From an optimization exercise on the open Yosys and OpenROAD flow, aimed at small area, a short achievable clock period and few clock cycles; shortcuts taken in it are not production practice. Only simulation tests tie the RTL to the original design; equivalence was not proved. The series may have gaps, and a smaller design here may also do less where the tests do not look.

**run.sh**
```bash
#!/bin/bash
# synth_recipe.tcl (not shown) runs the flow's synth.tcl, then flattens the netlist and writes it again
# the make line also repeats each setting of config.mk as NAME=value (left out here)
make -C /OpenROAD-flow-scripts/flow DESIGN_CONFIG=/design/flow/config.mk WORK_HOME=/design/flow/orfs CLKGATE_MAP_FILE= SYNTH_SCRIPT=/design/flow/synth_recipe.tcl finish
```
**config.mk**
```make
export PLATFORM = sky130hd
export DESIGN_NAME = LASER
export DESIGN_NICKNAME = LASER
export VERILOG_FILES = /design/flow/design.v
export SDC_FILE = /design/flow/constraint.sdc
export NUM_CORES = 4
export LEC_CHECK = 0
export CAP_MARGIN = 20
export CORE_MARGIN = 2
export CORE_UTILIZATION = 40
export SLEW_MARGIN = 20
```
**design.v**
```verilog
module LASER (
input CLK,
input RST,
input [3:0] X,
input [3:0] Y,
output reg [3:0] C1X,
output reg [3:0] C1Y,
output reg [3:0] C2X,
output reg [3:0] C2Y,
output reg DONE);
reg [3:0]current_state;
reg [3:0]next_state;
reg [2:0] interval;
parameter  INIT = 0;
parameter READ = 1;
parameter CAL_CIRCLE2_LOCATION = 2;
parameter CAL_COVER_RATE = 3;
parameter CAL_UP = 4;
parameter CAL_DOWN = 5;
parameter CAL_LEFT = 6;
parameter CAL_RIGHT = 7;
parameter OPTIMIZE = 8;
parameter OUTPUT = 9;
reg change;
reg circle;
reg [5:0] tmp_max_cover;
reg [5:0] max_cover;
reg [5:0] counter;
reg [3:0] bufferX [39:0];
reg [3:0] bufferY [39:0];
wire [10:0] add_1;
wire [10:0] add_2;
reg [10:0] temp_1;
reg [10:0] temp_2;
reg [10:0] temp_3;
reg [10:0] temp_4;
reg [3:0] dir1, dir2;
assign add_1 = (temp_1 + temp_2);
assign add_2 = (temp_3 + temp_4);
integer i;
reg [3:0] tmpx1, tmpx2, tmpy1, tmpy2;
wire [8:0] mul1, mul2;
assign mul1 =(tmpx1 - bufferX[counter])*(tmpx1 - bufferX[counter]) + (tmpy1 - bufferY[counter])*(tmpy1 - bufferY[counter]);
assign mul2 =(tmpx2 - bufferX[counter])*(tmpx2 - bufferX[counter]) + (tmpy2 - bufferY[counter])*(tmpy2 - bufferY[counter]);
always @(posedge CLK or posedge RST) begin
    if(RST)
        current_state <= INIT;
    else 
        current_state <= next_state;
end
always @(*) begin
case (current_state)
    INIT:
        next_state =(RST)?INIT:READ;
    READ:
        next_state =  (counter == 6'd39)?CAL_CIRCLE2_LOCATION:READ;
    CAL_CIRCLE2_LOCATION:
        next_state = CAL_COVER_RATE;
    CAL_COVER_RATE:
        next_state = (counter == 6'd40)?CAL_DOWN:CAL_COVER_RATE;
    CAL_DOWN:
        next_state =(counter == 6'd40)?CAL_UP:CAL_DOWN;
    CAL_UP:
        next_state =(counter == 6'd40)?CAL_RIGHT:CAL_UP;
    CAL_RIGHT:
        next_state =(counter == 6'd40)?CAL_LEFT:CAL_RIGHT;
    CAL_LEFT:
        next_state =(counter == 6'd40)?OPTIMIZE:CAL_LEFT;
    OPTIMIZE:
        next_state =(dir1 == 0 && dir2 == 0 && change ==0 && interval == 3'd7)?OUTPUT:CAL_DOWN;
    OUTPUT:
        next_state = READ;
    default: 
        next_state = INIT;
endcase
end
always @(posedge CLK)
begin
    if(RST)
    begin
        for(i=0;i<40;i=i+1)
        begin
            bufferX[i] <= 4'b0;
            bufferY[i] <= 4'b0;
        end
        temp_1 <= 0;
        temp_2 <= 0;
        temp_3 <= 0;
        temp_4 <= 0;
    end
    else if(next_state == READ || current_state == READ)
    begin
        if(counter == 0)
        begin
            bufferX[counter] <= X;
            bufferY[counter] <= Y;
            temp_1 <= X;
            temp_3 <= Y;
        end
        else if(counter == 1)
        begin
            bufferX[counter] <= X;
            bufferY[counter] <= Y;
            temp_2 <= X;
            temp_4 <= Y;
        end
        else
        begin
            bufferX[counter] <= X;
            bufferY[counter] <= Y;
            temp_1 <= add_1;
            temp_3 <= add_2;
            temp_2 <= X;
            temp_4 <= Y;
        end
    end
end
always @(posedge CLK) begin
if(RST)
    tmp_max_cover <= 6'd0;
else if(current_state == CAL_COVER_RATE)
begin
    if(counter >0)
    begin
        if(mul1 <=16)
            tmp_max_cover <= tmp_max_cover + 1;
    end
end
else if(current_state == CAL_UP || current_state == CAL_DOWN || current_state == CAL_LEFT ||current_state == CAL_RIGHT)
begin
    if(counter >0)
    begin
        if(mul1 <=16 || mul2 <= 16)
            tmp_max_cover <= tmp_max_cover + 1;
    end
    else
        tmp_max_cover <= 0;
end
else if(current_state == OUTPUT)
    tmp_max_cover <= 0;
end
always @(posedge CLK) begin
if(RST)
    max_cover <= 6'd0;
else if(current_state == CAL_COVER_RATE || current_state == CAL_UP || current_state == CAL_DOWN || current_state == CAL_LEFT || current_state == CAL_RIGHT)
begin
    if(counter == 6'd40)
    begin
        if(tmp_max_cover >max_cover)
            max_cover <= tmp_max_cover;
    end
end
else if(current_state == OUTPUT)
    max_cover <= 0;
end
always @(posedge CLK)
begin
if(RST)
begin
    dir1 <= 0;
    dir2 <= 0;
    change <= 0;
end
else if(current_state == OPTIMIZE && next_state == CAL_DOWN)
begin
    if(!circle && dir2!=0)
        change <= 1;
    else if(circle && dir1!=0)
        change <= 1;
    else
        change <=0;
    dir1 <= 0;
    dir2 <= 0;
end
else if(counter == 6'd40 && tmp_max_cover >max_cover)
begin
    if(circle)
    begin
        change <= 1;
        case(current_state)
            CAL_UP:
                dir2 <= 1;
            CAL_DOWN:
                dir2 <= 2;
            CAL_LEFT:
                dir2 <= 3;
            CAL_RIGHT:
                dir2 <= 4;
        endcase
    end
    else
    begin
        change <= 1;
        case(current_state)
            CAL_UP:
                dir1 <= 1;
            CAL_DOWN:
                dir1 <= 2;
            CAL_LEFT:
                dir1 <= 3;
            CAL_RIGHT:
                dir1 <= 4;
        endcase
    end
end
else if(current_state == OUTPUT)
begin
    dir1 <= 0;
    dir2 <= 0;
end
end
always @(posedge CLK) begin
if(RST)
    circle <= 0;
else if(current_state == CAL_LEFT)
begin
    if(counter == 6'd40)
        if((!circle && dir2==0) || (circle && dir1 == 0))
            circle <= ~circle;
end
else if(current_state == OUTPUT)
    circle <= 0;
end
always @(posedge CLK) begin
if(RST)
begin
    tmpx1 <= 0;
    tmpx2 <= 0;
    tmpy1 <= 0;
    tmpy2 <= 0;
end
else if(next_state == CAL_COVER_RATE)
begin
    tmpx1 <= C1X;
    tmpy1 <= C1Y;
end
else if(current_state == CAL_UP)
begin
    if(circle) 
    begin
        tmpx1 <= C1X-interval;
        tmpy1 <= C1Y;
        tmpx2 <= C2X;
        tmpy2 <= C2Y;
    end
    else  
    begin
        tmpx1 <= C1X;
        tmpy1 <= C1Y;
        tmpx2 <= C2X-interval;
        tmpy2 <= C2Y;
    end
end
else if(current_state == CAL_DOWN)
begin
    if(circle) 
    begin
        tmpx1 <= C1X+interval;
        tmpy1 <= C1Y;
        tmpx2 <= C2X;
        tmpy2 <= C2Y;
    end
    else  
    begin
        tmpx1 <= C1X;
        tmpy1 <= C1Y;
        tmpx2 <= C2X+interval;
        tmpy2 <= C2Y;
    end
end
else if(current_state == CAL_RIGHT)
begin
    if(circle) 
    begin
        tmpx1 <= C1X;
        tmpy1 <= C1Y-interval;
        tmpx2 <= C2X;
        tmpy2 <= C2Y;
    end
    else  
    begin
        tmpx1 <= C1X;
        tmpy1 <= C1Y;
        tmpx2 <= C2X;
        tmpy2 <= C2Y+interval;
    end
end
else if(current_state == CAL_LEFT)
begin
    if(circle) 
    begin
        tmpx1 <= C1X;
        tmpy1 <= C1Y+interval;
        tmpx2 <= C2X;
        tmpy2 <= C2Y;
    end
    else  
    begin
        tmpx1 <= C1X;
        tmpy1 <= C1Y;
        tmpx2 <= C2X;
        tmpy2 <= C2Y-interval;
    end
end
end
always @(posedge CLK) begin
if(RST)
    counter <= 0;
else if(current_state == OUTPUT)
    counter <= 0;
else if(next_state == READ)
    counter <= counter + 1;
else if(current_state == CAL_CIRCLE2_LOCATION)
    counter <= 0;
else if(current_state == CAL_COVER_RATE)
begin
    if(counter == 40)
        counter <= 0;
    else
        counter <= counter + 1;
end
else if(current_state == CAL_UP || current_state == CAL_DOWN || current_state == CAL_LEFT|| current_state == CAL_RIGHT )
begin
    if(counter ==6'd40)
        counter <= 0;
    else 
        counter <= counter +1;
end
else 
    counter <= 0;
end
always @(posedge CLK) begin
if(RST)
begin
    C1X <= 0;
    C1Y <= 0;
    C2X <= 0;
    C2Y <= 0;
    DONE <= 0;
end
else if(current_state == CAL_CIRCLE2_LOCATION)
begin
    C1X <= add_1/40;
    C1Y <= add_2/40;
    C2X <= add_1/40;
    C2Y <= add_2/40;
end
else if(current_state == CAL_UP || current_state == CAL_DOWN || current_state == CAL_LEFT || current_state == CAL_RIGHT)
begin
    if(counter == 6'd40)
    begin
        if(tmp_max_cover > max_cover)
        begin
            C1X <= tmpx1;
            C1Y <= tmpy1;
            C2X <= tmpx2;
            C2Y <= tmpy2;
        end
    end
end
if(next_state == OUTPUT)
begin
    DONE <= 1;
end
else 
    DONE <= 0;
end
always @(posedge CLK) begin
if(RST)
    interval <=1;
else if(change)
    interval <= 1;
else if(current_state == OPTIMIZE && change == 0 && dir1 == 0 && dir2 ==0)
    interval <= interval +1;
else if(current_state == READ)
    interval <= 1;
end
endmodule
```
**constraint.sdc**
```tcl
create_clock -name core_clock -period 12.0 [get_ports {CLK}]
set_input_delay 2.4000 -clock core_clock [delete_from_list [all_inputs] [get_ports {CLK}]]
set_output_delay 2.4000 -clock core_clock [all_outputs]
set_load 0.01 [all_outputs]
```
Fig. 1: run 1, gate-type map
Drawn at 1.5 px/um.
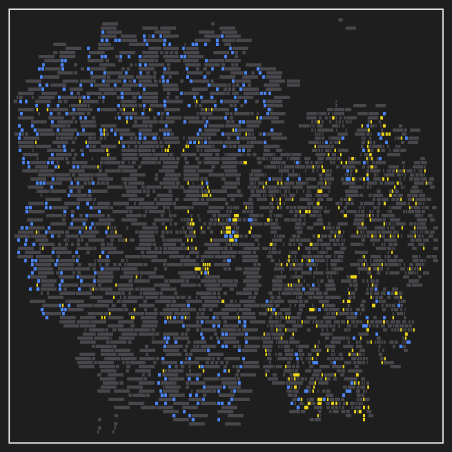
| colour | family | cells | most used |
|---|---|---|---|
| yellow | NOR gates | 286 | nor2_1 |
| blue | AND and OR gates | 387 | and2_1 |

Fig. 2: run 1, signal wires by layer
Drawn at 2 px/um. Only two layers are drawn.
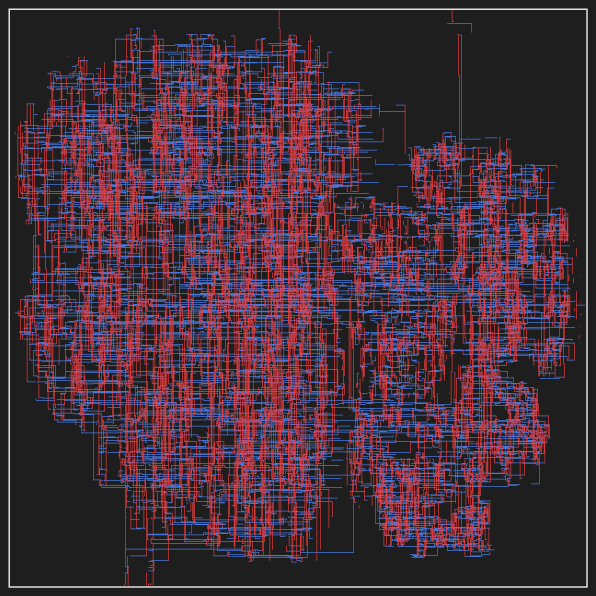
| colour | layer | wire length |
|---|---|---|
| blue | metal 1 | 38.3 mm |
| red | metal 2 | 43.6 mm |

Fig. 3: run 1, the metal 4 layer
Drawn at 2 px/um. Cells faint in the background.
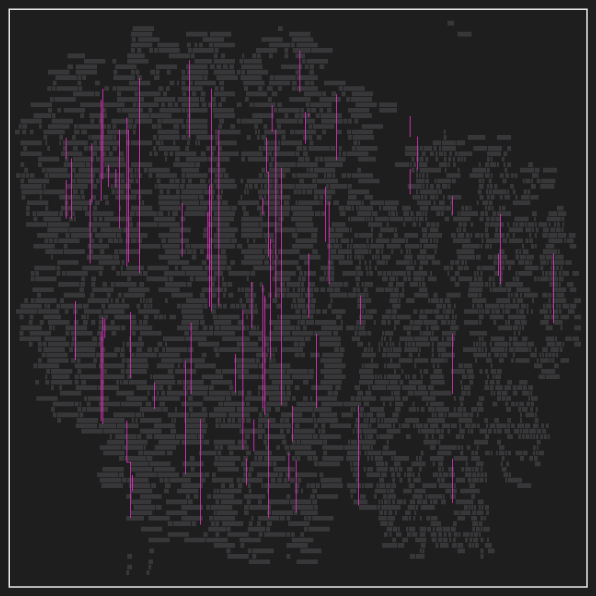
nets with wire on the layer: 48
wire length on this layer: 2410 um
longest straight run: 118 um
main direction: vertical
share of all routed wire: 2.7%

[run 1: Yosys cell counts (all sizes together), types with 28 or more instances]
library cell / instances
dfxtp: 92
nand2b: 28
a221oi: 32
fa: 78
edfxtp: 512
ha: 100
nor3: 33
clkbuf: 141
nor2: 215
a22o: 29
nand3: 41
o21ai: 85
xnor2: 52
a31oi: 30
nand4: 64
a22oi: 221
nand2: 136
inv: 126
and2: 339
buf: 38
a21oi: 77
[run 1: layer usage]
metal	routed length [um]	share of wire [%]	up-vias
met5	0	0	-
met4	2410	2.7	0
met3	6250	6.9	149
met2	43600	48	929
met1	38300	42	11400
li1	-	-	10300
[run 1: cells in the final DEF (no fill, tap or decap), drive strengths merged, types with 25 or more instances in the layout]
master and n:
a21oi 77, a211oi 25, dfxtp 92, and2 339, a21o 25, xor2 27
a31oi 30, nor3 33, clkinv 33, o21ai 85, ha 100, o211ai 26
clkbuf 89, a22oi 221, buf 54, nand2b 28, fa 78, a221oi 32
nand2 136, a22o 29, xnor2 52, inv 128, nor2 215, edfxtp 512
nand4 64, nand3 41
==> results.py, run 1 <==
metrics = {
    "placed_design": {
        "gp_congestion": 0.881,
        "hpwl_um": 58800,
        "placedCellCount": 3751,
        "pre_cts_ws_ns": 2.36,
    },
    "timing": {
        "setup_ws_ns": 2.22,
        "final.period_utilization_pct": 81.5,
        "hold_ws_ns": 0.456,
        "worst_pin_slew_ns": 1.05,
        "skew_ns": 0.0389,
        "fmaxAchievable_ghz": 0.102,
    },
    "final_layout": {
        "n_antenna_cell": 0,
        "buf_share_pct": 1.60,
        "syn2layout_area_growth_pct": 10.7,
        "regArea_mm2": 0.0173,
        "inverters": 127,
    },
    "grt": {
        "grt_usage_pct": 21.9,
        "busiest_layer": "met2",
        "grtUsageMet1_pct": 29.7,
    },
    "synth": {
        "synth_compound_area_share_pct": 14.8,
        "netlist_area_mm2": 0.0323,
        "netlist.area_leader.share_pct": 47.6,
    },
    "clock_tree": {
        "cts_tree": "yes",
        "post-cts-setup-buffers": 0,
        "cts.path.max_buffers": 3,
    },
    "routing": {
        "via_per_inst": 5.87,
        "drt_iter0_markers": 2581,
        "wl_um": 90500,
    },
    "critical_path": {
        "cp_top_family": "adder cells",
        "max_stage_delay_ns": 0.95,
        "arrival_ns": 10.27,
        "ff2ff_path_depth": 33,
    },
    "floorplanning": {
        "ios": 27,
        "start_util_pct": 40.3,
        "die_x_um": 288,
    },
    "run_status": {
        "status": "no timing/DRC/antenna violations",
    },
}
Testbench counts for the RTL of run 1, summed over its fixed seeds: cycles 992,140.
## Run 2: files that changed since run 1, shown whole
==> design.v <==
module LASER (
input CLK,
input RST,
input [3:0] X,
input [3:0] Y,
output reg [3:0] C1X,
output reg [3:0] C1Y,
output reg [3:0] C2X,
output reg [3:0] C2Y,
output reg DONE);
localparam NR = 38;            
localparam OP_NONE = 2'd0, OP_CAND = 2'd1, OP_REF = 2'd2, OP_INIT = 2'd3;
function cov;
    input [3:0] cx, cy, px, py;
    reg [4:0] dx, dy;
    reg [3:0] ax, ay;
    begin
        dx = {1'b0, cx} - {1'b0, px};
        dy = {1'b0, cy} - {1'b0, py};
        ax = dx[4] ? (~dx[3:0] + 4'd1) : dx[3:0];
        ay = dy[4] ? (~dy[3:0] + 4'd1) : dy[3:0];
        cov = (ax == 4'd0 && ay <= 4'd4) ||
              (ax >= 4'd1 && ax <= 4'd2 && ay <= 4'd3) ||
              (ax == 4'd3 && ay <= 4'd2) ||
              (ax == 4'd4 && ay == 4'd0);
    end
endfunction
function [7:0] mv;
    input [3:0] x, y;
    input circ;
    input [1:0] d;
    input [2:0] s;
    begin
        case (d)
            2'd0: mv = {x + {1'b0, s}, y};
            2'd1: mv = {x - {1'b0, s}, y};
            2'd2: mv = {x, circ ? y - {1'b0, s} : y + {1'b0, s}};
            default: mv = {x, circ ? y + {1'b0, s} : y - {1'b0, s}};
        endcase
    end
endfunction
reg inph;
reg [5:0] cnt;
reg [3:0] xr, yr;
reg ldr, p0r, p1r, lastr, cent;
reg [9:0] sumx, sumy;
reg [3:0] p1x, p1y;
reg [7:0] ring [0:NR-1];
integer j;
always @(posedge CLK or posedge RST) begin
    if (RST) begin
        inph <= 1'b1; cnt <= 6'd0;
        ldr <= 1'b0; p0r <= 1'b0; p1r <= 1'b0; lastr <= 1'b0; cent <= 1'b0;
    end else begin
        if (DONE) begin
            inph <= 1'b1; cnt <= 6'd0;
        end else if (inph) begin
            cnt <= cnt + 6'd1;
            if (cnt == 6'd39) inph <= 1'b0;
        end
        ldr <= inph;
        p0r <= inph && cnt == 6'd0;
        p1r <= inph && cnt == 6'd1;
        lastr <= inph && cnt == 6'd39;
        cent <= lastr;
    end
end
always @(posedge CLK) begin
    xr <= X; yr <= Y;
    if (ldr) begin
        sumx <= (p0r ? 10'd0 : sumx) + {6'd0, xr};
        sumy <= (p0r ? 10'd0 : sumy) + {6'd0, yr};
    end
    if (p1r) begin p1x <= xr; p1y <= yr; end
    ring[0] <= ldr ? {xr, yr} : ring[NR-1];
    for (j = 1; j < NR; j = j + 1) ring[j] <= ring[j-1];
end
wire [9:0] qx10 = sumx / 10'd40;
wire [9:0] qy10 = sumy / 10'd40;
wire [3:0] qx = qx10[3:0];
wire [3:0] qy = qy10[3:0];
reg srch, stopped;
reg circle, ch, acc;
reg [1:0] d;
reg [2:0] I;
reg [5:0] maxc;
reg [1:0] op0, op1, op2;
reg [3:0] cx0, cy0, qx0, qy0;
reg [6:0] mt0, mt1, mt2;      
reg [NR-1:0] cov1;
reg covp1;
reg [3:0] pa2, pb2, pc2;
reg [NR-1:0] m1, m2;          
reg m1p, m2p;                 
wire [2:0] s_main = ch ? 3'd1 : I;
wire [3:0] movx = circle ? C1X : C2X;
wire [3:0] movy = circle ? C1Y : C2Y;
wire [7:0] ic = mv(movx, movy, circle, d, s_main);
wire [7:0] ip = mv(movx, movy, circle, d, I);
wire [5:0] count = {2'b0, pa2} + {2'b0, pb2} + {2'b0, pc2};
wire gt = count > maxc;
wire accept = (op2 == OP_CAND) && gt;
wire kc = mt2[6];
wire [1:0] kd = mt2[5:4];
wire [2:0] kI = mt2[3:1];
wire kch = mt2[0];
wire [3:0] kmx = kc ? C1X : C2X;
wire [3:0] kmy = kc ? C1Y : C2Y;
wire [7:0] kcand = mv(kmx, kmy, kc, kd, kch ? 3'd1 : kI);
wire done_n = srch && stopped && op0 == OP_NONE && op1 == OP_NONE && op2 == OP_NONE;
always @(posedge CLK or posedge RST) begin
    if (RST) begin
        srch <= 1'b0; op0 <= OP_NONE; op1 <= OP_NONE; op2 <= OP_NONE; DONE <= 1'b0;
    end else begin
        DONE <= done_n;
        if (done_n) srch <= 1'b0;
        else if (cent) srch <= 1'b1;
        op2 <= accept ? OP_NONE : op1;
        op1 <= accept ? OP_NONE : op0;
        if (accept) op0 <= OP_REF;
        else if (cent) op0 <= OP_INIT;
        else if (srch && !stopped) op0 <= OP_CAND;
        else op0 <= OP_NONE;
    end
end
always @(posedge CLK) begin
    if (accept) begin
        cx0 <= kcand[7:4]; cy0 <= kcand[3:0];
        qx0 <= kcand[7:4]; qy0 <= kcand[3:0];
        mt0 <= {kc, 6'd0};
        if (kc) begin C1X <= kcand[7:4]; C1Y <= kcand[3:0]; end
        else    begin C2X <= kcand[7:4]; C2Y <= kcand[3:0]; end
        maxc <= count;
        stopped <= 1'b0;
        ch <= 1'b1;
        if (kd == 2'd3) begin
            circle <= ~kc; d <= 2'd0; I <= 3'd1; acc <= 1'b0;
        end else begin
            circle <= kc; d <= kd + 2'd1; I <= kch ? 3'd1 : kI; acc <= 1'b1;
        end
    end else if (cent) begin
        C1X <= qx; C1Y <= qy; C2X <= qx; C2Y <= qy;
        cx0 <= qx; cy0 <= qy; qx0 <= qx; qy0 <= qy;
        mt0 <= 7'd0;
        stopped <= 1'b0; circle <= 1'b0; d <= 2'd0; I <= 3'd1; ch <= 1'b0; acc <= 1'b0;
    end else begin
        if (op2 == OP_INIT) begin
            maxc <= count;
            ch <= count != 6'd0;
        end
        if (srch && !stopped) begin
            cx0 <= ic[7:4]; cy0 <= ic[3:0];
            qx0 <= ip[7:4]; qy0 <= ip[3:0];
            mt0 <= {circle, d, I, ch};
            if (d == 2'd3) begin
                circle <= ~circle; d <= 2'd0;
                if (!ch && I == 3'd7) stopped <= 1'b1;
                I <= ch ? 3'd1 : I + 3'd1;
                ch <= acc; acc <= 1'b0;
            end else begin
                d <= d + 2'd1;
                if (ch) I <= 3'd1;
            end
        end
    end
    for (j = 0; j < NR; j = j + 1)
        cov1[j] <= cov(cx0, cy0, ring[j][7:4], ring[j][3:0]);
    covp1 <= cov(qx0, qy0, p1x, p1y);
    mt1 <= mt0;
    pa2 <= cnt13(uall[12:0]);
    pb2 <= cnt13(uall[25:13]);
    pc2 <= cnt13(uall[38:26]);
    mt2 <= mt1;
    for (j = 0; j < NR; j = j + 1) begin
        m1[j] <= ((op1 == OP_REF && mt1[6]) || op1 == OP_INIT) ? cov1[(j+NR-2)%NR] : m1[(j+NR-1)%NR];
        m2[j] <= ((op1 == OP_REF && !mt1[6]) || op1 == OP_INIT) ? cov1[(j+NR-2)%NR] : m2[(j+NR-1)%NR];
    end
    if ((op1 == OP_REF && mt1[6]) || op1 == OP_INIT) m1p <= covp1;
    if ((op1 == OP_REF && !mt1[6]) || op1 == OP_INIT) m2p <= covp1;
end
wire [NR-1:0] fm = mt1[6] ? m2 : m1;
wire fmp = mt1[6] ? m2p : m1p;
wire nofix = (op1 == OP_INIT);
wire [NR:0] uall;
genvar g;
generate
    for (g = 0; g < NR; g = g + 1) begin : U
        assign uall[g] = cov1[g] | (fm[(g+1)%NR] & ~nofix);
    end
endgenerate
assign uall[NR] = covp1 | (fmp & ~nofix);
function [3:0] cnt13;
    input [12:0] b;
    integer k;
    begin
        cnt13 = 4'd0;
        for (k = 0; k < 13; k = k + 1) cnt13 = cnt13 + {3'd0, b[k]};
    end
endfunction
endmodule
Fig. 4: run 2, signal wires by layer
Drawn at 2 px/um. Only two layers are drawn.
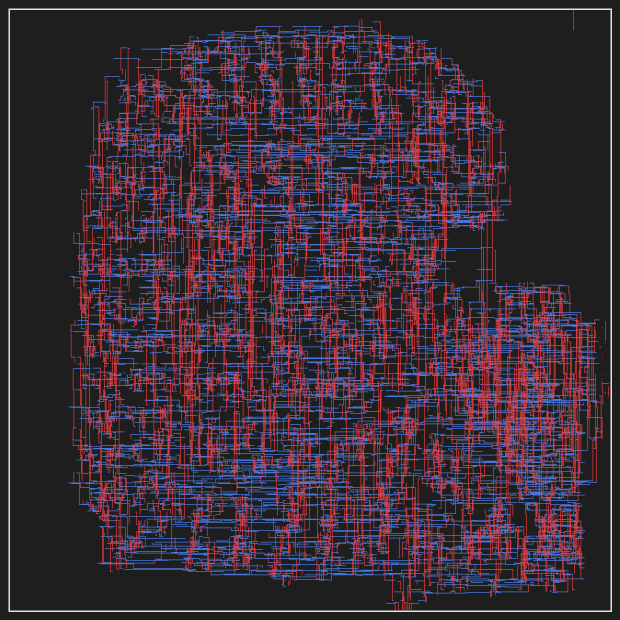
| colour | layer | wire length |
|---|---|---|
| blue | metal 1 | 34.6 mm |
| red | metal 2 | 33.3 mm |

Fig. 5: run 2, close-up of the layout
Window x 50 to 100, y 50 to 100 um. Cells in grey, sequential cells in the stronger grey; small squares are vias.
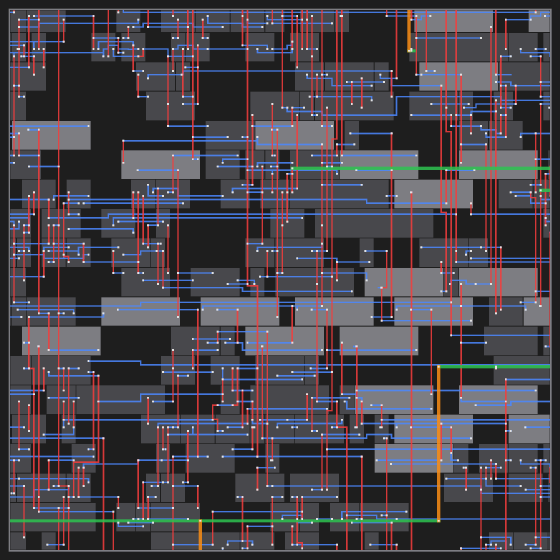
| colour | layer |
|---|---|
| orange | metal 4 |
| green | metal 3 |
| blue | metal 1 |
| red | metal 2 |
netlist names of flops here include: ring (20), cov1 (2)
sequential cells in the window: 22
cells with their middle in the window: 152
most frequent: inv_1 (25), ha_1 (23), dfxtp_1 (22)

==> run 2 against run 1 <==
Compared with the run above:
- wire length shrank 21%
- cell count increased by 23%
- count of clock-buffer cells in the layout rose by 5
- setup slack improved by 5.1 ns
- first-iteration DRC count down 60%
- highest routed layer unchanged
==> results.py, run 2 <==
metrics = {
    "run_status": {
        "status": "no timing/DRC/antenna violations",
    },
    "routing": {
        "wl_um": 71200,
        "drt_iter0_markers": 1043,
        "via_per_inst": 4.88,
        "route.met2.wl_um": 33300,
        "dr_wl_met3_um": 2010,
        "wl_per_cell_um": 14.9,
        "dr.max_layer_used": "met4",
        "wirelength_met1_um": 34600,
    },
    "floorplanning": {
        "ios": 27,
        "die_x_um": 300,
        "start_util_pct": 40.4,
    },
    "timing": {
        "skew_ns": 0.0273,
        "hold_ws_ns": 0.325,
        "setup_ws_ns": 7.30,
        "final.period_utilization_pct": 39.1,
        "setup_tns_ns": 0,
        "worst_pin_slew_ns": 0.935,
        "fmaxAchievable_ghz": 0.213,
    },
    "synth": {
        "netlist_area_mm2": 0.0351,
        "synthArstFlopShare_pct": 3.59,
        "synth_commonest_cells": "496 x inv_1, 461 x dfxtp_1, 459 x ha_1, 221 x xnor2_1, 216 x a21o_1",
        "post-synth-top-count-cell": "inv_1",
        "yosysUniqueCellTypes": 78,
        "netlist.area_leader.share_pct": 26.3,
    },
    "clock_tree": {
        "cts_hold_buf": 0,
        "cts.path.max_buffers": 3,
        "cts_tree": "yes",
        "post-cts-setup-buffers": 0,
    },
    "final_layout": {
        "final_common_cell": "inv_1",
        "final_cell_mix": "494 x inv_1, 460 x dfxtp_1, 459 x ha_1",
        "multi_input_area_mm2": 0.0210,
        "regArea_mm2": 0.0120,
        "n_antenna_cell": 0,
        "inverters": 496,
        "design.seq.count": 557,
        "buf_share_pct": 1.06,
    },
    "placed_design": {
        "pre_cts_ws_ns": 7.29,
        "gp_congestion": 0.838,
        "hpwl_um": 52300,
        "placedCellCount": 4652,
    },
    "critical_path": {
        "endpoint": "pb2[2]",
        "cp_top_family": "adder cells",
        "arrival_ns": 5.18,
        "max_stage_delay_ns": 0.55,
        "ff2ff_path_depth": 10,
    },
    "grt": {
        "grt_usage_pct": 16.2,
        "grtUsageMet1_pct": 21.6,
        "busiest_layer": "met2",
        "gr-usage-met3_pct": 1.97,
    },
}
Testbench counts for the RTL of run 2, summed over its fixed seeds: cycles 45,102.
Fig. 6: run 2, clock wiring as the flow saved it
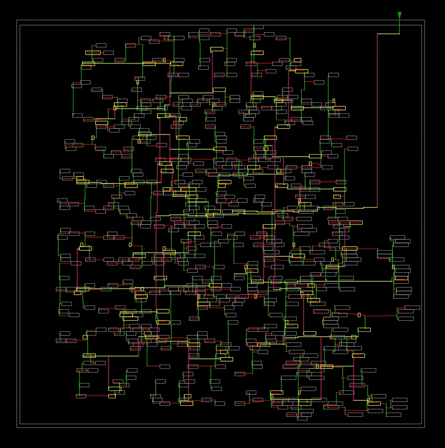
Sink Count: 557
latest clock arrival within the worst-skew pair: 0.59 ns

## run 2: cell count changes after synthesis, moves of 117 or more
cell / previous run / this run
edfxtp_1: 512 / 76
inv_1: 124 / 496
dfxtp_1: 92 / 461
ha_1: 100 / 459
and2_1: 335 / 8
a22oi_1: 221 / 5
a21o_1: 24 / 216
xnor2_1: 51 / 221
a21oi_1: 74 / 191
## run 2: worst min-delay path by stage
stage	start	end	slack (ns)
detailed placement	mt1[5]	mt2[5]	0.31
floorplan	mt1[0]	mt2[0]	0.31
finish	mt1[5]	mt2[5]	0.32
global placement	mt1[2]	mt2[2]	0.31
CTS	mt1[5]	mt2[5]	0.33
global route	mt1[4]	mt2[4]	0.33
## run 2: cell families after synthesis
family | count (synthesis) | share of synthesized area [%]
adders and majority gates | 596 | 23.6
and+or+nand+nor | 596 | 8.17
buffers and inverters | 555 | 6.02
DFF | 557 | 34.2
AOI/OAI and AO/OA | 725 | 14.4
muxes | 144 | 4.30
xor gates and xnor gates | 337 | 9.23
==> run 3: changes to the inputs <==
--- a/config.mk
+++ b/config.mk
@@ -5,7 +5,9 @@
 export SDC_FILE = /design/flow/constraint.sdc
 export NUM_CORES = 4
 export LEC_CHECK = 0
+export ABC_CLOCK_PERIOD_IN_PS = 3000
 export CAP_MARGIN = 20
 export CORE_MARGIN = 2
 export CORE_UTILIZATION = 40
+export SETUP_SLACK_MARGIN = 5
 export SLEW_MARGIN = 20
Fig. 7: run 3, routing congestion map
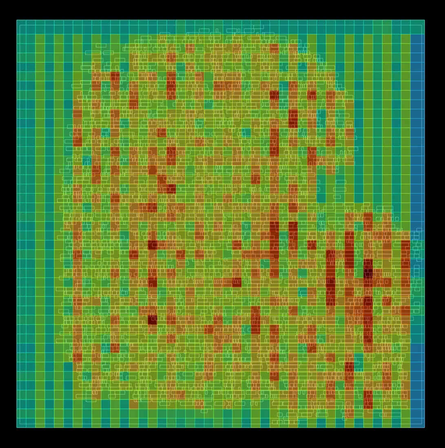
met2 usage: 27.6%
final core occ: 44.8%
met1 usage: 21.6%
WL/cell: 14.9 um

Fig. 8: run 3, the metal 4 layer
Drawn at 2 px/um. Cells faint in the background.
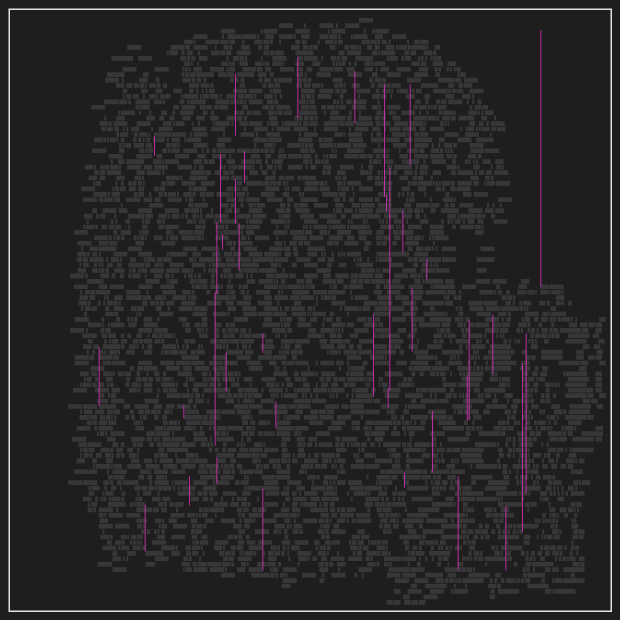
main direction: vertical
nets with wire on the layer: 16
wire length on this layer: 1320 um
share of all routed wire: 1.8%

==> run 3 against run 2 <==
Compared with the run above:
- sequential share of layout area is the same
- critical path depth stayed put
- wire length unchanged
- largest cell class unchanged
- still clean on timing, DRC and antenna
- final area unchanged
- setup slack is the same
- critical endpoint unchanged
- cell count is the same
- count of clock-buffer cells in the layout unchanged
- area after synthesis is the same
==> results.py, run 3 <==
metrics = {
    "critical_path": {
        "endpoint": "pb2[2]",
        "ff2ff_path_depth": 10,
        "arrival_ns": 5.18,
        "required_ns": 12.48,
        "cp_top_family": "adder cells",
    },
    "floorplanning": {
        "ios": 27,
        "start_util_pct": 40.4,
    },
    "timing": {
        "final.period_utilization_pct": 39.1,
        "skew_ns": 0.0273,
        "hold_ws_ns": 0.325,
        "fmaxAchievable_ghz": 0.213,
        "setup_tns_ns": 0,
        "worst_pin_slew_ns": 0.935,
    },
    "clock_tree": {
        "cts.sinks": 557,
        "cts.path.max_buffers": 3,
        "cts_hold_buf": 0,
        "cts_tree": "yes",
        "clk_latency_ns": 0.59,
        "post-cts-setup-buffers": 0,
    },
    "synth": {
        "netlist_area_mm2": 0.0351,
        "synth_compound_area_share_pct": 14.4,
        "netlist.area_leader.share_pct": 26.3,
        "synth_commonest_cells": "496 x inv_1, 461 x dfxtp_1, 459 x ha_1, 221 x xnor2_1, 216 x a21o_1",
        "synth_area_leaders": "dfxtp_1 26%, ha_1 16%, fa_1 6.7%",
        "synth_xor_area_share_pct": 9.23,
        "post-synth-top-count-cell": "inv_1",
        "dominantRegCellSynth": "dfxtp_1",
        "muxShareOfSynthArea_pct": 4.30,
        "synth_adder_area_share_pct": 23.6,
    },
    "placed_design": {
        "hpwl_um": 52300,
        "gp_congestion": 0.838,
    },
    "final_layout": {
        "final_cell_mix": "494 x inv_1, 460 x dfxtp_1, 459 x ha_1",
        "final_common_cell": "inv_1",
        "syn2layout_area_growth_pct": 10.8,
    },
    "run_status": {
        "status": "no timing/DRC/antenna violations",
    },
    "grt": {
        "grt_usage_pct": 16.2,
    },
    "routing": {
        "wl_um": 71200,
        "drt_iter0_markers": 1043,
    },
}
Fig. 9: run 3, gate-type map
Drawn at 1.5 px/um.
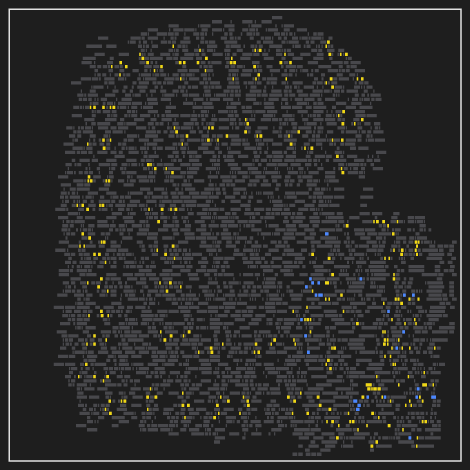
| colour | family | cells | most used |
|---|---|---|---|
| yellow | NOR gates | 281 | nor2_1 |
| blue | AND and OR gates | 25 | and2_1 |

run 3: cell counts in the layout (fill, tap and decap cells not counted):
No cell type changed its count.
run 3: through the flow:
| stage | cells | worst slack [ns] |
|---|---|---|
| final | 4768 | 7.30 |
| after global routing | 4768 | 7.11 |
| after CTS | 4768 | 7.27 |
| after detailed placement | 4652 | 7.29 |
| after global placement | 4652 | 7.31 |
| after floorplan | 3510 | 7.38 |
run 3: cell type report:
class	instances	area (um^2)	area share, %
multi-input cells	2398	21000	54.0
flip-flops and latches	557	12000	30.9
clock buffers	94	1930	4.96
inverters	496	1860	4.79
well taps	1155	1450	3.72
repair buffers	46	410	1.06
clock inverters	22	235	0.605
run 3: metal layers:
| layer | up-vias | GRT usage [%] | wire length (um) | part of all wire (%) |
|---|---|---|---|---|
| met1 | 10900 | 21.6 | 34600 | 49 |
| met2 | 213 | 27.6 | 33300 | 47 |
| met5 | - | 0 | 0 | 0 |
| met3 | 90 | 1.97 | 2010 | 2.8 |
| li1 | 12100 | - | - | - |
| met4 | 0 | 4.21 | 1320 | 1.8 |
==> run 4: a larger rewrite; changed files in full <==
==> design.v <==
module LASER (
input CLK,
input RST,
input [3:0] X,
input [3:0] Y,
output reg [3:0] C1X,
output reg [3:0] C1Y,
output reg [3:0] C2X,
output reg [3:0] C2Y,
output reg DONE);
localparam NR = 38;            
localparam OP_NONE = 2'd0, OP_CAND = 2'd1, OP_REF = 2'd2, OP_INIT = 2'd3;
function [3:0] dm;
    input [3:0] a;
    input [3:0] q;
    reg k1, k2, k3;
    begin
        dm[0] = a[0] ^ q[0];
        k1 = a[0] & q[0];
        dm[1] = a[1] ^ q[1] ^ k1;
        k2 = (a[1] & q[1]) | (k1 & (a[1] ^ q[1]));
        dm[2] = a[2] ^ q[2] ^ k2;
        k3 = (a[2] & q[2]) | (k2 & (a[2] ^ q[2]));
        dm[3] = a[3] ^ q[3] ^ k3;
    end
endfunction
function [5:0] cside;
    input [3:0] c;
    cside = {c + 4'd1, c[3] & c[2], ~c[3] & ~c[2]};
endfunction
function cov;
    input [5:0] sx, sy;
    input [7:0] q;
    reg [3:0] dx, dy;
    reg fx, fy, t;
    begin
        fx = (sx[1] & q[7] & q[6]) | (sx[0] & ~q[7] & ~q[6]);
        fy = (sy[1] & q[3] & q[2]) | (sy[0] & ~q[3] & ~q[2]);
        dx = dm(sx[5:2], q[7:4]);
        dy = dm(sy[5:2], q[3:0]);
        case ({dx, dy})
            8'h00, 8'h01, 8'h02, 8'h03, 8'h04, 8'h0c, 8'h0d, 8'h0e, 8'h0f,
            8'h10, 8'h11, 8'h12, 8'h13, 8'h1d, 8'h1e, 8'h1f,
            8'h20, 8'h21, 8'h22, 8'h23, 8'h2d, 8'h2e, 8'h2f,
            8'h30, 8'h31, 8'h32, 8'h3e, 8'h3f,
            8'h40,
            8'hc0,
            8'hd0, 8'hd1, 8'hd2, 8'hde, 8'hdf,
            8'he0, 8'he1, 8'he2, 8'he3, 8'hed, 8'hee, 8'hef,
            8'hf0, 8'hf1, 8'hf2, 8'hf3, 8'hfd, 8'hfe, 8'hff: t = 1'b1;
            default: t = 1'b0;
        endcase
        cov = t & ~fx & ~fy;
    end
endfunction
function [7:0] mv;
    input [3:0] x, y;
    input circ;
    input [1:0] d;
    input [2:0] s;
    begin
        case (d)
            2'd0: mv = {x + {1'b0, s}, y};
            2'd1: mv = {x - {1'b0, s}, y};
            2'd2: mv = {x, circ ? y - {1'b0, s} : y + {1'b0, s}};
            default: mv = {x, circ ? y + {1'b0, s} : y - {1'b0, s}};
        endcase
    end
endfunction
function [1:0] fa;
    input a, b, c;
    fa = {(a & b) | (a & c) | (b & c), a ^ b ^ c};
endfunction
function [2:0] pc7;
    input [6:0] b;
    reg [1:0] s1, s2, s3, s4;
    begin
        s1 = fa(b[0], b[1], b[2]);
        s2 = fa(b[3], b[4], b[5]);
        s3 = fa(s1[0], s2[0], b[6]);
        s4 = fa(s1[1], s2[1], s3[1]);
        pc7 = {s4[1], s4[0], s3[0]};
    end
endfunction
reg inph;
reg [5:0] cnt;
reg [3:0] xr, yr;
reg ldr, p0r, p1r, lastr, cent;
reg [9:0] sumx, sumy;
reg [7:0] p1q;
reg [7:0] ring [0:NR-1];
integer j;
always @(posedge CLK or posedge RST) begin
    if (RST) begin
        inph <= 1'b1; cnt <= 6'd0;
        ldr <= 1'b0; p0r <= 1'b0; p1r <= 1'b0; lastr <= 1'b0; cent <= 1'b0;
    end else begin
        if (DONE) begin
            inph <= 1'b1; cnt <= 6'd0;
        end else if (inph) begin
            cnt <= cnt + 6'd1;
            if (cnt == 6'd39) inph <= 1'b0;
        end
        ldr <= inph;
        p0r <= inph && cnt == 6'd0;
        p1r <= inph && cnt == 6'd1;
        lastr <= inph && cnt == 6'd39;
        cent <= lastr;
    end
end
always @(posedge CLK) begin
    xr <= X; yr <= Y;
    if (ldr) begin
        sumx <= (p0r ? 10'd0 : sumx) + {6'd0, xr};
        sumy <= (p0r ? 10'd0 : sumy) + {6'd0, yr};
    end
    if (p1r) p1q <= ~{xr, yr};
    ring[0] <= ldr ? ~{xr, yr} : ring[NR-1];
    for (j = 1; j < NR; j = j + 1) ring[j] <= ring[j-1];
end
wire [9:0] qx10 = sumx / 10'd40;
wire [9:0] qy10 = sumy / 10'd40;
wire [3:0] qx = qx10[3:0];
wire [3:0] qy = qy10[3:0];
reg srch, stopped;
reg circle, ch, acc;
reg [1:0] d;
reg [2:0] I;
reg [5:0] maxc;
reg [1:0] op0, op1, op2;
reg [5:0] sx0, sy0, tx0, ty0;    
reg [6:0] mt0, mt1, mt2;         
reg [NR:0] u1;                   
reg [2:0] g2 [0:5];              
reg [NR-1:0] m1, m2;             
reg m1p, m2p;                    
wire [2:0] s_main = ch ? 3'd1 : I;
wire [3:0] movx = circle ? C1X : C2X;
wire [3:0] movy = circle ? C1Y : C2Y;
wire [7:0] ic = mv(movx, movy, circle, d, s_main);
wire [7:0] ip = mv(movx, movy, circle, d, I);
wire [5:0] nmax = ~maxc;
wire [6:0] tot = {4'd0, g2[0]} + {4'd0, g2[1]} + {4'd0, g2[2]} + {4'd0, g2[3]} +
                 {4'd0, g2[4]} + {4'd0, g2[5]} + {1'b0, nmax};
wire [5:0] count = {3'd0, g2[0]} + {3'd0, g2[1]} + {3'd0, g2[2]} + {3'd0, g2[3]} +
                   {3'd0, g2[4]} + {3'd0, g2[5]};
wire accept = (op2 == OP_CAND) && tot[6];
wire kc = mt2[6];
wire [1:0] kd = mt2[5:4];
wire [2:0] kI = mt2[3:1];
wire kch = mt2[0];
wire [3:0] kmx = kc ? C1X : C2X;
wire [3:0] kmy = kc ? C1Y : C2Y;
wire [7:0] kcand = mv(kmx, kmy, kc, kd, kch ? 3'd1 : kI);
wire done_n = srch && stopped && op0 == OP_NONE && op1 == OP_NONE && op2 == OP_NONE;
always @(posedge CLK or posedge RST) begin
    if (RST) begin
        srch <= 1'b0; op0 <= OP_NONE; op1 <= OP_NONE; op2 <= OP_NONE; DONE <= 1'b0;
    end else begin
        DONE <= done_n;
        if (done_n) srch <= 1'b0;
        else if (cent) srch <= 1'b1;
        op2 <= accept ? OP_NONE : op1;
        op1 <= (accept || op0 == OP_REF) ? OP_NONE : op0;
        if (accept) op0 <= OP_REF;
        else if (cent) op0 <= OP_INIT;
        else if (srch && !stopped) op0 <= OP_CAND;
        else op0 <= OP_NONE;
    end
end
wire [NR-1:0] fm = mt0[6] ? m2 : m1;
wire fmp = mt0[6] ? m2p : m1p;
wire init0 = (op0 == OP_INIT);
wire wr1 = (op0 == OP_REF && mt0[6]) || init0;
wire wr2 = (op0 == OP_REF && !mt0[6]) || init0;
wire [NR-1:0] chk;
wire chkp = cov(tx0, ty0, p1q);
genvar g;
generate
    for (g = 0; g < NR; g = g + 1) begin : CK
        assign chk[g] = cov(sx0, sy0, ring[g]);
    end
endgenerate
always @(posedge CLK) begin
    if (accept) begin
        sx0 <= cside(kcand[7:4]); sy0 <= cside(kcand[3:0]);
        tx0 <= cside(kcand[7:4]); ty0 <= cside(kcand[3:0]);
        mt0 <= {kc, 6'd0};
        if (kc) begin C1X <= kcand[7:4]; C1Y <= kcand[3:0]; end
        else    begin C2X <= kcand[7:4]; C2Y <= kcand[3:0]; end
        maxc <= count;
        stopped <= 1'b0;
        ch <= 1'b1;
        if (kd == 2'd3) begin
            circle <= ~kc; d <= 2'd0; I <= 3'd1; acc <= 1'b0;
        end else begin
            circle <= kc; d <= kd + 2'd1; I <= kch ? 3'd1 : kI; acc <= 1'b1;
        end
    end else if (cent) begin
        C1X <= qx; C1Y <= qy; C2X <= qx; C2Y <= qy;
        sx0 <= cside(qx); sy0 <= cside(qy); tx0 <= cside(qx); ty0 <= cside(qy);
        mt0 <= 7'd0;
        stopped <= 1'b0; circle <= 1'b0; d <= 2'd0; I <= 3'd1; ch <= 1'b0; acc <= 1'b0;
    end else begin
        if (op2 == OP_INIT) begin
            maxc <= count;
            ch <= count != 6'd0;
        end
        if (srch && !stopped) begin
            sx0 <= cside(ic[7:4]); sy0 <= cside(ic[3:0]);
            tx0 <= cside(ip[7:4]); ty0 <= cside(ip[3:0]);
            mt0 <= {circle, d, I, ch};
            if (d == 2'd3) begin
                circle <= ~circle; d <= 2'd0;
                if (!ch && I == 3'd7) stopped <= 1'b1;
                I <= ch ? 3'd1 : I + 3'd1;
                ch <= acc; acc <= 1'b0;
            end else begin
                d <= d + 2'd1;
                if (ch) I <= 3'd1;
            end
        end
    end
    for (j = 0; j < NR; j = j + 1)
        u1[j] <= chk[j] | (fm[j] & ~init0);
    u1[NR] <= chkp | (fmp & ~init0);
    mt1 <= mt0;
    for (j = 0; j < NR; j = j + 1) begin
        m1[j] <= wr1 ? chk[(j+NR-1)%NR] : m1[(j+NR-1)%NR];
        m2[j] <= wr2 ? chk[(j+NR-1)%NR] : m2[(j+NR-1)%NR];
    end
    if (wr1) m1p <= chkp;
    if (wr2) m2p <= chkp;
    g2[0] <= pc7(u1[6:0]);
    g2[1] <= pc7(u1[13:7]);
    g2[2] <= pc7(u1[20:14]);
    g2[3] <= pc7(u1[27:21]);
    g2[4] <= pc7(u1[34:28]);
    g2[5] <= pc7({3'b000, u1[38:35]});
    mt2 <= mt1;
end
endmodule
==> config.mk <==
export PLATFORM = sky130hd
export DESIGN_NAME = LASER
export DESIGN_NICKNAME = LASER
export VERILOG_FILES = /design/flow/design.v
export SDC_FILE = /design/flow/constraint.sdc
export NUM_CORES = 4
export LEC_CHECK = 0
export CAP_MARGIN = 20
export CORE_MARGIN = 2
export CORE_UTILIZATION = 40
export SLEW_MARGIN = 20
Fig. 10: run 4, routing congestion map
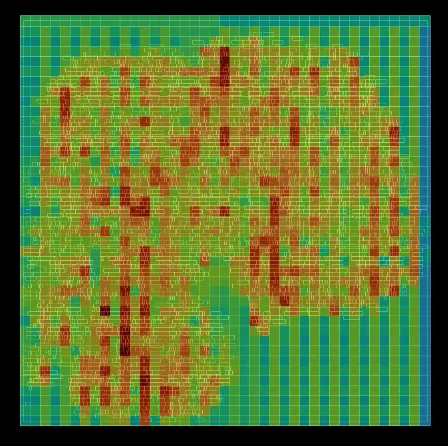
overall routing resource usage: 18.9%
met1 usage: 26.3%

Fig. 11: run 4, signal wires by layer
Drawn at 2 px/um. Only two layers are drawn.
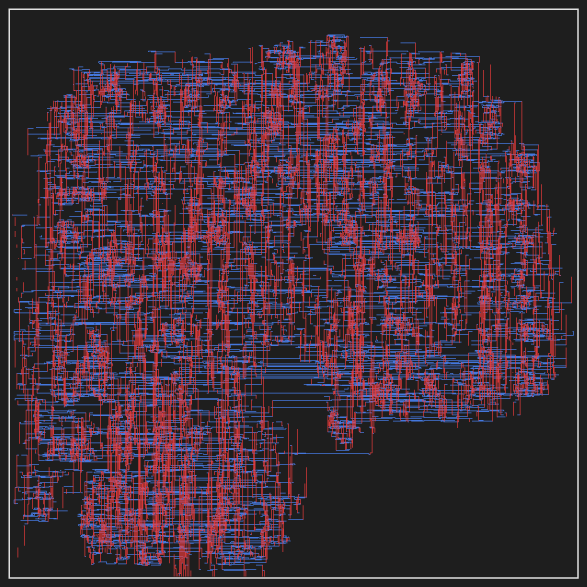
| colour | layer | wire length |
|---|---|---|
| blue | metal 1 | 35.6 mm |
| red | metal 2 | 35.7 mm |

==> run 4 against run 3 <==
Compared with the run above:
- still clean
- hold slack improved by 0.0038 ns
- utilization rose by 0.42 points
- register-to-register slack got worse by 0.56 ns
- sequential cell count rose by 14
- critical path type unchanged
==> results.py, run 4 <==
metrics = {
    "final_layout": {
        "clkCellAreaFrac_pct": 6.69,
        "sh_seq_area_pct": 35.3,
        "n_antenna_cell": 0,
        "syn2layout_area_growth_pct": 12.0,
        "multi_input_area_mm2": 0.0174,
        "final_common_cell": "dfxtp_1",
        "inverters": 311,
        "design.seq.count": 571,
        "n_clock_buffer": 80,
        "final_cell_mix": "467 x dfxtp_1, 308 x inv_1, 237 x o21ai_0",
        "fin_cells": 4190,
        "dominant-cell-class": "multi-input gates",
        "multi_input_gates": 2101,
    },
    "routing": {
        "wl_per_cell_um": 18.2,
        "wl_um": 76100,
        "via_per_inst": 5.37,
        "dr_wl_met3_um": 3330,
        "drt_iter0_markers": 1340,
        "wirelength_met1_um": 35600,
    },
    "timing": {
        "final.period_utilization_pct": 43.8,
        "hold_ws_ns": 0.328,
        "worst_pin_slew_ns": 1.09,
        "fmaxAchievable_ghz": 0.190,
    },
    "placed_design": {
        "gp_congestion": 0.842,
        "hpwl_um": 52000,
        "pre_cts_ws_ns": 6.67,
    },
    "grt": {
        "busiest_layer": "met2",
        "grtUsageMet2_pct": 31.1,
    },
    "floorplanning": {
        "die_x_um": 284,
        "start_util_pct": 40.4,
    },
    "clock_tree": {
        "cts_tree": "yes",
        "post-cts-setup-buffers": 0,
        "clk_latency_ns": 0.63,
    },
    "synth": {
        "dominantRegCellSynth": "dfxtp_1",
        "yosysUniqueCellTypes": 89,
        "netlist.area_leader.share_pct": 29.9,
        "synth_area_leaders": "dfxtp_1 30%, fa_1 14%, edfxtp_1 8.1%",
        "synthArstFlopShare_pct": 3.50,
        "synth_commonest_cells": "467 x dfxtp_1, 310 x inv_1, 241 x o21ai_0, 212 x fa_1, 203 x nand2_1",
        "netlist_area_mm2": 0.0313,
    },
    "run_status": {
        "status": "no timing/DRC/antenna violations",
    },
    "critical_path": {
        "max_stage_delay_ns": 0.62,
        "required_ns": 12.26,
    },
}
Testbench counts for the RTL of run 4, summed over its fixed seeds: cycles 45,102.
Fig. 12: run 4, close-up of the layout
Window x 46 to 96, y 46 to 96 um. Cells in grey, sequential cells in the stronger grey; small squares are vias.
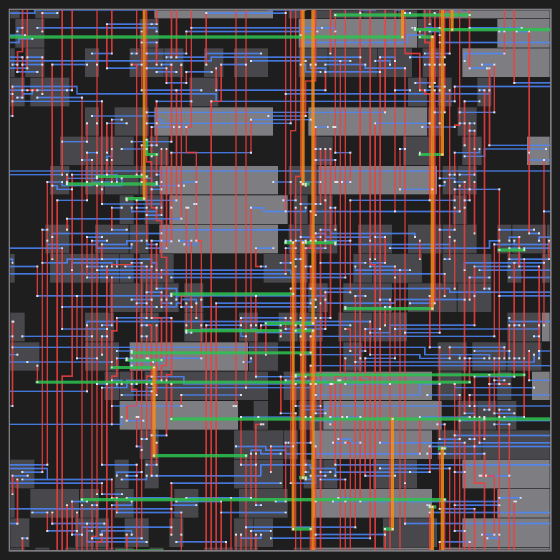
| colour | layer |
|---|---|
| blue | metal 1 |
| red | metal 2 |
| orange | metal 4 |
| green | metal 3 |
most frequent: a21oi_1 (22), edfxtp_1 (16), nor2_1 (15)
sequential cells in the window: 16
netlist names of flops here include: C1X (3), sy0 (3), tx0 (3)
cells with their middle in the window: 141

-- run 4: changes by cell type in the layout (fill, tap and decap cells not counted), moves of 94 or more --
| cell | delta |
|---|---|
| fa_1 | +94 |
| xnor2_1 | -113 |
| nand3_1 | +131 |
| inv_1 | -186 |
| a21o_1 | -202 |
| a21oi_1 | -100 |
| o21ai_0 | +176 |
| ha_1 | -306 |
-- run 4: worst paths after layout --
path | start | endpoint | depth (start not counted)
max in group asynchronous | RST | op2[1] | 2
hold reg to reg | mt1[1] | mt2[1] | 0
hold / removal | mt1[1] | mt2[1] | 0
setup reg to reg | maxc[2] | C1Y[1] | 13
min in group asynchronous | RST | cent | 2
setup / recovery | maxc[2] | C1Y[1] | 13
-- run 4: cells by family after synthesis --
family / share of synthesized area [%]
mux: 3.39
buf+inv: 5.01
flops: 39.6
simple gates: 11.9
fa+ha+maj: 19.8
compound gates: 14.1
xor+xnor: 6.27
-- run 4: worst register-to-register path: cells and delay by family, from the launching register on --
kind                       cells  cell delay (ns)
and+or+nand+nor                2             0.27
buffers and inverters          2             0.45
muxes                          1             0.33
DFF                            1             0.39
AOI/OAI and AO/OA              3             1.11
adders and majority gates      5             2.33
==> run 5: a larger rewrite; changed files in full <==
removed: run.sh
==> design.v <==
module LASER (
input CLK,
input RST,
input [3:0] X,
input [3:0] Y,
output reg [3:0] C1X,
output reg [3:0] C1Y,
output reg [3:0] C2X,
output reg [3:0] C2Y,
output reg DONE);
reg [3:0] c1x, c1y, c2x, c2y;
reg done_i;
localparam NR = 38;            
localparam OP_NONE = 2'd0, OP_CAND = 2'd1, OP_REF = 2'd2, OP_INIT = 2'd3;
function [3:0] dm;
    input [3:0] a;
    input [3:0] q;
    reg k1, k2, k3;
    begin
        dm[0] = a[0] ^ q[0];
        k1 = a[0] & q[0];
        dm[1] = a[1] ^ q[1] ^ k1;
        k2 = (a[1] & q[1]) | (k1 & (a[1] ^ q[1]));
        dm[2] = a[2] ^ q[2] ^ k2;
        k3 = (a[2] & q[2]) | (k2 & (a[2] ^ q[2]));
        dm[3] = a[3] ^ q[3] ^ k3;
    end
endfunction
function [5:0] cside;
    input [3:0] c;
    cside = {c + 4'd1, c[3] & c[2], ~c[3] & ~c[2]};
endfunction
function cov;
    input [5:0] sx, sy;
    input [7:0] q;
    reg [3:0] dx, dy;
    reg fx, fy, t;
    begin
        fx = (sx[1] & q[7] & q[6]) | (sx[0] & ~q[7] & ~q[6]);
        fy = (sy[1] & q[3] & q[2]) | (sy[0] & ~q[3] & ~q[2]);
        dx = dm(sx[5:2], q[7:4]);
        dy = dm(sy[5:2], q[3:0]);
        case ({dx, dy})
            8'h00, 8'h01, 8'h02, 8'h03, 8'h04, 8'h0c, 8'h0d, 8'h0e, 8'h0f,
            8'h10, 8'h11, 8'h12, 8'h13, 8'h1d, 8'h1e, 8'h1f,
            8'h20, 8'h21, 8'h22, 8'h23, 8'h2d, 8'h2e, 8'h2f,
            8'h30, 8'h31, 8'h32, 8'h3e, 8'h3f,
            8'h40,
            8'hc0,
            8'hd0, 8'hd1, 8'hd2, 8'hde, 8'hdf,
            8'he0, 8'he1, 8'he2, 8'he3, 8'hed, 8'hee, 8'hef,
            8'hf0, 8'hf1, 8'hf2, 8'hf3, 8'hfd, 8'hfe, 8'hff: t = 1'b1;
            default: t = 1'b0;
        endcase
        cov = t & ~fx & ~fy;
    end
endfunction
function [7:0] mv;
    input [3:0] x, y;
    input circ;
    input [1:0] d;
    input [2:0] s;
    begin
        case (d)
            2'd0: mv = {x + {1'b0, s}, y};
            2'd1: mv = {x - {1'b0, s}, y};
            2'd2: mv = {x, circ ? y - {1'b0, s} : y + {1'b0, s}};
            default: mv = {x, circ ? y + {1'b0, s} : y - {1'b0, s}};
        endcase
    end
endfunction
function [1:0] fa;
    input a, b, c;
    fa = {(a & b) | (a & c) | (b & c), a ^ b ^ c};
endfunction
function [3:0] pc13;
    input [12:0] b;
    reg [1:0] a1, a2, a3, a4, b1, b2, c1, c2, d1, e1;
    begin
        a1 = fa(b[0], b[1], b[2]);
        a2 = fa(b[3], b[4], b[5]);
        a3 = fa(b[6], b[7], b[8]);
        a4 = fa(b[9], b[10], b[11]);
        b1 = fa(a1[0], a2[0], a3[0]);
        b2 = fa(a4[0], b[12], b1[0]);           
        c1 = fa(a1[1], a2[1], a3[1]);
        c2 = fa(a4[1], b1[1], b2[1]);
        d1 = fa(c1[0], c2[0], 1'b0);             
        e1 = fa(c1[1], c2[1], d1[1]);            
        pc13 = {e1[1], e1[0], d1[0], b2[0]};
    end
endfunction
function [2:0] pc7;
    input [6:0] b;
    reg [1:0] s1, s2, s3, s4;
    begin
        s1 = fa(b[0], b[1], b[2]);
        s2 = fa(b[3], b[4], b[5]);
        s3 = fa(s1[0], s2[0], b[6]);
        s4 = fa(s1[1], s2[1], s3[1]);
        pc7 = {s4[1], s4[0], s3[0]};
    end
endfunction
reg inph;
reg [5:0] cnt;
reg [3:0] xr, yr;
reg ldr, p0r, p1r, lastr;
reg [3:0] qxr, qyr;           
reg [5:0] rxr, ryr;           
reg [7:0] p1q;
reg [7:0] ring [0:NR-1];
integer j;
always @(posedge CLK or posedge RST) begin
    if (RST) begin
        inph <= 1'b1; cnt <= 6'd0;
        ldr <= 1'b0; p0r <= 1'b0; p1r <= 1'b0; lastr <= 1'b0;
    end else begin
        if (done_i) begin
            inph <= 1'b1; cnt <= 6'd0;
        end else if (inph) begin
            cnt <= cnt + 6'd1;
            if (cnt == 6'd39) inph <= 1'b0;
        end
        ldr <= inph;
        p0r <= inph && cnt == 6'd0;
        p1r <= inph && cnt == 6'd1;
        lastr <= inph && cnt == 6'd39;
    end
end
always @(posedge CLK) begin
    C1X <= c1x; C1Y <= c1y; C2X <= c2x; C2Y <= c2y;
    xr <= X; yr <= Y;
    if (ldr) begin
        qxr <= qxn; rxr <= rxn;
        qyr <= qyn; ryr <= ryn;
    end
    if (p1r) p1q <= ~{xr, yr};
    ring[0] <= ldr ? ~{xr, yr} : ring[NR-1];
    for (j = 1; j < NR; j = j + 1) ring[j] <= ring[j-1];
end
wire [5:0] tx_ = (p0r ? 6'd0 : rxr) + {2'd0, xr};
wire [5:0] ty_ = (p0r ? 6'd0 : ryr) + {2'd0, yr};
wire ovx = tx_ >= 6'd40;
wire ovy = ty_ >= 6'd40;
wire [3:0] qxn = (p0r ? 4'd0 : qxr) + {3'd0, ovx};
wire [3:0] qyn = (p0r ? 4'd0 : qyr) + {3'd0, ovy};
wire [5:0] rxn = ovx ? tx_ - 6'd40 : tx_;
wire [5:0] ryn = ovy ? ty_ - 6'd40 : ty_;
wire [3:0] qx = qxn;
wire [3:0] qy = qyn;
reg srch, stopped;
reg circle, ch, acc;
reg [1:0] d;
reg [2:0] I;
reg [5:0] maxc;
reg [1:0] op0, op1, op2;
reg [5:0] sx0, sy0, tx0, ty0;    
reg [6:0] mt0, mt1, mt2;         
reg [NR:0] u1;                   
reg [3:0] g2 [0:2];              
reg [NR-1:0] m1, m2;             
reg m1p, m2p;                    
wire [2:0] s_main = ch ? 3'd1 : I;
wire [3:0] movx = circle ? c1x : c2x;
wire [3:0] movy = circle ? c1y : c2y;
wire [7:0] ic = mv(movx, movy, circle, d, s_main);
wire [7:0] ip = mv(movx, movy, circle, d, I);
wire [5:0] nmax = ~maxc;
wire [5:0] count = {2'd0, g2[0]} + {2'd0, g2[1]} + {2'd0, g2[2]};
wire [3:0] cs_s, cs_c;
wire [5:0] ct_s, ct_c;
genvar h;
generate
    for (h = 0; h < 4; h = h + 1) begin : CSA1
        assign {cs_c[h], cs_s[h]} = fa(g2[0][h], g2[1][h], g2[2][h]);
    end
    for (h = 0; h < 6; h = h + 1) begin : CSA2
        wire a_ = (h < 4) ? cs_s[h] : 1'b0;
        wire b_ = (h >= 1 && h <= 4) ? cs_c[h-1] : 1'b0;
        assign {ct_c[h], ct_s[h]} = fa(a_, b_, nmax[h]);
    end
endgenerate
wire [6:0] cg, cp;
assign cg[0] = 1'b0; assign cp[0] = ct_s[0];
generate
    for (h = 1; h < 6; h = h + 1) begin : GP
        assign cg[h] = ct_s[h] & ct_c[h-1];
        assign cp[h] = ct_s[h] | ct_c[h-1];
    end
endgenerate
wire c6 = cg[5] | (cp[5] & (cg[4] | (cp[4] & (cg[3] | (cp[3] & (cg[2] | (cp[2] & cg[1])))))));
wire accept = (op2 == OP_CAND) && (ct_c[5] ^ c6);
wire kc = mt2[6];
wire [1:0] kd = mt2[5:4];
wire [2:0] kI = mt2[3:1];
wire kch = mt2[0];
wire [3:0] kmx = kc ? c1x : c2x;
wire [3:0] kmy = kc ? c1y : c2y;
wire [7:0] kcand = mv(kmx, kmy, kc, kd, kch ? 3'd1 : kI);
wire cent = lastr;
wire done_n = srch && stopped && op0 == OP_NONE && op1 == OP_NONE && op2 == OP_NONE;
always @(posedge CLK or posedge RST) begin
    if (RST) begin
        srch <= 1'b0; op0 <= OP_NONE; op1 <= OP_NONE; op2 <= OP_NONE; DONE <= 1'b0; done_i <= 1'b0;
    end else begin
        DONE <= done_n;
        done_i <= done_n;
        if (done_n) srch <= 1'b0;
        else if (cent) srch <= 1'b1;
        op2 <= accept ? OP_NONE : op1;
        op1 <= (accept || op0 == OP_REF) ? OP_NONE : op0;
        if (accept) op0 <= OP_REF;
        else if (cent) op0 <= OP_INIT;
        else if (srch && !stopped) op0 <= OP_CAND;
        else op0 <= OP_NONE;
    end
end
wire [NR-1:0] fm = mt0[6] ? m2 : m1;
wire fmp = mt0[6] ? m2p : m1p;
wire init0 = (op0 == OP_INIT);
wire wr1 = (op0 == OP_REF && mt0[6]) || init0;
wire wr2 = (op0 == OP_REF && !mt0[6]) || init0;
wire [NR-1:0] chk;
wire chkp = cov(tx0, ty0, p1q);
genvar g;
generate
    for (g = 0; g < NR; g = g + 1) begin : CK
        assign chk[g] = cov(sx0, sy0, ring[g]);
    end
endgenerate
always @(posedge CLK) begin
    if (accept) begin
        sx0 <= cside(kcand[7:4]); sy0 <= cside(kcand[3:0]);
        tx0 <= cside(kcand[7:4]); ty0 <= cside(kcand[3:0]);
        mt0 <= {kc, 6'd0};
        if (kc) begin c1x <= kcand[7:4]; c1y <= kcand[3:0]; end
        else    begin c2x <= kcand[7:4]; c2y <= kcand[3:0]; end
        maxc <= count;
        stopped <= 1'b0;
        ch <= 1'b1;
        if (kd == 2'd3) begin
            circle <= ~kc; d <= 2'd0; I <= 3'd1; acc <= 1'b0;
        end else begin
            circle <= kc; d <= kd + 2'd1; I <= kch ? 3'd1 : kI; acc <= 1'b1;
        end
    end else if (cent) begin
        c1x <= qx; c1y <= qy; c2x <= qx; c2y <= qy;
        sx0 <= cside(qx); sy0 <= cside(qy); tx0 <= cside(qx); ty0 <= cside(qy);
        mt0 <= 7'd0;
        stopped <= 1'b0; circle <= 1'b0; d <= 2'd0; I <= 3'd1; ch <= 1'b0; acc <= 1'b0;
    end else begin
        if (op2 == OP_INIT) begin
            maxc <= count;
            ch <= count != 6'd0;
        end
        if (srch && !stopped) begin
            sx0 <= cside(ic[7:4]); sy0 <= cside(ic[3:0]);
            tx0 <= cside(ip[7:4]); ty0 <= cside(ip[3:0]);
            mt0 <= {circle, d, I, ch};
            if (d == 2'd3) begin
                circle <= ~circle; d <= 2'd0;
                if (!ch && I == 3'd7) stopped <= 1'b1;
                I <= ch ? 3'd1 : I + 3'd1;
                ch <= acc; acc <= 1'b0;
            end else begin
                d <= d + 2'd1;
                if (ch) I <= 3'd1;
            end
        end
    end
    for (j = 0; j < NR; j = j + 1)
        u1[j] <= chk[j] | (fm[j] & ~init0);
    u1[NR] <= chkp | (fmp & ~init0);
    mt1 <= mt0;
    for (j = 0; j < NR; j = j + 1) begin
        m1[j] <= wr1 ? chk[(j+NR-1)%NR] : m1[(j+NR-1)%NR];
        m2[j] <= wr2 ? chk[(j+NR-1)%NR] : m2[(j+NR-1)%NR];
    end
    if (wr1) m1p <= chkp;
    if (wr2) m2p <= chkp;
    g2[0] <= pc13(u1[12:0]);
    g2[1] <= pc13(u1[25:13]);
    g2[2] <= pc13(u1[38:26]);
    mt2 <= mt1;
end
endmodule
==> flow/run.sh <==
#!/bin/bash
set -euo pipefail
bash standard.sh finish "BUFFER_PORTS_ARGS=-buffer_cell sky130_fd_sc_hd__buf_4" > standard_flow.log 2>&1
==> standard.sh <==
#!/bin/bash
# synth_recipe.tcl (not shown) runs the flow's synth.tcl, then flattens the netlist and writes it again
# the make line also repeats each setting of config.mk as NAME=value (left out here)
make -C /OpenROAD-flow-scripts/flow DESIGN_CONFIG=/design/flow/config.mk WORK_HOME=/design/flow/orfs CLKGATE_MAP_FILE= SYNTH_SCRIPT=/design/flow/synth_recipe.tcl "${@:-finish}"
Fig. 13: run 5, gate-type map
Drawn at 1.5 px/um.
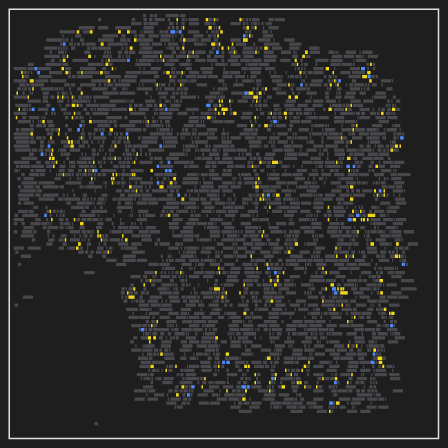
| colour | family | cells | most used | where |
|---|---|---|---|---|
| blue | AND and OR gates | 58 | or3_1 | spread over the die |
| yellow | NOR gates | 311 | nor2_1 | spread over the die |

Fig. 14: run 5, close-up of the layout
Window x 46 to 96, y 46 to 96 um. Cells in grey, sequential cells in the stronger grey; small squares are vias.
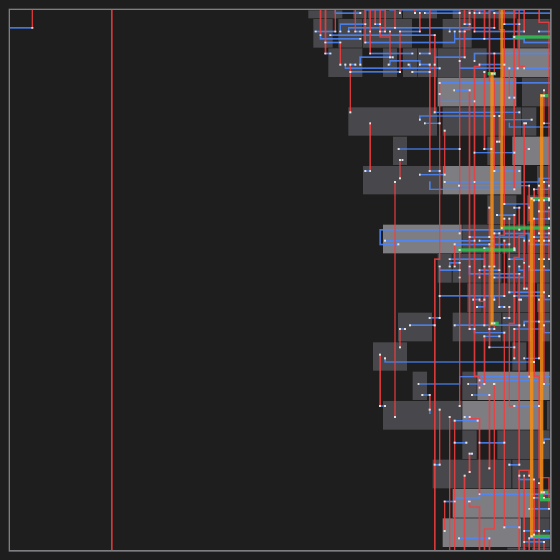
| colour | layer |
|---|---|
| red | metal 2 |
| blue | metal 1 |
| orange | metal 4 |
| green | metal 3 |
most frequent: inv_1 (10), dfxtp_1 (8), fa_1 (4)
cells with their middle in the window: 49
sequential cells in the window: 8
netlist names of flops here include: ring (8)

==> run 5 against run 4 <==
Compared with the run above:
- maximum frequency rose by 32%
- final area up 1.3%
- largest cell class unchanged
- clock skew shrank 0.0012 ns
- critical path type unchanged
- first-iteration DRC count is 4.5% higher
==> results.py, run 5 <==
metrics = {
    "run_status": {
        "status": "no timing/DRC/antenna violations",
    },
    "placed_design": {
        "gp_congestion": 0.838,
        "pre_cts_ws_ns": 7.98,
        "hpwl_um": 49400,
        "placedCellCount": 4128,
    },
    "routing": {
        "via_per_inst": 5.17,
        "wl_per_cell_um": 17.2,
        "wl_um": 73000,
        "drt_iter0_markers": 1400,
    },
    "synth": {
        "synth_adder_area_share_pct": 18.9,
        "synth_xor_area_share_pct": 6.42,
        "synth_compound_area_share_pct": 12.9,
        "synth_area_leaders": "dfxtp_1 30%, fa_1 13%, edfxtp_1 8.0%",
        "dominantRegCellSynth": "dfxtp_1",
        "synth-simple-area-share_pct": 12.7,
        "yosysUniqueCellTypes": 91,
        "muxShareOfSynthArea_pct": 3.57,
        "synthArstFlopShare_pct": 3.28,
        "post-synth-top-count-cell": "dfxtp_1",
        "synth_commonest_cells": "477 x dfxtp_1, 407 x inv_1, 202 x fa_1, 201 x nand2_1, 192 x o21ai_0",
        "netlist_area_mm2": 0.0316,
    },
    "floorplanning": {
        "ios": 27,
        "start_util_pct": 40.2,
    },
    "clock_tree": {
        "clk_latency_ns": 0.61,
        "cts_hold_buf": 0,
        "cts.path.max_buffers": 3,
        "post-cts-setup-buffers": 0,
        "cts_tree": "yes",
        "cts.sinks": 580,
    },
    "timing": {
        "final.period_utilization_pct": 33.3,
        "fmaxAchievable_ghz": 0.250,
        "setup_ws_ns": 8.01,
        "setup_tns_ns": 0,
    },
    "final_layout": {
        "fin_util_pct": 45.1,
        "n_antenna_cell": 0,
        "final_common_cell": "dfxtp_1",
        "syn2layout_area_growth_pct": 12.1,
        "final_cell_mix": "477 x dfxtp_1, 403 x inv_1, 202 x fa_1",
    },
    "grt": {
        "grt_usage_pct": 18.3,
    },
    "critical_path": {
        "max_stage_delay_ns": 0.72,
        "required_ns": 12.31,
        "arrival_ns": 4.31,
    },
    "worst_hold_path": {
        "hold_depth": 0,
    },
}
Testbench counts for the RTL of run 5, summed over its fixed seeds: cycles 44,782.
Fig. 15: run 5, clock wiring as the flow saved it
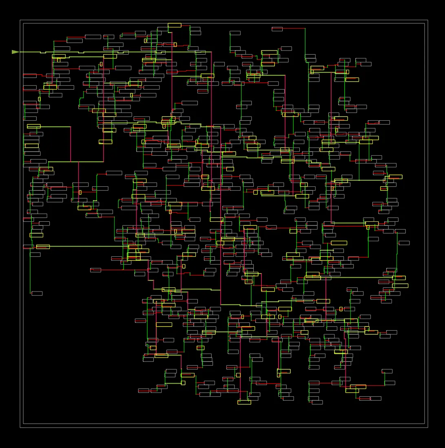
Num CTS Buffers: 67
clock skew: 0.0270 ns
num sequential: 580

## run 5: critical path: cells and delay by family, from the launching register on
| family | cells | cell delay (ns) |
|---|---|---|
| AOI/OAI and AO/OA | 3 | 0.47 |
| xor gates and xnor gates | 3 | 0.80 |
| DFF | 1 | 0.72 |
| and+or+nand+nor | 5 | 0.63 |
| adders and majority gates | 4 | 1.09 |
## run 5: path summary, 6_finish.rpt
path | start | endpoint | slack [ns]
worst max-delay path | p0r | ty0[5] | 8.01
worst min-delay path | mt1[3] | mt2[3] | 0.33
worst max register to register | p0r | ty0[5] | 8.01
worst min register to register | mt1[3] | mt2[3] | 0.33
max in group asynchronous | RST | op0[0] | 9.50
min in group asynchronous | RST | cnt[4] | 1.97
## run 5: layer usage
layer	vias to the layer above	track usage, %	part of all wire [%]
li1	10800	-	-
met1	10600	24.9	46
met2	460	30.0	46
met3	117	2.90	4.7
met4	0	5.18	2.6
met5	-	0	0
## run 5: layout make-up
class	count	area (um^2)	share of cell area, %
Clock buffer	97	2080	5.87
Sequential cell	580	12500	35.4
Timing Repair Buffer	50	375	1.06
Multi-Input combinational cell	2041	17200	48.6
Tap cell	1050	1310	3.70
Inverter	407	1530	4.32
Clock inverter	27	367	1.03
==> run 6: changes to the inputs <==
==> run.sh (new file) <==
#!/bin/bash
# synth_recipe.tcl (not shown) runs the flow's synth.tcl, then flattens the netlist and writes it again
# the make line also repeats each setting of config.mk as NAME=value (left out here)
make -C /OpenROAD-flow-scripts/flow DESIGN_CONFIG=/design/flow/config.mk WORK_HOME=/design/flow/orfs CLKGATE_MAP_FILE= SYNTH_SCRIPT=/design/flow/synth_recipe.tcl finish
removed: flow/run.sh
removed: standard.sh
Fig. 16: run 6, close-up of the layout
Window x 46 to 96, y 46 to 96 um. Cells in grey, sequential cells in the stronger grey; small squares are vias.
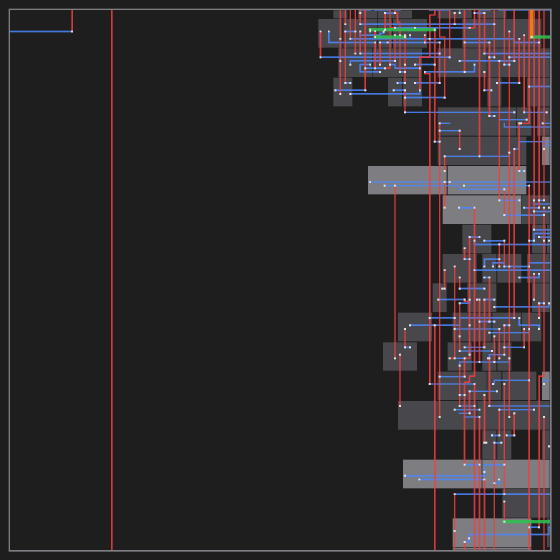
| colour | layer |
|---|---|
| green | metal 3 |
| orange | metal 4 |
| red | metal 2 |
| blue | metal 1 |
cells with their middle in the window: 48
sequential cells in the window: 6
netlist names of flops here include: ring (6)
most frequent: inv_1 (10), dfxtp_1 (6), fa_1 (4)

Fig. 17: run 6, routing congestion map
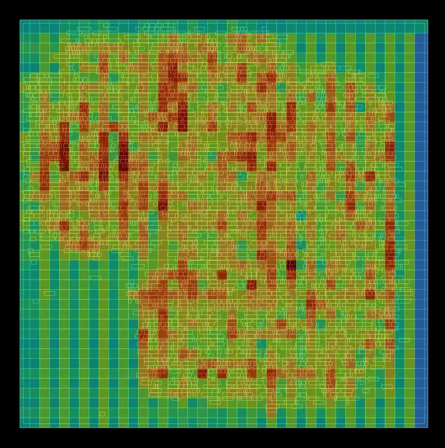
final core occ: 44.9%
WL/cell: 17.0 um
met1 usage: 24.6%
GR peak layer: met2
overall routing resource usage: 17.9%

==> run 6 against run 5 <==
Compared with the run above:
- wire length fell by 0.91%
- die area did not move
- hold slack got worse by 0.036 ns
- sequential cell count did not move
- via count fell by 0.17%
- critical endpoint is now sx0[3]
- highest routed layer unchanged
- critical path depth fell by 2
- utilization fell by 0.20 points
- synthesized cell count did not move
- critical path type unchanged
==> results.py, run 6 <==
metrics = {
    "timing": {
        "final.period_utilization_pct": 34.5,
        "worst_pin_slew_ns": 1.02,
        "skew_ns": 0.0407,
        "setup_tns_ns": 0,
        "fmaxAchievable_ghz": 0.242,
    },
    "final_layout": {
        "multi_input_gates": 2041,
        "inverters": 407,
        "multi_input_area_share_pct": 48.9,
        "dominant-cell-class": "multi-input gates",
        "multi_input_area_mm2": 0.0172,
        "fin_cells": 4246,
        "n_antenna_cell": 0,
    },
    "worst_hold_path": {
        "worstHoldStart": "mt1[6]",
        "min_delay_worst_endpoint": "mt2[6]",
        "hold_depth": 0,
    },
    "clock_tree": {
        "post-cts-setup-buffers": 0,
        "cts.sinks": 580,
        "cts.path.max_buffers": 3,
    },
    "grt": {
        "grtUsageMet2_pct": 29.0,
    },
    "synth": {
        "netlist_area_mm2": 0.0316,
        "post-synth-top-count-cell": "dfxtp_1",
        "synthArstFlopShare_pct": 3.28,
    },
    "critical_path": {
        "r2r_slack_ns": 7.87,
        "endpoint": "sx0[3]",
        "ff2ff_path_depth": 13,
    },
    "placed_design": {
        "gp_congestion": 0.842,
        "hpwl_um": 49400,
    },
    "floorplanning": {
        "taps": 1050,
        "die_x_um": 285,
    },
    "routing": {
        "via_per_inst": 5.17,
        "drt_iter0_markers": 1303,
    },
    "run_status": {
        "status": "no timing/DRC/antenna violations",
    },
}
Fig. 18: run 6, gate-type map
Drawn at 1.5 px/um.
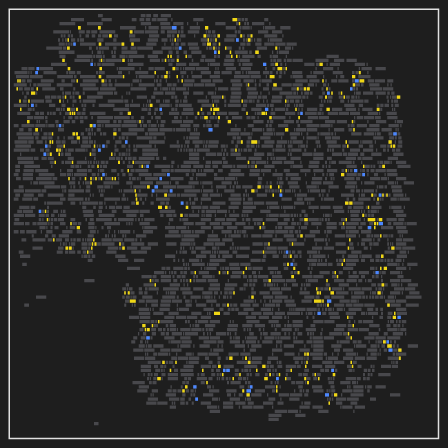
| colour | family | cells | most used | where |
|---|---|---|---|---|
| yellow | NOR gates | 311 | nor2_1 | spread over the die |
| blue | AND and OR gates | 58 | or3_1 | spread over the die |

-- run 6: worst max-delay path, stage by stage (launching register included) --
cell	delay, ns
dfrtp_1	0.75
nor2b_1	0.11
ha_1	0.24
fa_1	0.44
a21o_1	0.19
a21oi_1	0.18
xor2_1	0.28
nor2_1	0.10
nor2b_1	0.13
ha_1	0.19
ha_1	0.29
ha_1	0.29
a21oi_1	0.08
a21oi_1	0.54
-- run 6: routing by layer --
layer / vias up / wire [um]
li1: 10800 / -
met1: 10600 / 34200
met2: 440 / 33200
met3: 132 / 2730
met4: 0 / 2120
met5: - / 0
-- run 6: stage by stage --
step,util (%),setup WS (ns)
6_report,44.9,7.87
5_1_grt,44.9,7.56
4_1_cts,44.9,7.80
3_5_place_dp,42.1,7.83
3_3_place_gp,42.1,7.88
2_1_floorplan,-,7.99
-- run 6: cell families (layout without fill, tap and decap cells) --
group	after synthesis	after routing	share of synthesized area, %
AOI/OAI and AO/OA	618	618	12.9
xor gates and xnor gates	177	177	6.42
adders and majority gates	357	357	18.9
buffers and inverters	482	575	5.89
DFF	580	580	39.7
muxes	110	110	3.57
and+or+nand+nor	779	779	12.7
==> run 7: changes to the inputs <==
==> flow/run.sh (new file) <==
#!/bin/bash
set -euo pipefail
bash standard.sh finish "BUFFER_PORTS_ARGS=-buffer_cell sky130_fd_sc_hd__buf_4" SETUP_SLACK_MARGIN=8.4 > standard_flow.log 2>&1
==> standard.sh (new file) <==
#!/bin/bash
# synth_recipe.tcl (not shown) runs the flow's synth.tcl, then flattens the netlist and writes it again
# the make line also repeats each setting of config.mk as NAME=value (left out here)
make -C /OpenROAD-flow-scripts/flow DESIGN_CONFIG=/design/flow/config.mk WORK_HOME=/design/flow/orfs CLKGATE_MAP_FILE= SYNTH_SCRIPT=/design/flow/synth_recipe.tcl "${@:-finish}"
removed: run.sh
Fig. 19: run 7, close-up of the layout
Window x 46 to 96, y 46 to 96 um. Cells in grey, sequential cells in the stronger grey; small squares are vias.
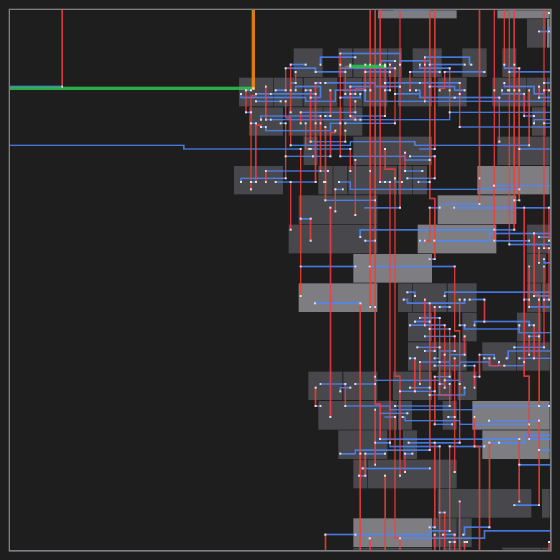
| colour | layer |
|---|---|
| orange | metal 4 |
| blue | metal 1 |
| red | metal 2 |
| green | metal 3 |
most frequent: inv_1 (11), dfxtp_1 (8), nor2_1 (5)
sequential cells in the window: 8
cells with their middle in the window: 69
netlist names of flops here include: ring (8)

Fig. 20: run 7, the metal 4 layer
Drawn at 2 px/um. Cells faint in the background.
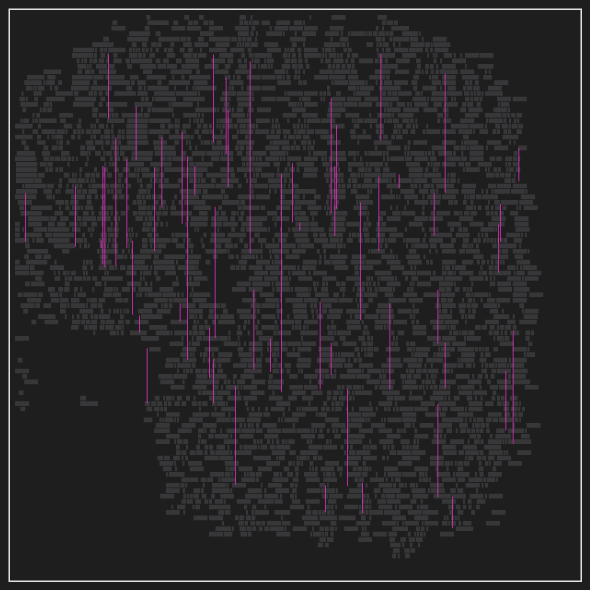
nets with wire on the layer: 29
main direction: vertical
longest straight run: 109 um

==> run 7 against run 6 <==
Compared with the run above:
- still clean on timing, DRC and antenna
- sequential cell count is the same
- setup slack gained 0.60 ns
- utilization grew 0.80 points
- critical path depth shrank 12
- synthesized cell count is the same
- area after synthesis is the same
- first-iteration DRC count grew 28%
- count of clock-buffer cells in the layout grew 5
- via count grew 0.60%
==> results.py, run 7 <==
metrics = {
    "final_layout": {
        "fin_cells": 4279,
        "clkCellAreaFrac_pct": 6.25,
        "regArea_mm2": 0.0126,
        "final_cell_mix": "476 x dfxtp_1, 402 x inv_1, 200 x nand2_1",
        "n_antenna_cell": 0,
        "dominant-cell-class": "multi-input gates",
        "buf_share_pct": 1.86,
        "final_common_cell": "dfxtp_1",
    },
    "critical_path": {
        "crit_chain": "buf_4",
        "r2r-end": "sy0[4]",
        "crit_slowest_cell": "dfrtp_2",
        "required_ns": 9.60,
        "ff2ff_path_depth": 14,
    },
    "synth": {
        "netlist_area_mm2": 0.0316,
        "yosysUniqueCellTypes": 91,
        "synthArstFlopShare_pct": 3.28,
    },
    "timing": {
        "fmaxAchievable_ghz": 0.283,
        "final.period_utilization_pct": 29.5,
        "setup_tns_ns": 0,
        "hold_ws_ns": 0.324,
    },
    "grt": {
        "busiest_layer": "met2",
    },
    "floorplanning": {
        "taps": 1050,
        "start_util_pct": 40.2,
        "ios": 27,
        "die_x_um": 285,
    },
    "routing": {
        "via_per_inst": 5.16,
        "wl_um": 74600,
        "wl_per_cell_um": 17.4,
        "dr_wl_met3_um": 3180,
    },
    "clock_tree": {
        "cts_made_buffers": 69,
    },
    "worst_hold_path": {
        "hold_depth": 0,
    },
    "run_status": {
        "status": "no timing/DRC/antenna violations",
    },
    "placed_design": {
        "placedCellCount": 4128,
    },
}
Fig. 21: run 7, clock wiring as the flow saved it
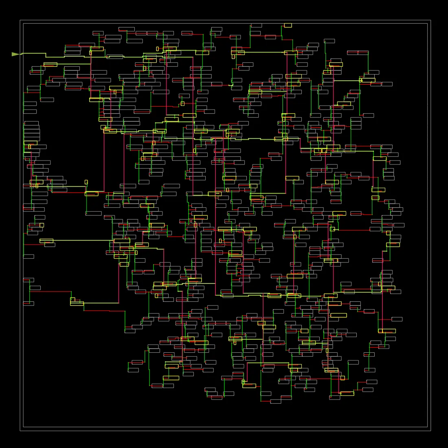
latest clock arrival within the worst-skew pair: 0.61 ns
clkbuf count: 90

-- run 7: worst max-delay path by stage --
stage / depth (start not counted) / end / from / slack [ns]
finish: 1 / DONE / DONE / 8.47
CTS: 14 / sy0[4] / p0r / 8.37
floorplan: 10 / m1[10] / sy0[3] / 8.23
global placement: 14 / sy0[4] / p0r / 7.80
global route: 11 / sy0[5] / circle / 8.35
detailed placement: 14 / sy0[4] / p0r / 7.77
-- run 7: logic make-up after synthesis --
family                     after synthesis  share of synthesized area, %
and+or+nand+nor                        779                          12.7
AOI/OAI and AO/OA                      618                          12.9
DFF                                    580                          39.7
buffers and inverters                  482                          5.89
adders and majority gates              357                          18.9
xor gates and xnor gates               177                          6.42
muxes                                  110                          3.57
-- run 7: repair_timing --
item / in CTS / in global routing
gates resized for setup: 20 / 45
buffers inserted: 12 / 15
setup endpoints to repair: 158 / 82
gates cloned: 1 / 2
pin swaps: 1 / 12
==> run 8: changes to the inputs <==
--- a/design.v
+++ b/design.v
@@ -198,7 +198,8 @@
 wire [3:0] kmy = kc ? c1y : c2y;
 wire [7:0] kcand = mv(kmx, kmy, kc, kd, kch ? 3'd1 : kI);
 wire cent = lastr;
-wire done_n = srch && stopped && op0 == OP_NONE && op1 == OP_NONE && op2 == OP_NONE;
+wire done_n = srch && stopped && op0 == OP_NONE && op1 == OP_NONE &&
+              (op2 == OP_NONE || (op2 == OP_CAND && !accept));
 always @(posedge CLK or posedge RST) begin
     if (RST) begin
         srch <= 1'b0; op0 <= OP_NONE; op1 <= OP_NONE; op2 <= OP_NONE; DONE <= 1'b0; done_i <= 1'b0;
==> flow/run.sh (replaced) <==
#!/bin/bash
# The standard layout, with two changes to how it is made:
#  - port buffers of a regular buffer cell (buf_4) instead of the delay cell
#    that buffer_ports picks by default;
#  - repair_timing asked for more setup margin than the 12 ns clock needs,
#    so that it also works on paths that already meet 12 ns.
set -euo pipefail
bash standard.sh finish "BUFFER_PORTS_ARGS=-buffer_cell sky130_fd_sc_hd__buf_4" SETUP_SLACK_MARGIN=8.5 > standard_flow.log 2>&1
Fig. 22: run 8, close-up of the layout
Window x 46 to 96, y 46 to 96 um. Cells in grey, sequential cells in the stronger grey; small squares are vias.
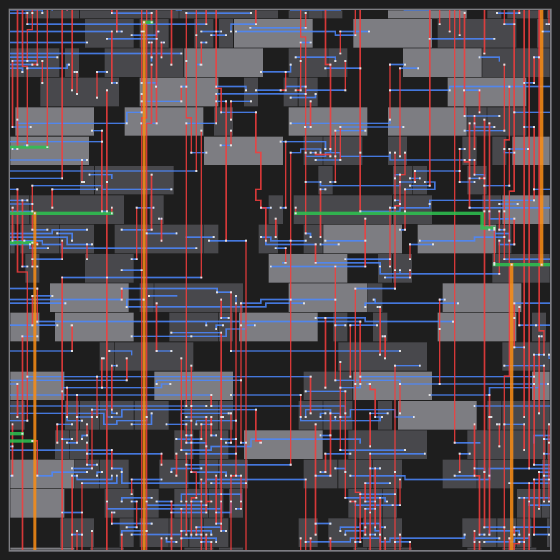
| colour | layer |
|---|---|
| green | metal 3 |
| orange | metal 4 |
| red | metal 2 |
| blue | metal 1 |
most frequent: dfxtp_1 (29), inv_1 (18), nand2_1 (14)
sequential cells in the window: 29
netlist names of flops here include: ring (17), m1 (5), u1 (4)
cells with their middle in the window: 141

Fig. 23: run 8, clock wiring as the flow saved it
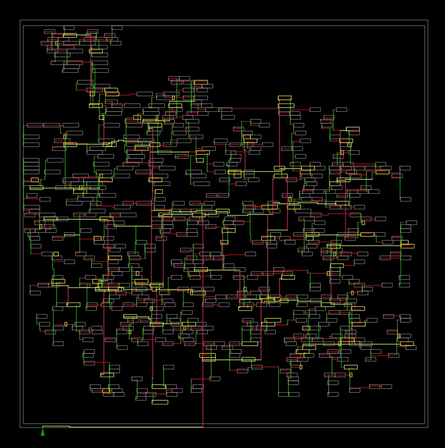
Sink Count: 580
clock skew: 0.0185 ns
latest clock arrival within the worst-skew pair: 0.62 ns

==> run 8 against run 7 <==
Compared with the run above:
- final area rose by 0.70%
- utilization rose by 0.93 points
- wire length rose by 1.5%
- non-clock buffer count rose by 26
- critical path depth did not move
- sequential cell count did not move
- hold slack improved by 0.0013 ns
==> results.py, run 8 <==
metrics = {
    "synth": {
        "post-synth-top-count-cell": "dfxtp_1",
        "synth_compound_area_share_pct": 12.4,
        "synth_commonest_cells": "477 x dfxtp_1, 415 x inv_1, 220 x nand2_1, 202 x fa_1, 195 x o21ai_0",
        "synth-simple-area-share_pct": 12.5,
        "muxShareOfSynthArea_pct": 3.71,
        "synth_top_family_by_area": "adder cells",
        "netlist.area_leader.share_pct": 30.4,
        "synthArstFlopShare_pct": 3.28,
    },
    "critical_path": {
        "cp_num_cells": 1,
        "crit_buf_inv": 1,
        "arrival_ns": 1.16,
        "required_ns": 9.60,
        "ff2ff_path_depth": 13,
        "crit_chain": "buf_6",
    },
    "worst_hold_path": {
        "hold_depth": 0,
    },
    "grt": {
        "grt_usage_pct": 18.3,
    },
    "clock_tree": {
        "cts_tree": "yes",
        "cts.path.max_buffers": 3,
        "cts_hold_buf": 0,
    },
    "placed_design": {
        "placedCellCount": 4128,
        "hpwl_um": 49300,
        "pre_cts_ws_ns": 7.98,
    },
    "final_layout": {
        "final_common_cell": "dfxtp_1",
        "final_cell_mix": "475 x dfxtp_1, 409 x inv_1, 218 x nand2_1",
        "syn2layout_area_growth_pct": 15.3,
        "regArea_mm2": 0.0126,
    },
    "timing": {
        "worst_pin_slew_ns": 0.948,
        "final.period_utilization_pct": 29.7,
        "setup_tns_ns": 0,
        "hold_ws_ns": 0.325,
    },
    "run_status": {
        "status": "no timing/DRC/antenna violations",
    },
    "routing": {
        "wl_um": 75700,
    },
}
Testbench counts for the RTL of run 8, summed over its fixed seeds: cycles 44,462.
Fig. 24: run 8, routing congestion map
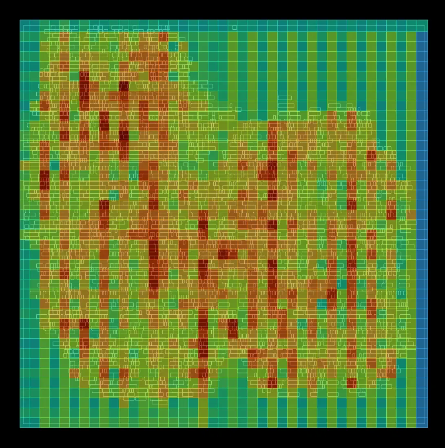
met2 usage: 29.6%
WL/cell: 17.6 um
met1 usage: 25.4%
routing usage on met3: 2.78%
final core occ: 46.6%

## run 8: repair_timing
item,in CTS,in global routing
gates resized for setup,29,79
endpoints found under the hold margin,0,0
pin swaps,4,26
cloned,1,6
endpoints found under the setup margin,161,108
buffers inserted,10,41
## run 8: cell type report
cell class	instances	share of cell area [%]
flip-flops and latches	580	34.7
multi-input cells	2045	48.2
inverters	415	4.36
repair inverters	1	0.0207
repair buffers	105	2.73
well taps	1040	3.60
clock inverters	27	1.03
clock buffers	95	5.34
## run 8: final timing paths
check | start | endpoint | slack [ns]
max in group asynchronous | RST | DONE | 9.45
worst max register to register | circle | sy0[4] | 8.59
min in group asynchronous | RST | cnt[3] | 1.97
worst min register to register | mt1[2] | mt2[2] | 0.33
worst min-delay path | mt1[2] | mt2[2] | 0.33
worst max-delay path | DONE | DONE | 8.44
## run 8: metal layers
layer / global-route usage [%] / wire, um
met1: 25.4 / 35800
met2: 29.6 / 34600
met3: 2.78 / 3460
met4: 5.32 / 1830
met5: 0 / 0
==> run 9: changes to the inputs <==
--- a/design.v
+++ b/design.v
@@ -128,6 +128,8 @@
     end
 end
 always @(posedge CLK) begin
+    DONE <= done_n;
+    done_i <= done_n;
     C1X <= c1x; C1Y <= c1y; C2X <= c2x; C2Y <= c2y;
     xr <= X; yr <= Y;
     if (ldr) begin
@@ -202,10 +204,8 @@
               (op2 == OP_NONE || (op2 == OP_CAND && !accept));
 always @(posedge CLK or posedge RST) begin
     if (RST) begin
-        srch <= 1'b0; op0 <= OP_NONE; op1 <= OP_NONE; op2 <= OP_NONE; DONE <= 1'b0; done_i <= 1'b0;
+        srch <= 1'b0; op0 <= OP_NONE; op1 <= OP_NONE; op2 <= OP_NONE;
     end else begin
-        DONE <= done_n;
-        done_i <= done_n;
         if (done_n) srch <= 1'b0;
         else if (cent) srch <= 1'b1;
         op2 <= accept ? OP_NONE : op1;
--- a/flow/run.sh
+++ b/flow/run.sh
@@ -5,4 +5,4 @@
 #  - repair_timing asked for more setup margin than the 12 ns clock needs,
 #    so that it also works on paths that already meet 12 ns.
 set -euo pipefail
-bash standard.sh finish "BUFFER_PORTS_ARGS=-buffer_cell sky130_fd_sc_hd__buf_4" SETUP_SLACK_MARGIN=8.5 > standard_flow.log 2>&1
+bash standard.sh finish "BUFFER_PORTS_ARGS=-buffer_cell sky130_fd_sc_hd__buf_4" SETUP_SLACK_MARGIN=8.7 > standard_flow.log 2>&1
Fig. 25: run 9, close-up of the layout
Window x 46 to 96, y 46 to 96 um. Cells in grey, sequential cells in the stronger grey; small squares are vias.
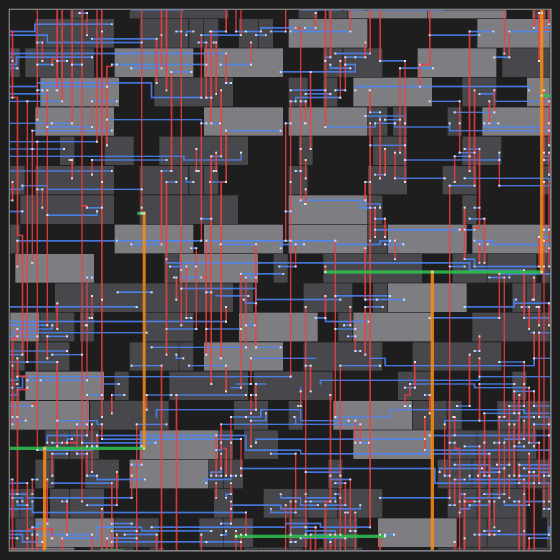
| colour | layer |
|---|---|
| green | metal 3 |
| red | metal 2 |
| orange | metal 4 |
| blue | metal 1 |
cells with their middle in the window: 139
most frequent: dfxtp_1 (31), inv_1 (18), nand2_1 (12)
sequential cells in the window: 31
netlist names of flops here include: ring (21), m1 (4), m2 (4)

Fig. 26: run 9, gate-type map
Drawn at 1.5 px/um.
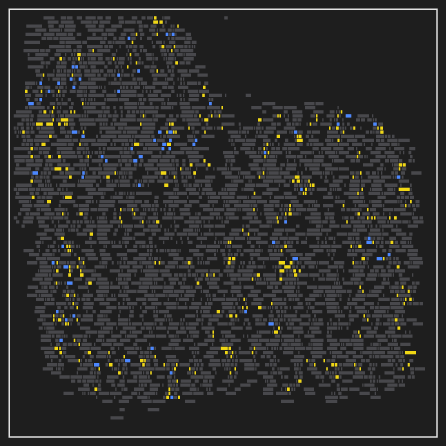
| colour | family | cells | most used |
|---|---|---|---|
| yellow | NOR gates | 296 | nor2_1 |
| blue | AND and OR gates | 66 | and2_1 |

==> run 9 against run 8 <==
Compared with the run above:
- still clean on timing, DRC and antenna
- final area rose by 3.6%
- cell count grew 1.0%
- synthesized cell count unchanged
- first-iteration DRC count grew 9.5%
- register-to-register slack improved by 0.07 ns
- non-clock buffer count rose by 48
- wire length rose by 2.4%
- sequential cell count unchanged
- hold slack hardly changed
- critical path type unchanged
- largest cell class unchanged
==> results.py, run 9 <==
metrics = {
    "run_status": {
        "status": "no timing/DRC/antenna violations",
    },
    "final_layout": {
        "inverters": 416,
        "sh_seq_area_pct": 33.5,
        "syn2layout_area_growth_pct": 19.5,
        "regArea_mm2": 0.0126,
        "final_cell_mix": "462 x dfxtp_1, 401 x inv_1, 218 x nand2_1",
        "buf_share_pct": 4.13,
        "n_antenna_cell": 1,
        "design.seq.count": 580,
        "final_common_cell": "dfxtp_1",
    },
    "placed_design": {
        "gp_congestion": 0.837,
        "hpwl_um": 49300,
    },
    "timing": {
        "worst_pin_slew_ns": 1.11,
        "final.period_utilization_pct": 28.8,
        "setup_tns_ns": 0,
        "hold_ws_ns": 0.325,
    },
    "synth": {
        "yosysUniqueCellTypes": 82,
        "synth_commonest_cells": "478 x dfxtp_1, 415 x inv_1, 220 x nand2_1, 202 x fa_1, 195 x o21ai_0",
        "netlist_area_mm2": 0.0314,
        "dominantRegCellSynth": "dfxtp_1",
        "synth_area_leaders": "dfxtp_1 30%, fa_1 13%, edfxtp_1 8.0%",
        "synth_top_family_by_area": "adder cells",
        "synth-simple-area-share_pct": 12.5,
    },
    "critical_path": {
        "arrival_ns": 1.06,
        "crit_slowest_cell": "dfxtp_4",
        "ff2ff_path_depth": 14,
        "r2r_slack_ns": 8.66,
        "crit_chain": "buf_6",
    },
    "grt": {
        "busiest_layer": "met2",
        "grtUsageMet2_pct": 29.9,
    },
    "worst_hold_path": {
        "min_delay_worst_endpoint": "mt2[1]",
    },
    "clock_tree": {
        "cts.path.max_buffers": 3,
        "clk_latency_ns": 0.61,
        "cts_made_buffers": 66,
    },
    "floorplanning": {
        "ios": 27,
        "taps": 1040,
    },
    "routing": {
        "drt_iter0_markers": 1712,
        "route.met2.wl_um": 35800,
    },
}
Testbench counts for the RTL of run 9, summed over its fixed seeds: cycles 44,462.
Fig. 27: run 9, routing congestion map
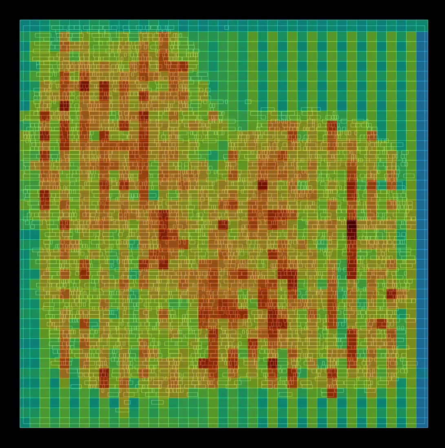
overall routing resource usage: 18.6%
routing usage on met3: 2.50%
WL/cell: 17.8 um
met1 usage: 26.1%

run 9: metrics by stage:
step,setup slack (ns),std cells,util (%)
finish,8.54,4353,48.3
global route,8.51,4352,48.3
CTS,8.51,4296,46.6
detailed placement,7.97,4128,42.6
global placement,8.00,4128,42.6
floorplan,8.29,3114,-
run 9: worst max-delay path by stage:
stage                  end  slack (ns)  depth (start not counted)
finish                DONE        8.54                          1
global route          DONE        8.51                          1
CTS                   DONE        8.51                          1
detailed placement  sx0[5]        7.97                         16
global placement    tx0[5]        8.00                         16
floorplan           m2[34]        8.29                         10
run 9: repair_timing:
item,CTS,global route
gates cloned,4,8
pin swaps,14,95
setup buffers,46,48
endpoints found under the setup margin,225,163
gates resized for setup,85,202
==> run 10: changes to the inputs <==
--- a/flow/run.sh
+++ b/flow/run.sh
@@ -5,4 +5,4 @@
 #  - repair_timing asked for more setup margin than the 12 ns clock needs,
 #    so that it also works on paths that already meet 12 ns.
 set -euo pipefail
-bash standard.sh finish "BUFFER_PORTS_ARGS=-buffer_cell sky130_fd_sc_hd__buf_4" SETUP_SLACK_MARGIN=8.7 > standard_flow.log 2>&1
+bash standard.sh finish "BUFFER_PORTS_ARGS=-buffer_cell sky130_fd_sc_hd__buf_4" SETUP_SLACK_MARGIN=8.7 CTS_CLUSTER_SIZE=28 CTS_CLUSTER_DIAMETER=70 > standard_flow.log 2>&1
--- a/config.mk
+++ b/config.mk
@@ -7,5 +7,5 @@
 export LEC_CHECK = 0
 export CAP_MARGIN = 20
 export CORE_MARGIN = 2
-export CORE_UTILIZATION = 40
+export CORE_UTILIZATION = 65
 export SLEW_MARGIN = 20
Fig. 28: run 10, the metal 4 layer
Drawn at 2 px/um. Cells faint in the background.
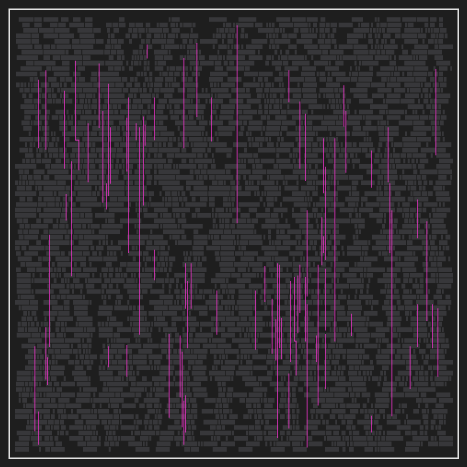
nets with wire on the layer: 58
longest straight run: 103 um
wire length on this layer: 2840 um

Fig. 29: run 10, clock wiring as the flow saved it
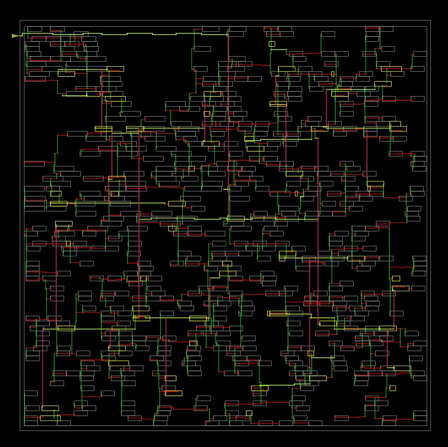
latest clock arrival within the worst-skew pair: 0.59 ns
clock skew: 0.0277 ns

==> run 10 against run 9 <==
Compared with the run above:
- clock skew decreased by 0.0076 ns
- setup slack worse by 0.060 ns
- sequential share of layout area rose by 1.3 points
- first-iteration DRC count decreased by 0.41%
- die area is 38% lower
- sequential cell count unchanged
- hold slack got worse by 0.0019 ns
- maximum frequency is 1.7% lower
- synthesized cell count stayed put
- via count is 4.7% higher
- critical path type is now reg2reg
- critical endpoint is now sx0[4]
- largest cell class unchanged
==> results.py, run 10 <==
metrics = {
    "run_status": {
        "status": "no timing/DRC/antenna violations",
    },
    "routing": {
        "via_per_inst": 6.01,
        "wl_um": 79900,
    },
    "critical_path": {
        "required_ns": 12.32,
        "arrival_ns": 3.83,
        "cp_top_family": "adder cells",
        "crit_buf_inv": 2,
    },
    "final_layout": {
        "clkCellAreaFrac_pct": 3.54,
        "regArea_mm2": 0.0126,
        "n_clock_buffer": 43,
        "buf_share_pct": 4.75,
        "fin_cells": 3890,
        "multi_input_area_mm2": 0.0182,
        "multi_input_gates": 2045,
        "sh_seq_area_pct": 34.8,
        "n_antenna_cell": 0,
        "design.seq.count": 580,
        "nNonClkBuffers": 168,
        "inverters": 418,
    },
    "placed_design": {
        "pre_cts_ws_ns": 7.83,
        "gp_congestion": 0.894,
        "placedCellCount": 3704,
    },
    "clock_tree": {
        "cts_made_buffers": 37,
        "cts.path.max_buffers": 3,
        "cts.sinks": 580,
        "post-cts-setup-buffers": 45,
    },
    "synth": {
        "yosysUniqueCellTypes": 82,
        "synth_top_family_by_area": "adder cells",
        "post-synth-top-count-cell": "dfxtp_1",
        "synth-simple-area-share_pct": 12.5,
        "netlist.area_leader.share_pct": 30.5,
        "synthArstFlopShare_pct": 3.10,
        "netlist_area_mm2": 0.0314,
        "dominantRegCellSynth": "dfxtp_1",
    },
    "timing": {
        "setup_tns_ns": 0,
        "final.period_utilization_pct": 29.3,
        "worst_pin_slew_ns": 0.921,
        "fmaxAchievable_ghz": 0.284,
    },
    "floorplanning": {
        "ios": 27,
        "start_util_pct": 65.7,
    },
    "grt": {
        "grtUsageMet1_pct": 40.4,
        "grt_usage_pct": 30.9,
    },
}
Fig. 30: run 10, routing congestion map
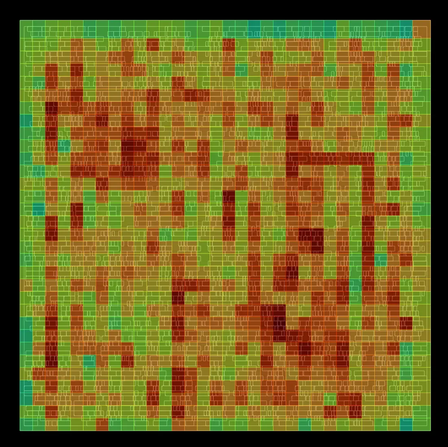
routing usage on met3: 3.67%
final core occ: 75.7%
met2 usage: 53.1%
WL/cell: 20.5 um

==> run 10: cell counts after synthesis <==
Identical to the previous run, type by type.
==> run 10: path summary, 6_finish.rpt <==
path / startpoint / to / slack, ns / cells past startpoint
worst max-delay path: p0r / sx0[4] / 8.48 / 15
worst min-delay path: mt1[6] / mt2[6] / 0.32 / 0
worst max register to register: p0r / sx0[4] / 8.48 / 15
worst min register to register: mt1[6] / mt2[6] / 0.32 / 0
max in group asynchronous: RST / p0r / 9.47 / 2
min in group asynchronous: RST / cnt[3] / 1.96 / 2
==> run 10: per-layer routing <==
metal / vias to the layer above / share of wire, %
met1: 11500 / 41
li1: 10800 / -
met2: 886 / 49
met3: 188 / 6.5
met5: - / 0
met4: 0 / 3.6
==> run 10: per-stage QoR <==
stage	hold slack, ns
final	0.323
after global routing	0.320
after CTS	0.317
after detailed placement	0.315
after global placement	0.311
after floorplan	0.310
==> run 11: changes to the inputs <==
--- a/config.mk
+++ b/config.mk
@@ -7,5 +7,5 @@
 export LEC_CHECK = 0
 export CAP_MARGIN = 20
 export CORE_MARGIN = 2
-export CORE_UTILIZATION = 65
+export CORE_UTILIZATION = 40
 export SLEW_MARGIN = 20
Fig. 31: run 11, the metal 4 layer
Drawn at 2 px/um. Cells faint in the background.
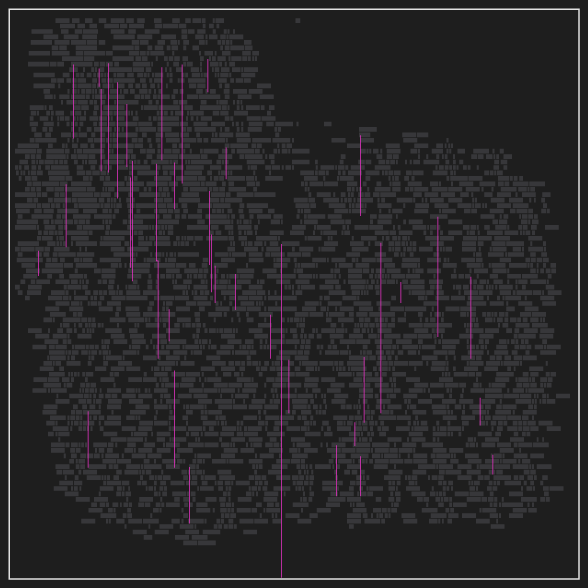
share of all routed wire: 1.8%
nets with wire on the layer: 24

Fig. 32: run 11, signal wires by layer
Drawn at 2 px/um. Only two layers are drawn.
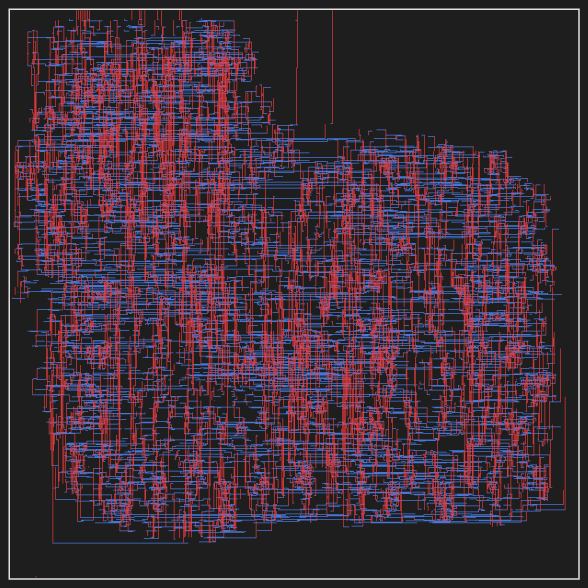
| colour | layer | wire length |
|---|---|---|
| blue | metal 1 | 36.1 mm |
| red | metal 2 | 35.5 mm |

==> run 11 against run 10 <==
Compared with the run above:
- global-route usage is 13 points lower
- hold slack improved by 0.0083 ns
- still clean
- register-to-register slack improved by 0.15 ns
- first-iteration DRC count is 3.6% lower
- final area rose by 1.5%
- non-clock buffer count increased by 10
- cell count is 11% higher
- critical endpoint is now DONE
- sequential cell count unchanged
- utilization shrank 28 points
- clock skew fell by 0.0045 ns
- maximum frequency increased by 1.2%
==> results.py, run 11 <==
metrics = {
    "final_layout": {
        "fin_cells": 4328,
        "final_common_cell": "dfxtp_1",
        "syn2layout_area_growth_pct": 16.9,
    },
    "critical_path": {
        "r2r_slack_ns": 8.63,
        "crit_buf_inv": 1,
        "ff2ff_path_depth": 14,
        "cp_num_cells": 1,
        "max_stage_delay_ns": 0.37,
    },
    "synth": {
        "yosysUniqueCellTypes": 82,
        "netlist_area_mm2": 0.0314,
        "synthArstFlopShare_pct": 3.10,
        "synth_adder_area_share_pct": 19.1,
        "post-synth-top-count-cell": "dfxtp_1",
    },
    "floorplanning": {
        "die_x_um": 284,
        "start_util_pct": 40.4,
        "ios": 27,
    },
    "clock_tree": {
        "cts.sinks": 580,
        "cts_resized": 79,
        "post-cts-setup-buffers": 42,
        "cts_made_buffers": 38,
        "cts_tree": "yes",
    },
    "grt": {
        "grtUsageMet2_pct": 29.0,
        "gr-usage-met3_pct": 2.75,
    },
    "run_status": {
        "status": "no timing/DRC/antenna violations",
    },
    "timing": {
        "worst_pin_slew_ns": 1.09,
        "skew_ns": 0.0232,
        "setup_tns_ns": 0,
        "fmaxAchievable_ghz": 0.288,
    },
    "routing": {
        "drt_iter0_markers": 1643,
        "wirelength_met1_um": 36100,
        "wl_um": 76800,
        "via_per_inst": 5.15,
    },
    "placed_design": {
        "hpwl_um": 49300,
    },
}
Fig. 33: run 11, routing congestion map
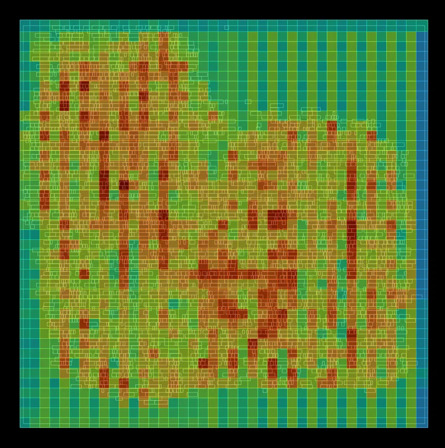
overall routing resource usage: 18.2%
final core occ: 47.3%
met1 usage: 25.6%
WL/cell: 17.7 um

==> run 11: cell counts after synthesis <==
No cell type changed its count.
==> run 11: final cells by class <==
class | count | area (um^2) | share of cell area [%]
timing repair buffer | 178 | 1790 | 4.87
inverter | 415 | 1580 | 4.30
tap | 1040 | 1300 | 3.55
clock buffer | 43 | 1010 | 2.76
multi-input combinational | 2045 | 18100 | 49.3
timing repair inverter | 1 | 7.51 | 0.0205
clock inverter | 26 | 360 | 0.982
sequential | 580 | 12600 | 34.3
==> run 11: logic make-up (layout without fill, tap and decap cells) <==
logic type | after synthesis | in the layout
AND/OR/NAND/NOR | 780 | 781
buffers and inverters | 490 | 663
flip-flops | 580 | 580
AO/OA/AOI/OAI | 602 | 602
multiplexers | 114 | 114
XOR/XNOR | 188 | 188
adder cells (fa/ha/maj) | 360 | 360
==> run 12: changes to the inputs <==
==> flow/run.sh (replaced) <==
#!/bin/bash
# The standard layout, with two changes to how it is made:
#  - port buffers of a regular buffer cell (buf_4) instead of the delay cell
#    that buffer_ports picks by default;
#  - repair_timing asked for more setup margin than the 12 ns clock needs,
#    so that it also works on paths that already meet 12 ns.
set -euo pipefail
bash standard.sh finish "BUFFER_PORTS_ARGS=-buffer_cell sky130_fd_sc_hd__buf_4" SETUP_SLACK_MARGIN=8.7 ABC_AREA=1 CTS_CLUSTER_SIZE=28 CTS_CLUSTER_DIAMETER=70 > standard_flow.log 2>&1
Fig. 34: run 12, gate-type map
Drawn at 1.5 px/um.
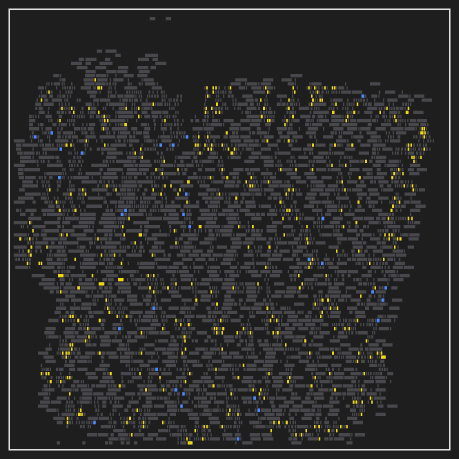
| colour | family | cells | most used | where |
|---|---|---|---|---|
| blue | AND and OR gates | 31 | or2_2 | spread over the die |
| yellow | NOR gates | 394 | nor2_1 | spread over the die |

Fig. 35: run 12, signal wires by layer
Drawn at 2 px/um. Only two layers are drawn.
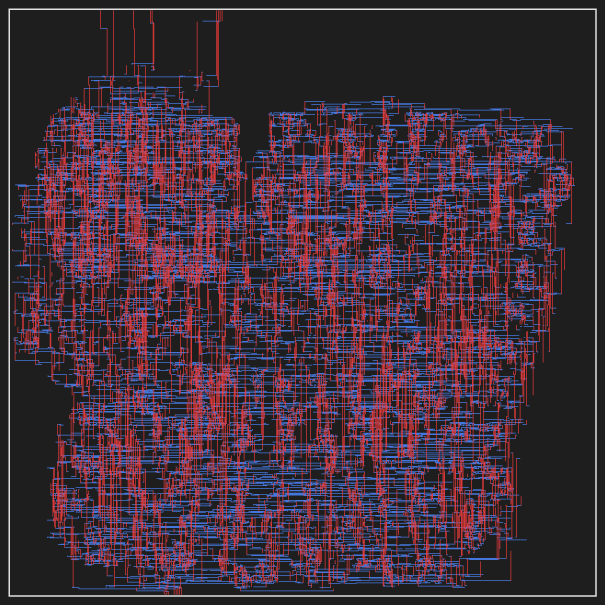
| colour | layer | wire length |
|---|---|---|
| red | metal 2 | 38.0 mm |
| blue | metal 1 | 40.0 mm |

==> run 12 against run 11 <==
Compared with the run above:
- hold slack worse by 0.0013 ns
- non-clock buffer count down 94
- utilization decreased by 2.3 points
- synthesized cell count rose by 33%
- cell count is 22% higher
- critical path depth unchanged
- via count is 16% higher
- sequential share of layout area decreased by 0.27 points
- final area increased by 0.72%
==> results.py, run 12 <==
metrics = {
    "routing": {
        "via_per_inst": 4.89,
        "drt_iter0_markers": 1718,
    },
    "final_layout": {
        "inverters": 715,
        "n_antenna_cell": 0,
        "nNonClkBuffers": 84,
        "dominant-cell-class": "multi-input gates",
        "fin_cells": 5283,
        "final_common_cell": "nand2_1",
    },
    "synth": {
        "netlist.area_leader.share_pct": 28.7,
        "dominantRegCellSynth": "dfxtp_1",
    },
    "worst_hold_path": {
        "min_delay_worst_endpoint": "mt2[3]",
    },
    "clock_tree": {
        "cts_made_buffers": 40,
        "cts_hold_buf": 0,
        "cts_tree": "yes",
    },
    "critical_path": {
        "cp_top_family": "flip-flops",
        "crit_slowest_cell": "dfxtp_2",
        "r2r_slack_ns": 8.83,
        "crit_buf_inv": 1,
        "ff2ff_path_depth": 8,
    },
    "run_status": {
        "status": "no timing/DRC/antenna violations",
    },
    "floorplanning": {
        "start_util_pct": 40.5,
        "taps": 1070,
        "ios": 27,
    },
    "timing": {
        "fmaxAchievable_ghz": 0.291,
        "final.period_utilization_pct": 28.6,
    },
    "grt": {
        "grtUsageMet2_pct": 31.9,
        "grtUsageMet1_pct": 27.4,
    },
}
Fig. 36: run 12, the metal 4 layer
Drawn at 2 px/um. Cells faint in the background.
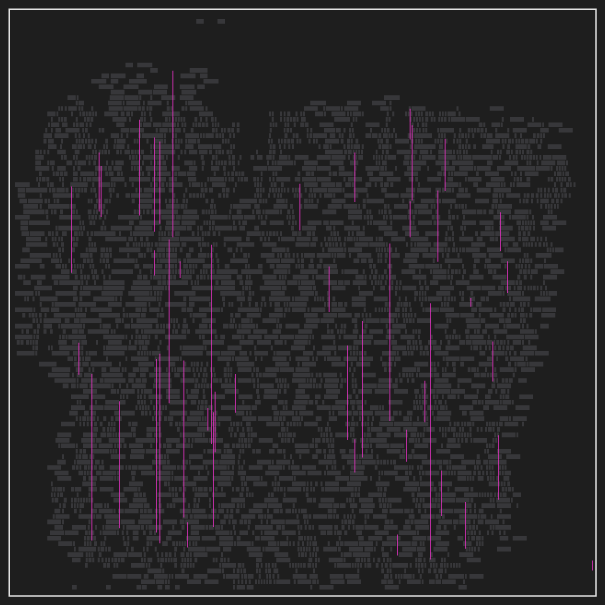
wire length on this layer: 1800 um
main direction: vertical

-- run 12: routing by layer --
| layer | up-vias | wire length [um] |
|---|---|---|
| li1 | 13200 | - |
| met1 | 12100 | 40000 |
| met2 | 470 | 38000 |
| met3 | 107 | 3240 |
| met4 | 0 | 1800 |
| met5 | - | 0 |
-- run 12: cells by family after synthesis --
kind of cell	Yosys count	share of synthesized area (%)
XOR/XNOR	159	4.41
AO/OA/AOI/OAI	442	7.80
flip-flops	580	37.6
AND/OR/NAND/NOR	1807	23.1
adder cells (fa/ha/maj)	352	17.8
buffers and inverters	792	9.32
-- run 12: worst max path at each step --
stage | startpoint | end | slack, ns | cells after the start
after CTS | DONE | DONE | 8.53 | 1
final | DONE | DONE | 8.57 | 1
after global placement | p0r | sx0[4] | 8.22 | 16
after global routing | DONE | DONE | 8.53 | 1
after detailed placement | p0r | ty0[5] | 8.16 | 18
after floorplan | sx0[3] | u1[13] | 8.66 | 10
-- run 12: repair_timing --
action,in CTS,in global routing
setup buffers,8,18
gates cloned,1,4
gates resized for setup,56,66
endpoints found under the hold margin,0,0
endpoints found under the setup margin,213,174
pin swaps,2,19
==> run 13: changes to the inputs <==
==> flow/run.sh (replaced) <==
#!/bin/bash
# The standard layout, with two changes to how it is made:
#  - port buffers of a regular buffer cell (buf_4) instead of the delay cell
#    that buffer_ports picks by default;
#  - repair_timing asked for more setup margin than the 12 ns clock needs,
#    so that it also works on paths that already meet 12 ns.
set -euo pipefail
bash standard.sh finish "BUFFER_PORTS_ARGS=-buffer_cell sky130_fd_sc_hd__buf_4" SETUP_SLACK_MARGIN=8.7 CTS_CLUSTER_SIZE=32 CTS_CLUSTER_DIAMETER=90 CTS_BUF_DISTANCE=300 > standard_flow.log 2>&1
Fig. 37: run 13, close-up of the layout
Window x 46 to 96, y 46 to 96 um. Cells in grey, sequential cells in the stronger grey; small squares are vias.
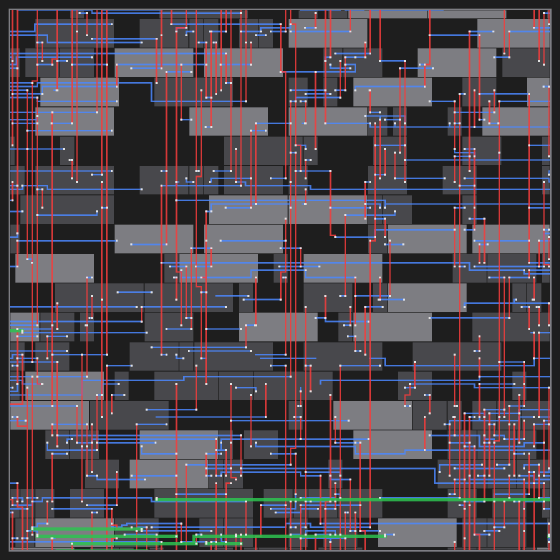
| colour | layer |
|---|---|
| red | metal 2 |
| blue | metal 1 |
| green | metal 3 |
netlist names of flops here include: ring (21), m1 (4), m2 (4)
sequential cells in the window: 31
cells with their middle in the window: 138
most frequent: dfxtp_1 (31), inv_1 (18), nand2_1 (12)

Fig. 38: run 13, clock wiring as the flow saved it
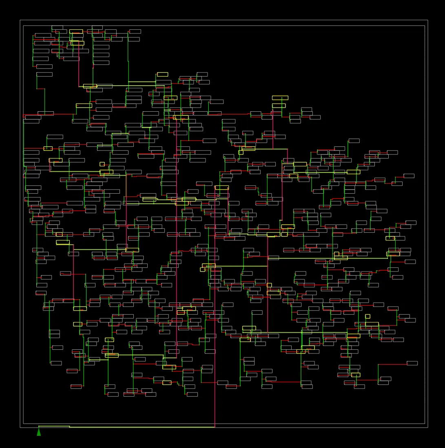
Num CTS Buffers: 29
latest clock arrival within the worst-skew pair: 0.63 ns
clock skew: 0.0422 ns
clkbuf count: 33

==> run 13 against run 12 <==
Compared with the run above:
- setup slack worse by 0.10 ns
- area after synthesis shrank 5.9%
- hold slack improved by 0.0067 ns
- final area is 0.30% higher
- sequential cell count did not move
- count of clock-buffer cells in the layout shrank 13
- critical path type unchanged
- largest cell class unchanged
==> results.py, run 13 <==
metrics = {
    "clock_tree": {
        "cts.path.max_buffers": 3,
        "cts_hold_buf": 0,
        "cts_tree": "yes",
        "cts.sinks": 580,
    },
    "synth": {
        "synth_compound_area_share_pct": 12.4,
        "muxShareOfSynthArea_pct": 3.71,
        "post-synth-top-count-cell": "dfxtp_1",
        "yosysUniqueCellTypes": 82,
        "netlist_area_mm2": 0.0314,
        "synth_area_leaders": "dfxtp_1 30%, fa_1 13%, edfxtp_1 8.0%",
        "synth-simple-area-share_pct": 12.5,
        "synth_xor_area_share_pct": 6.23,
        "netlist.area_leader.share_pct": 30.5,
        "synth_adder_area_share_pct": 19.1,
        "synth_commonest_cells": "478 x dfxtp_1, 415 x inv_1, 220 x nand2_1, 202 x fa_1, 195 x o21ai_0",
        "dominantRegCellSynth": "dfxtp_1",
    },
    "placed_design": {
        "hpwl_um": 49300,
        "gp_congestion": 0.837,
        "pre_cts_ws_ns": 7.97,
        "placedCellCount": 4128,
    },
    "critical_path": {
        "crit_slowest_cell": "dfxtp_4",
        "crit_buf_inv": 1,
        "cp_top_family": "flip-flops",
        "required_ns": 9.60,
        "max_stage_delay_ns": 0.38,
        "ff2ff_path_depth": 14,
    },
    "worst_hold_path": {
        "hold_depth": 0,
    },
    "final_layout": {
        "multi_input_area_mm2": 0.0185,
        "final_common_cell": "dfxtp_1",
        "fin_cells": 4334,
        "final_cell_mix": "461 x dfxtp_1, 394 x inv_1, 218 x nand2_1",
        "n_antenna_cell": 0,
        "syn2layout_area_growth_pct": 18.1,
    },
    "floorplanning": {
        "ios": 27,
        "die_x_um": 284,
        "start_util_pct": 40.4,
    },
    "routing": {
        "dr.max_layer_used": "met4",
        "route.met2.wl_um": 36100,
        "drt_iter0_markers": 1564,
        "wl_per_cell_um": 17.8,
        "via_per_inst": 5.14,
        "wirelength_met1_um": 36100,
        "dr_wl_met3_um": 3640,
    },
    "grt": {
        "busiest_layer": "met2",
    },
    "timing": {
        "fmaxAchievable_ghz": 0.283,
        "worst_pin_slew_ns": 1.05,
        "setup_tns_ns": 0,
        "setup_ws_ns": 8.47,
    },
    "run_status": {
        "status": "no timing/DRC/antenna violations",
    },
}
Fig. 39: run 13, routing congestion map
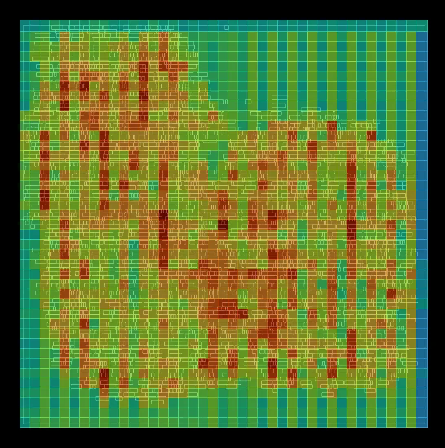
routing usage on met3: 2.25%
final core occ: 47.8%
met2 usage: 28.9%
overall routing resource usage: 18.0%

[run 13: cell count changes in the layout (fill, tap and decap cells not counted), sizes merged, moves of 82 or more]
cell and change:
mux2i +95, nor2 -135, inv -300, nand2 -745
nand3 -280, nand2b +82, buf +109
[run 13: final cells by class]
class                           count  area share (%)
Clock inverter                     20           0.824
Sequential cell                   580            33.9
Multi-Input combinational cell   2045            49.8
Inverter                          415            4.25
Tap cell                         1040            3.51
Timing Repair inverter              3          0.0608
Clock buffer                       33            2.14
Timing Repair Buffer              198            5.51
[run 13: repair_timing]
action,in CTS,in global routing
cloned,4,12
setup endpoints to repair,226,171
pin swaps,26,142
resized for setup,92,317
endpoints found under the hold margin,0,0
setup buffers,41,96
[run 13: path summary, 6_finish.rpt]
kind / slack (ns) / start / end
hold / removal: 0.34 / mt1[2] / mt2[2]
setup / recovery: 8.47 / DONE / DONE
max in group asynchronous: 9.50 / RST / p0r
min in group asynchronous: 1.91 / RST / srch
setup reg to reg: 8.56 / sy0[2] / m1[7]
hold reg to reg: 0.34 / mt1[2] / mt2[2]

==> static timing again, ports no longer ideal <==
The flow's constraints put no driver on any port. The routed layouts listed below were extracted and timed again, unchanged, in two steps. Step 1 (the two cells are an assumption about what drives the block):
set clk [get_ports {CLK}]
set_driving_cell -lib_cell sky130_fd_sc_hd__clkbuf_16 $clk
set_driving_cell -lib_cell sky130_fd_sc_hd__buf_2 [delete_from_list [all_inputs] $clk]
Step 2 also shifts input and output timing later by t, the mid clock arrival at the registers, as if the neighbouring blocks saw the same clock. Slacks: ideal ports / drivers / drivers and shift; pairs: ideal ports / drivers.
run | shift t [ns] | slack for setup (ns) | worst hold slack (ns) | pins driven straight from the clock port
run 1 | 0.666 | 2.216 / 2.216 / 2.216 | 0.456 / 0.456 / 0.456 | 1
run 2 | 0.633 | 7.303 / 7.303 / 7.303 | 0.325 / 0.325 / 0.325 | 1
run 3 | 0.633 | 7.303 / 7.303 / 7.303 | 0.325 / 0.325 / 0.325 | 1
run 4 | 0.679 | 6.745 / 6.745 / 6.745 | 0.328 / 0.328 / 0.328 | 1
run 5 | 0.665 | 8.007 / 8.007 / 8.007 | 0.331 / 0.331 / 0.331 | 1
run 6 | 0.665 | 7.866 / 7.852 / 7.866 | 0.296 / 0.296 / 0.296 | 1
run 7 | 0.657 | 8.466 / 8.404 / 8.520 | 0.324 / 0.324 / 0.324 | 1
run 8 | 0.669 | 8.441 / 8.378 / 8.593 | 0.325 / 0.325 / 0.325 | 1
run 9 | 0.652 | 8.544 / 8.481 / 8.660 | 0.325 / 0.325 / 0.325 | 1
run 10 | 0.631 | 8.483 / 8.480 / 8.483 | 0.323 / 0.323 / 0.323 | 1
run 11 | 0.651 | 8.524 / 8.462 / 8.628 | 0.332 / 0.332 / 0.332 | 1
run 12 | 0.662 | 8.567 / 8.497 / 8.831 | 0.330 / 0.330 / 0.330 | 1
run 13 | 0.674 | 8.466 / 8.403 / 8.560 | 0.337 / 0.337 / 0.337 | 1
After both steps setup and hold are still met in every run listed.
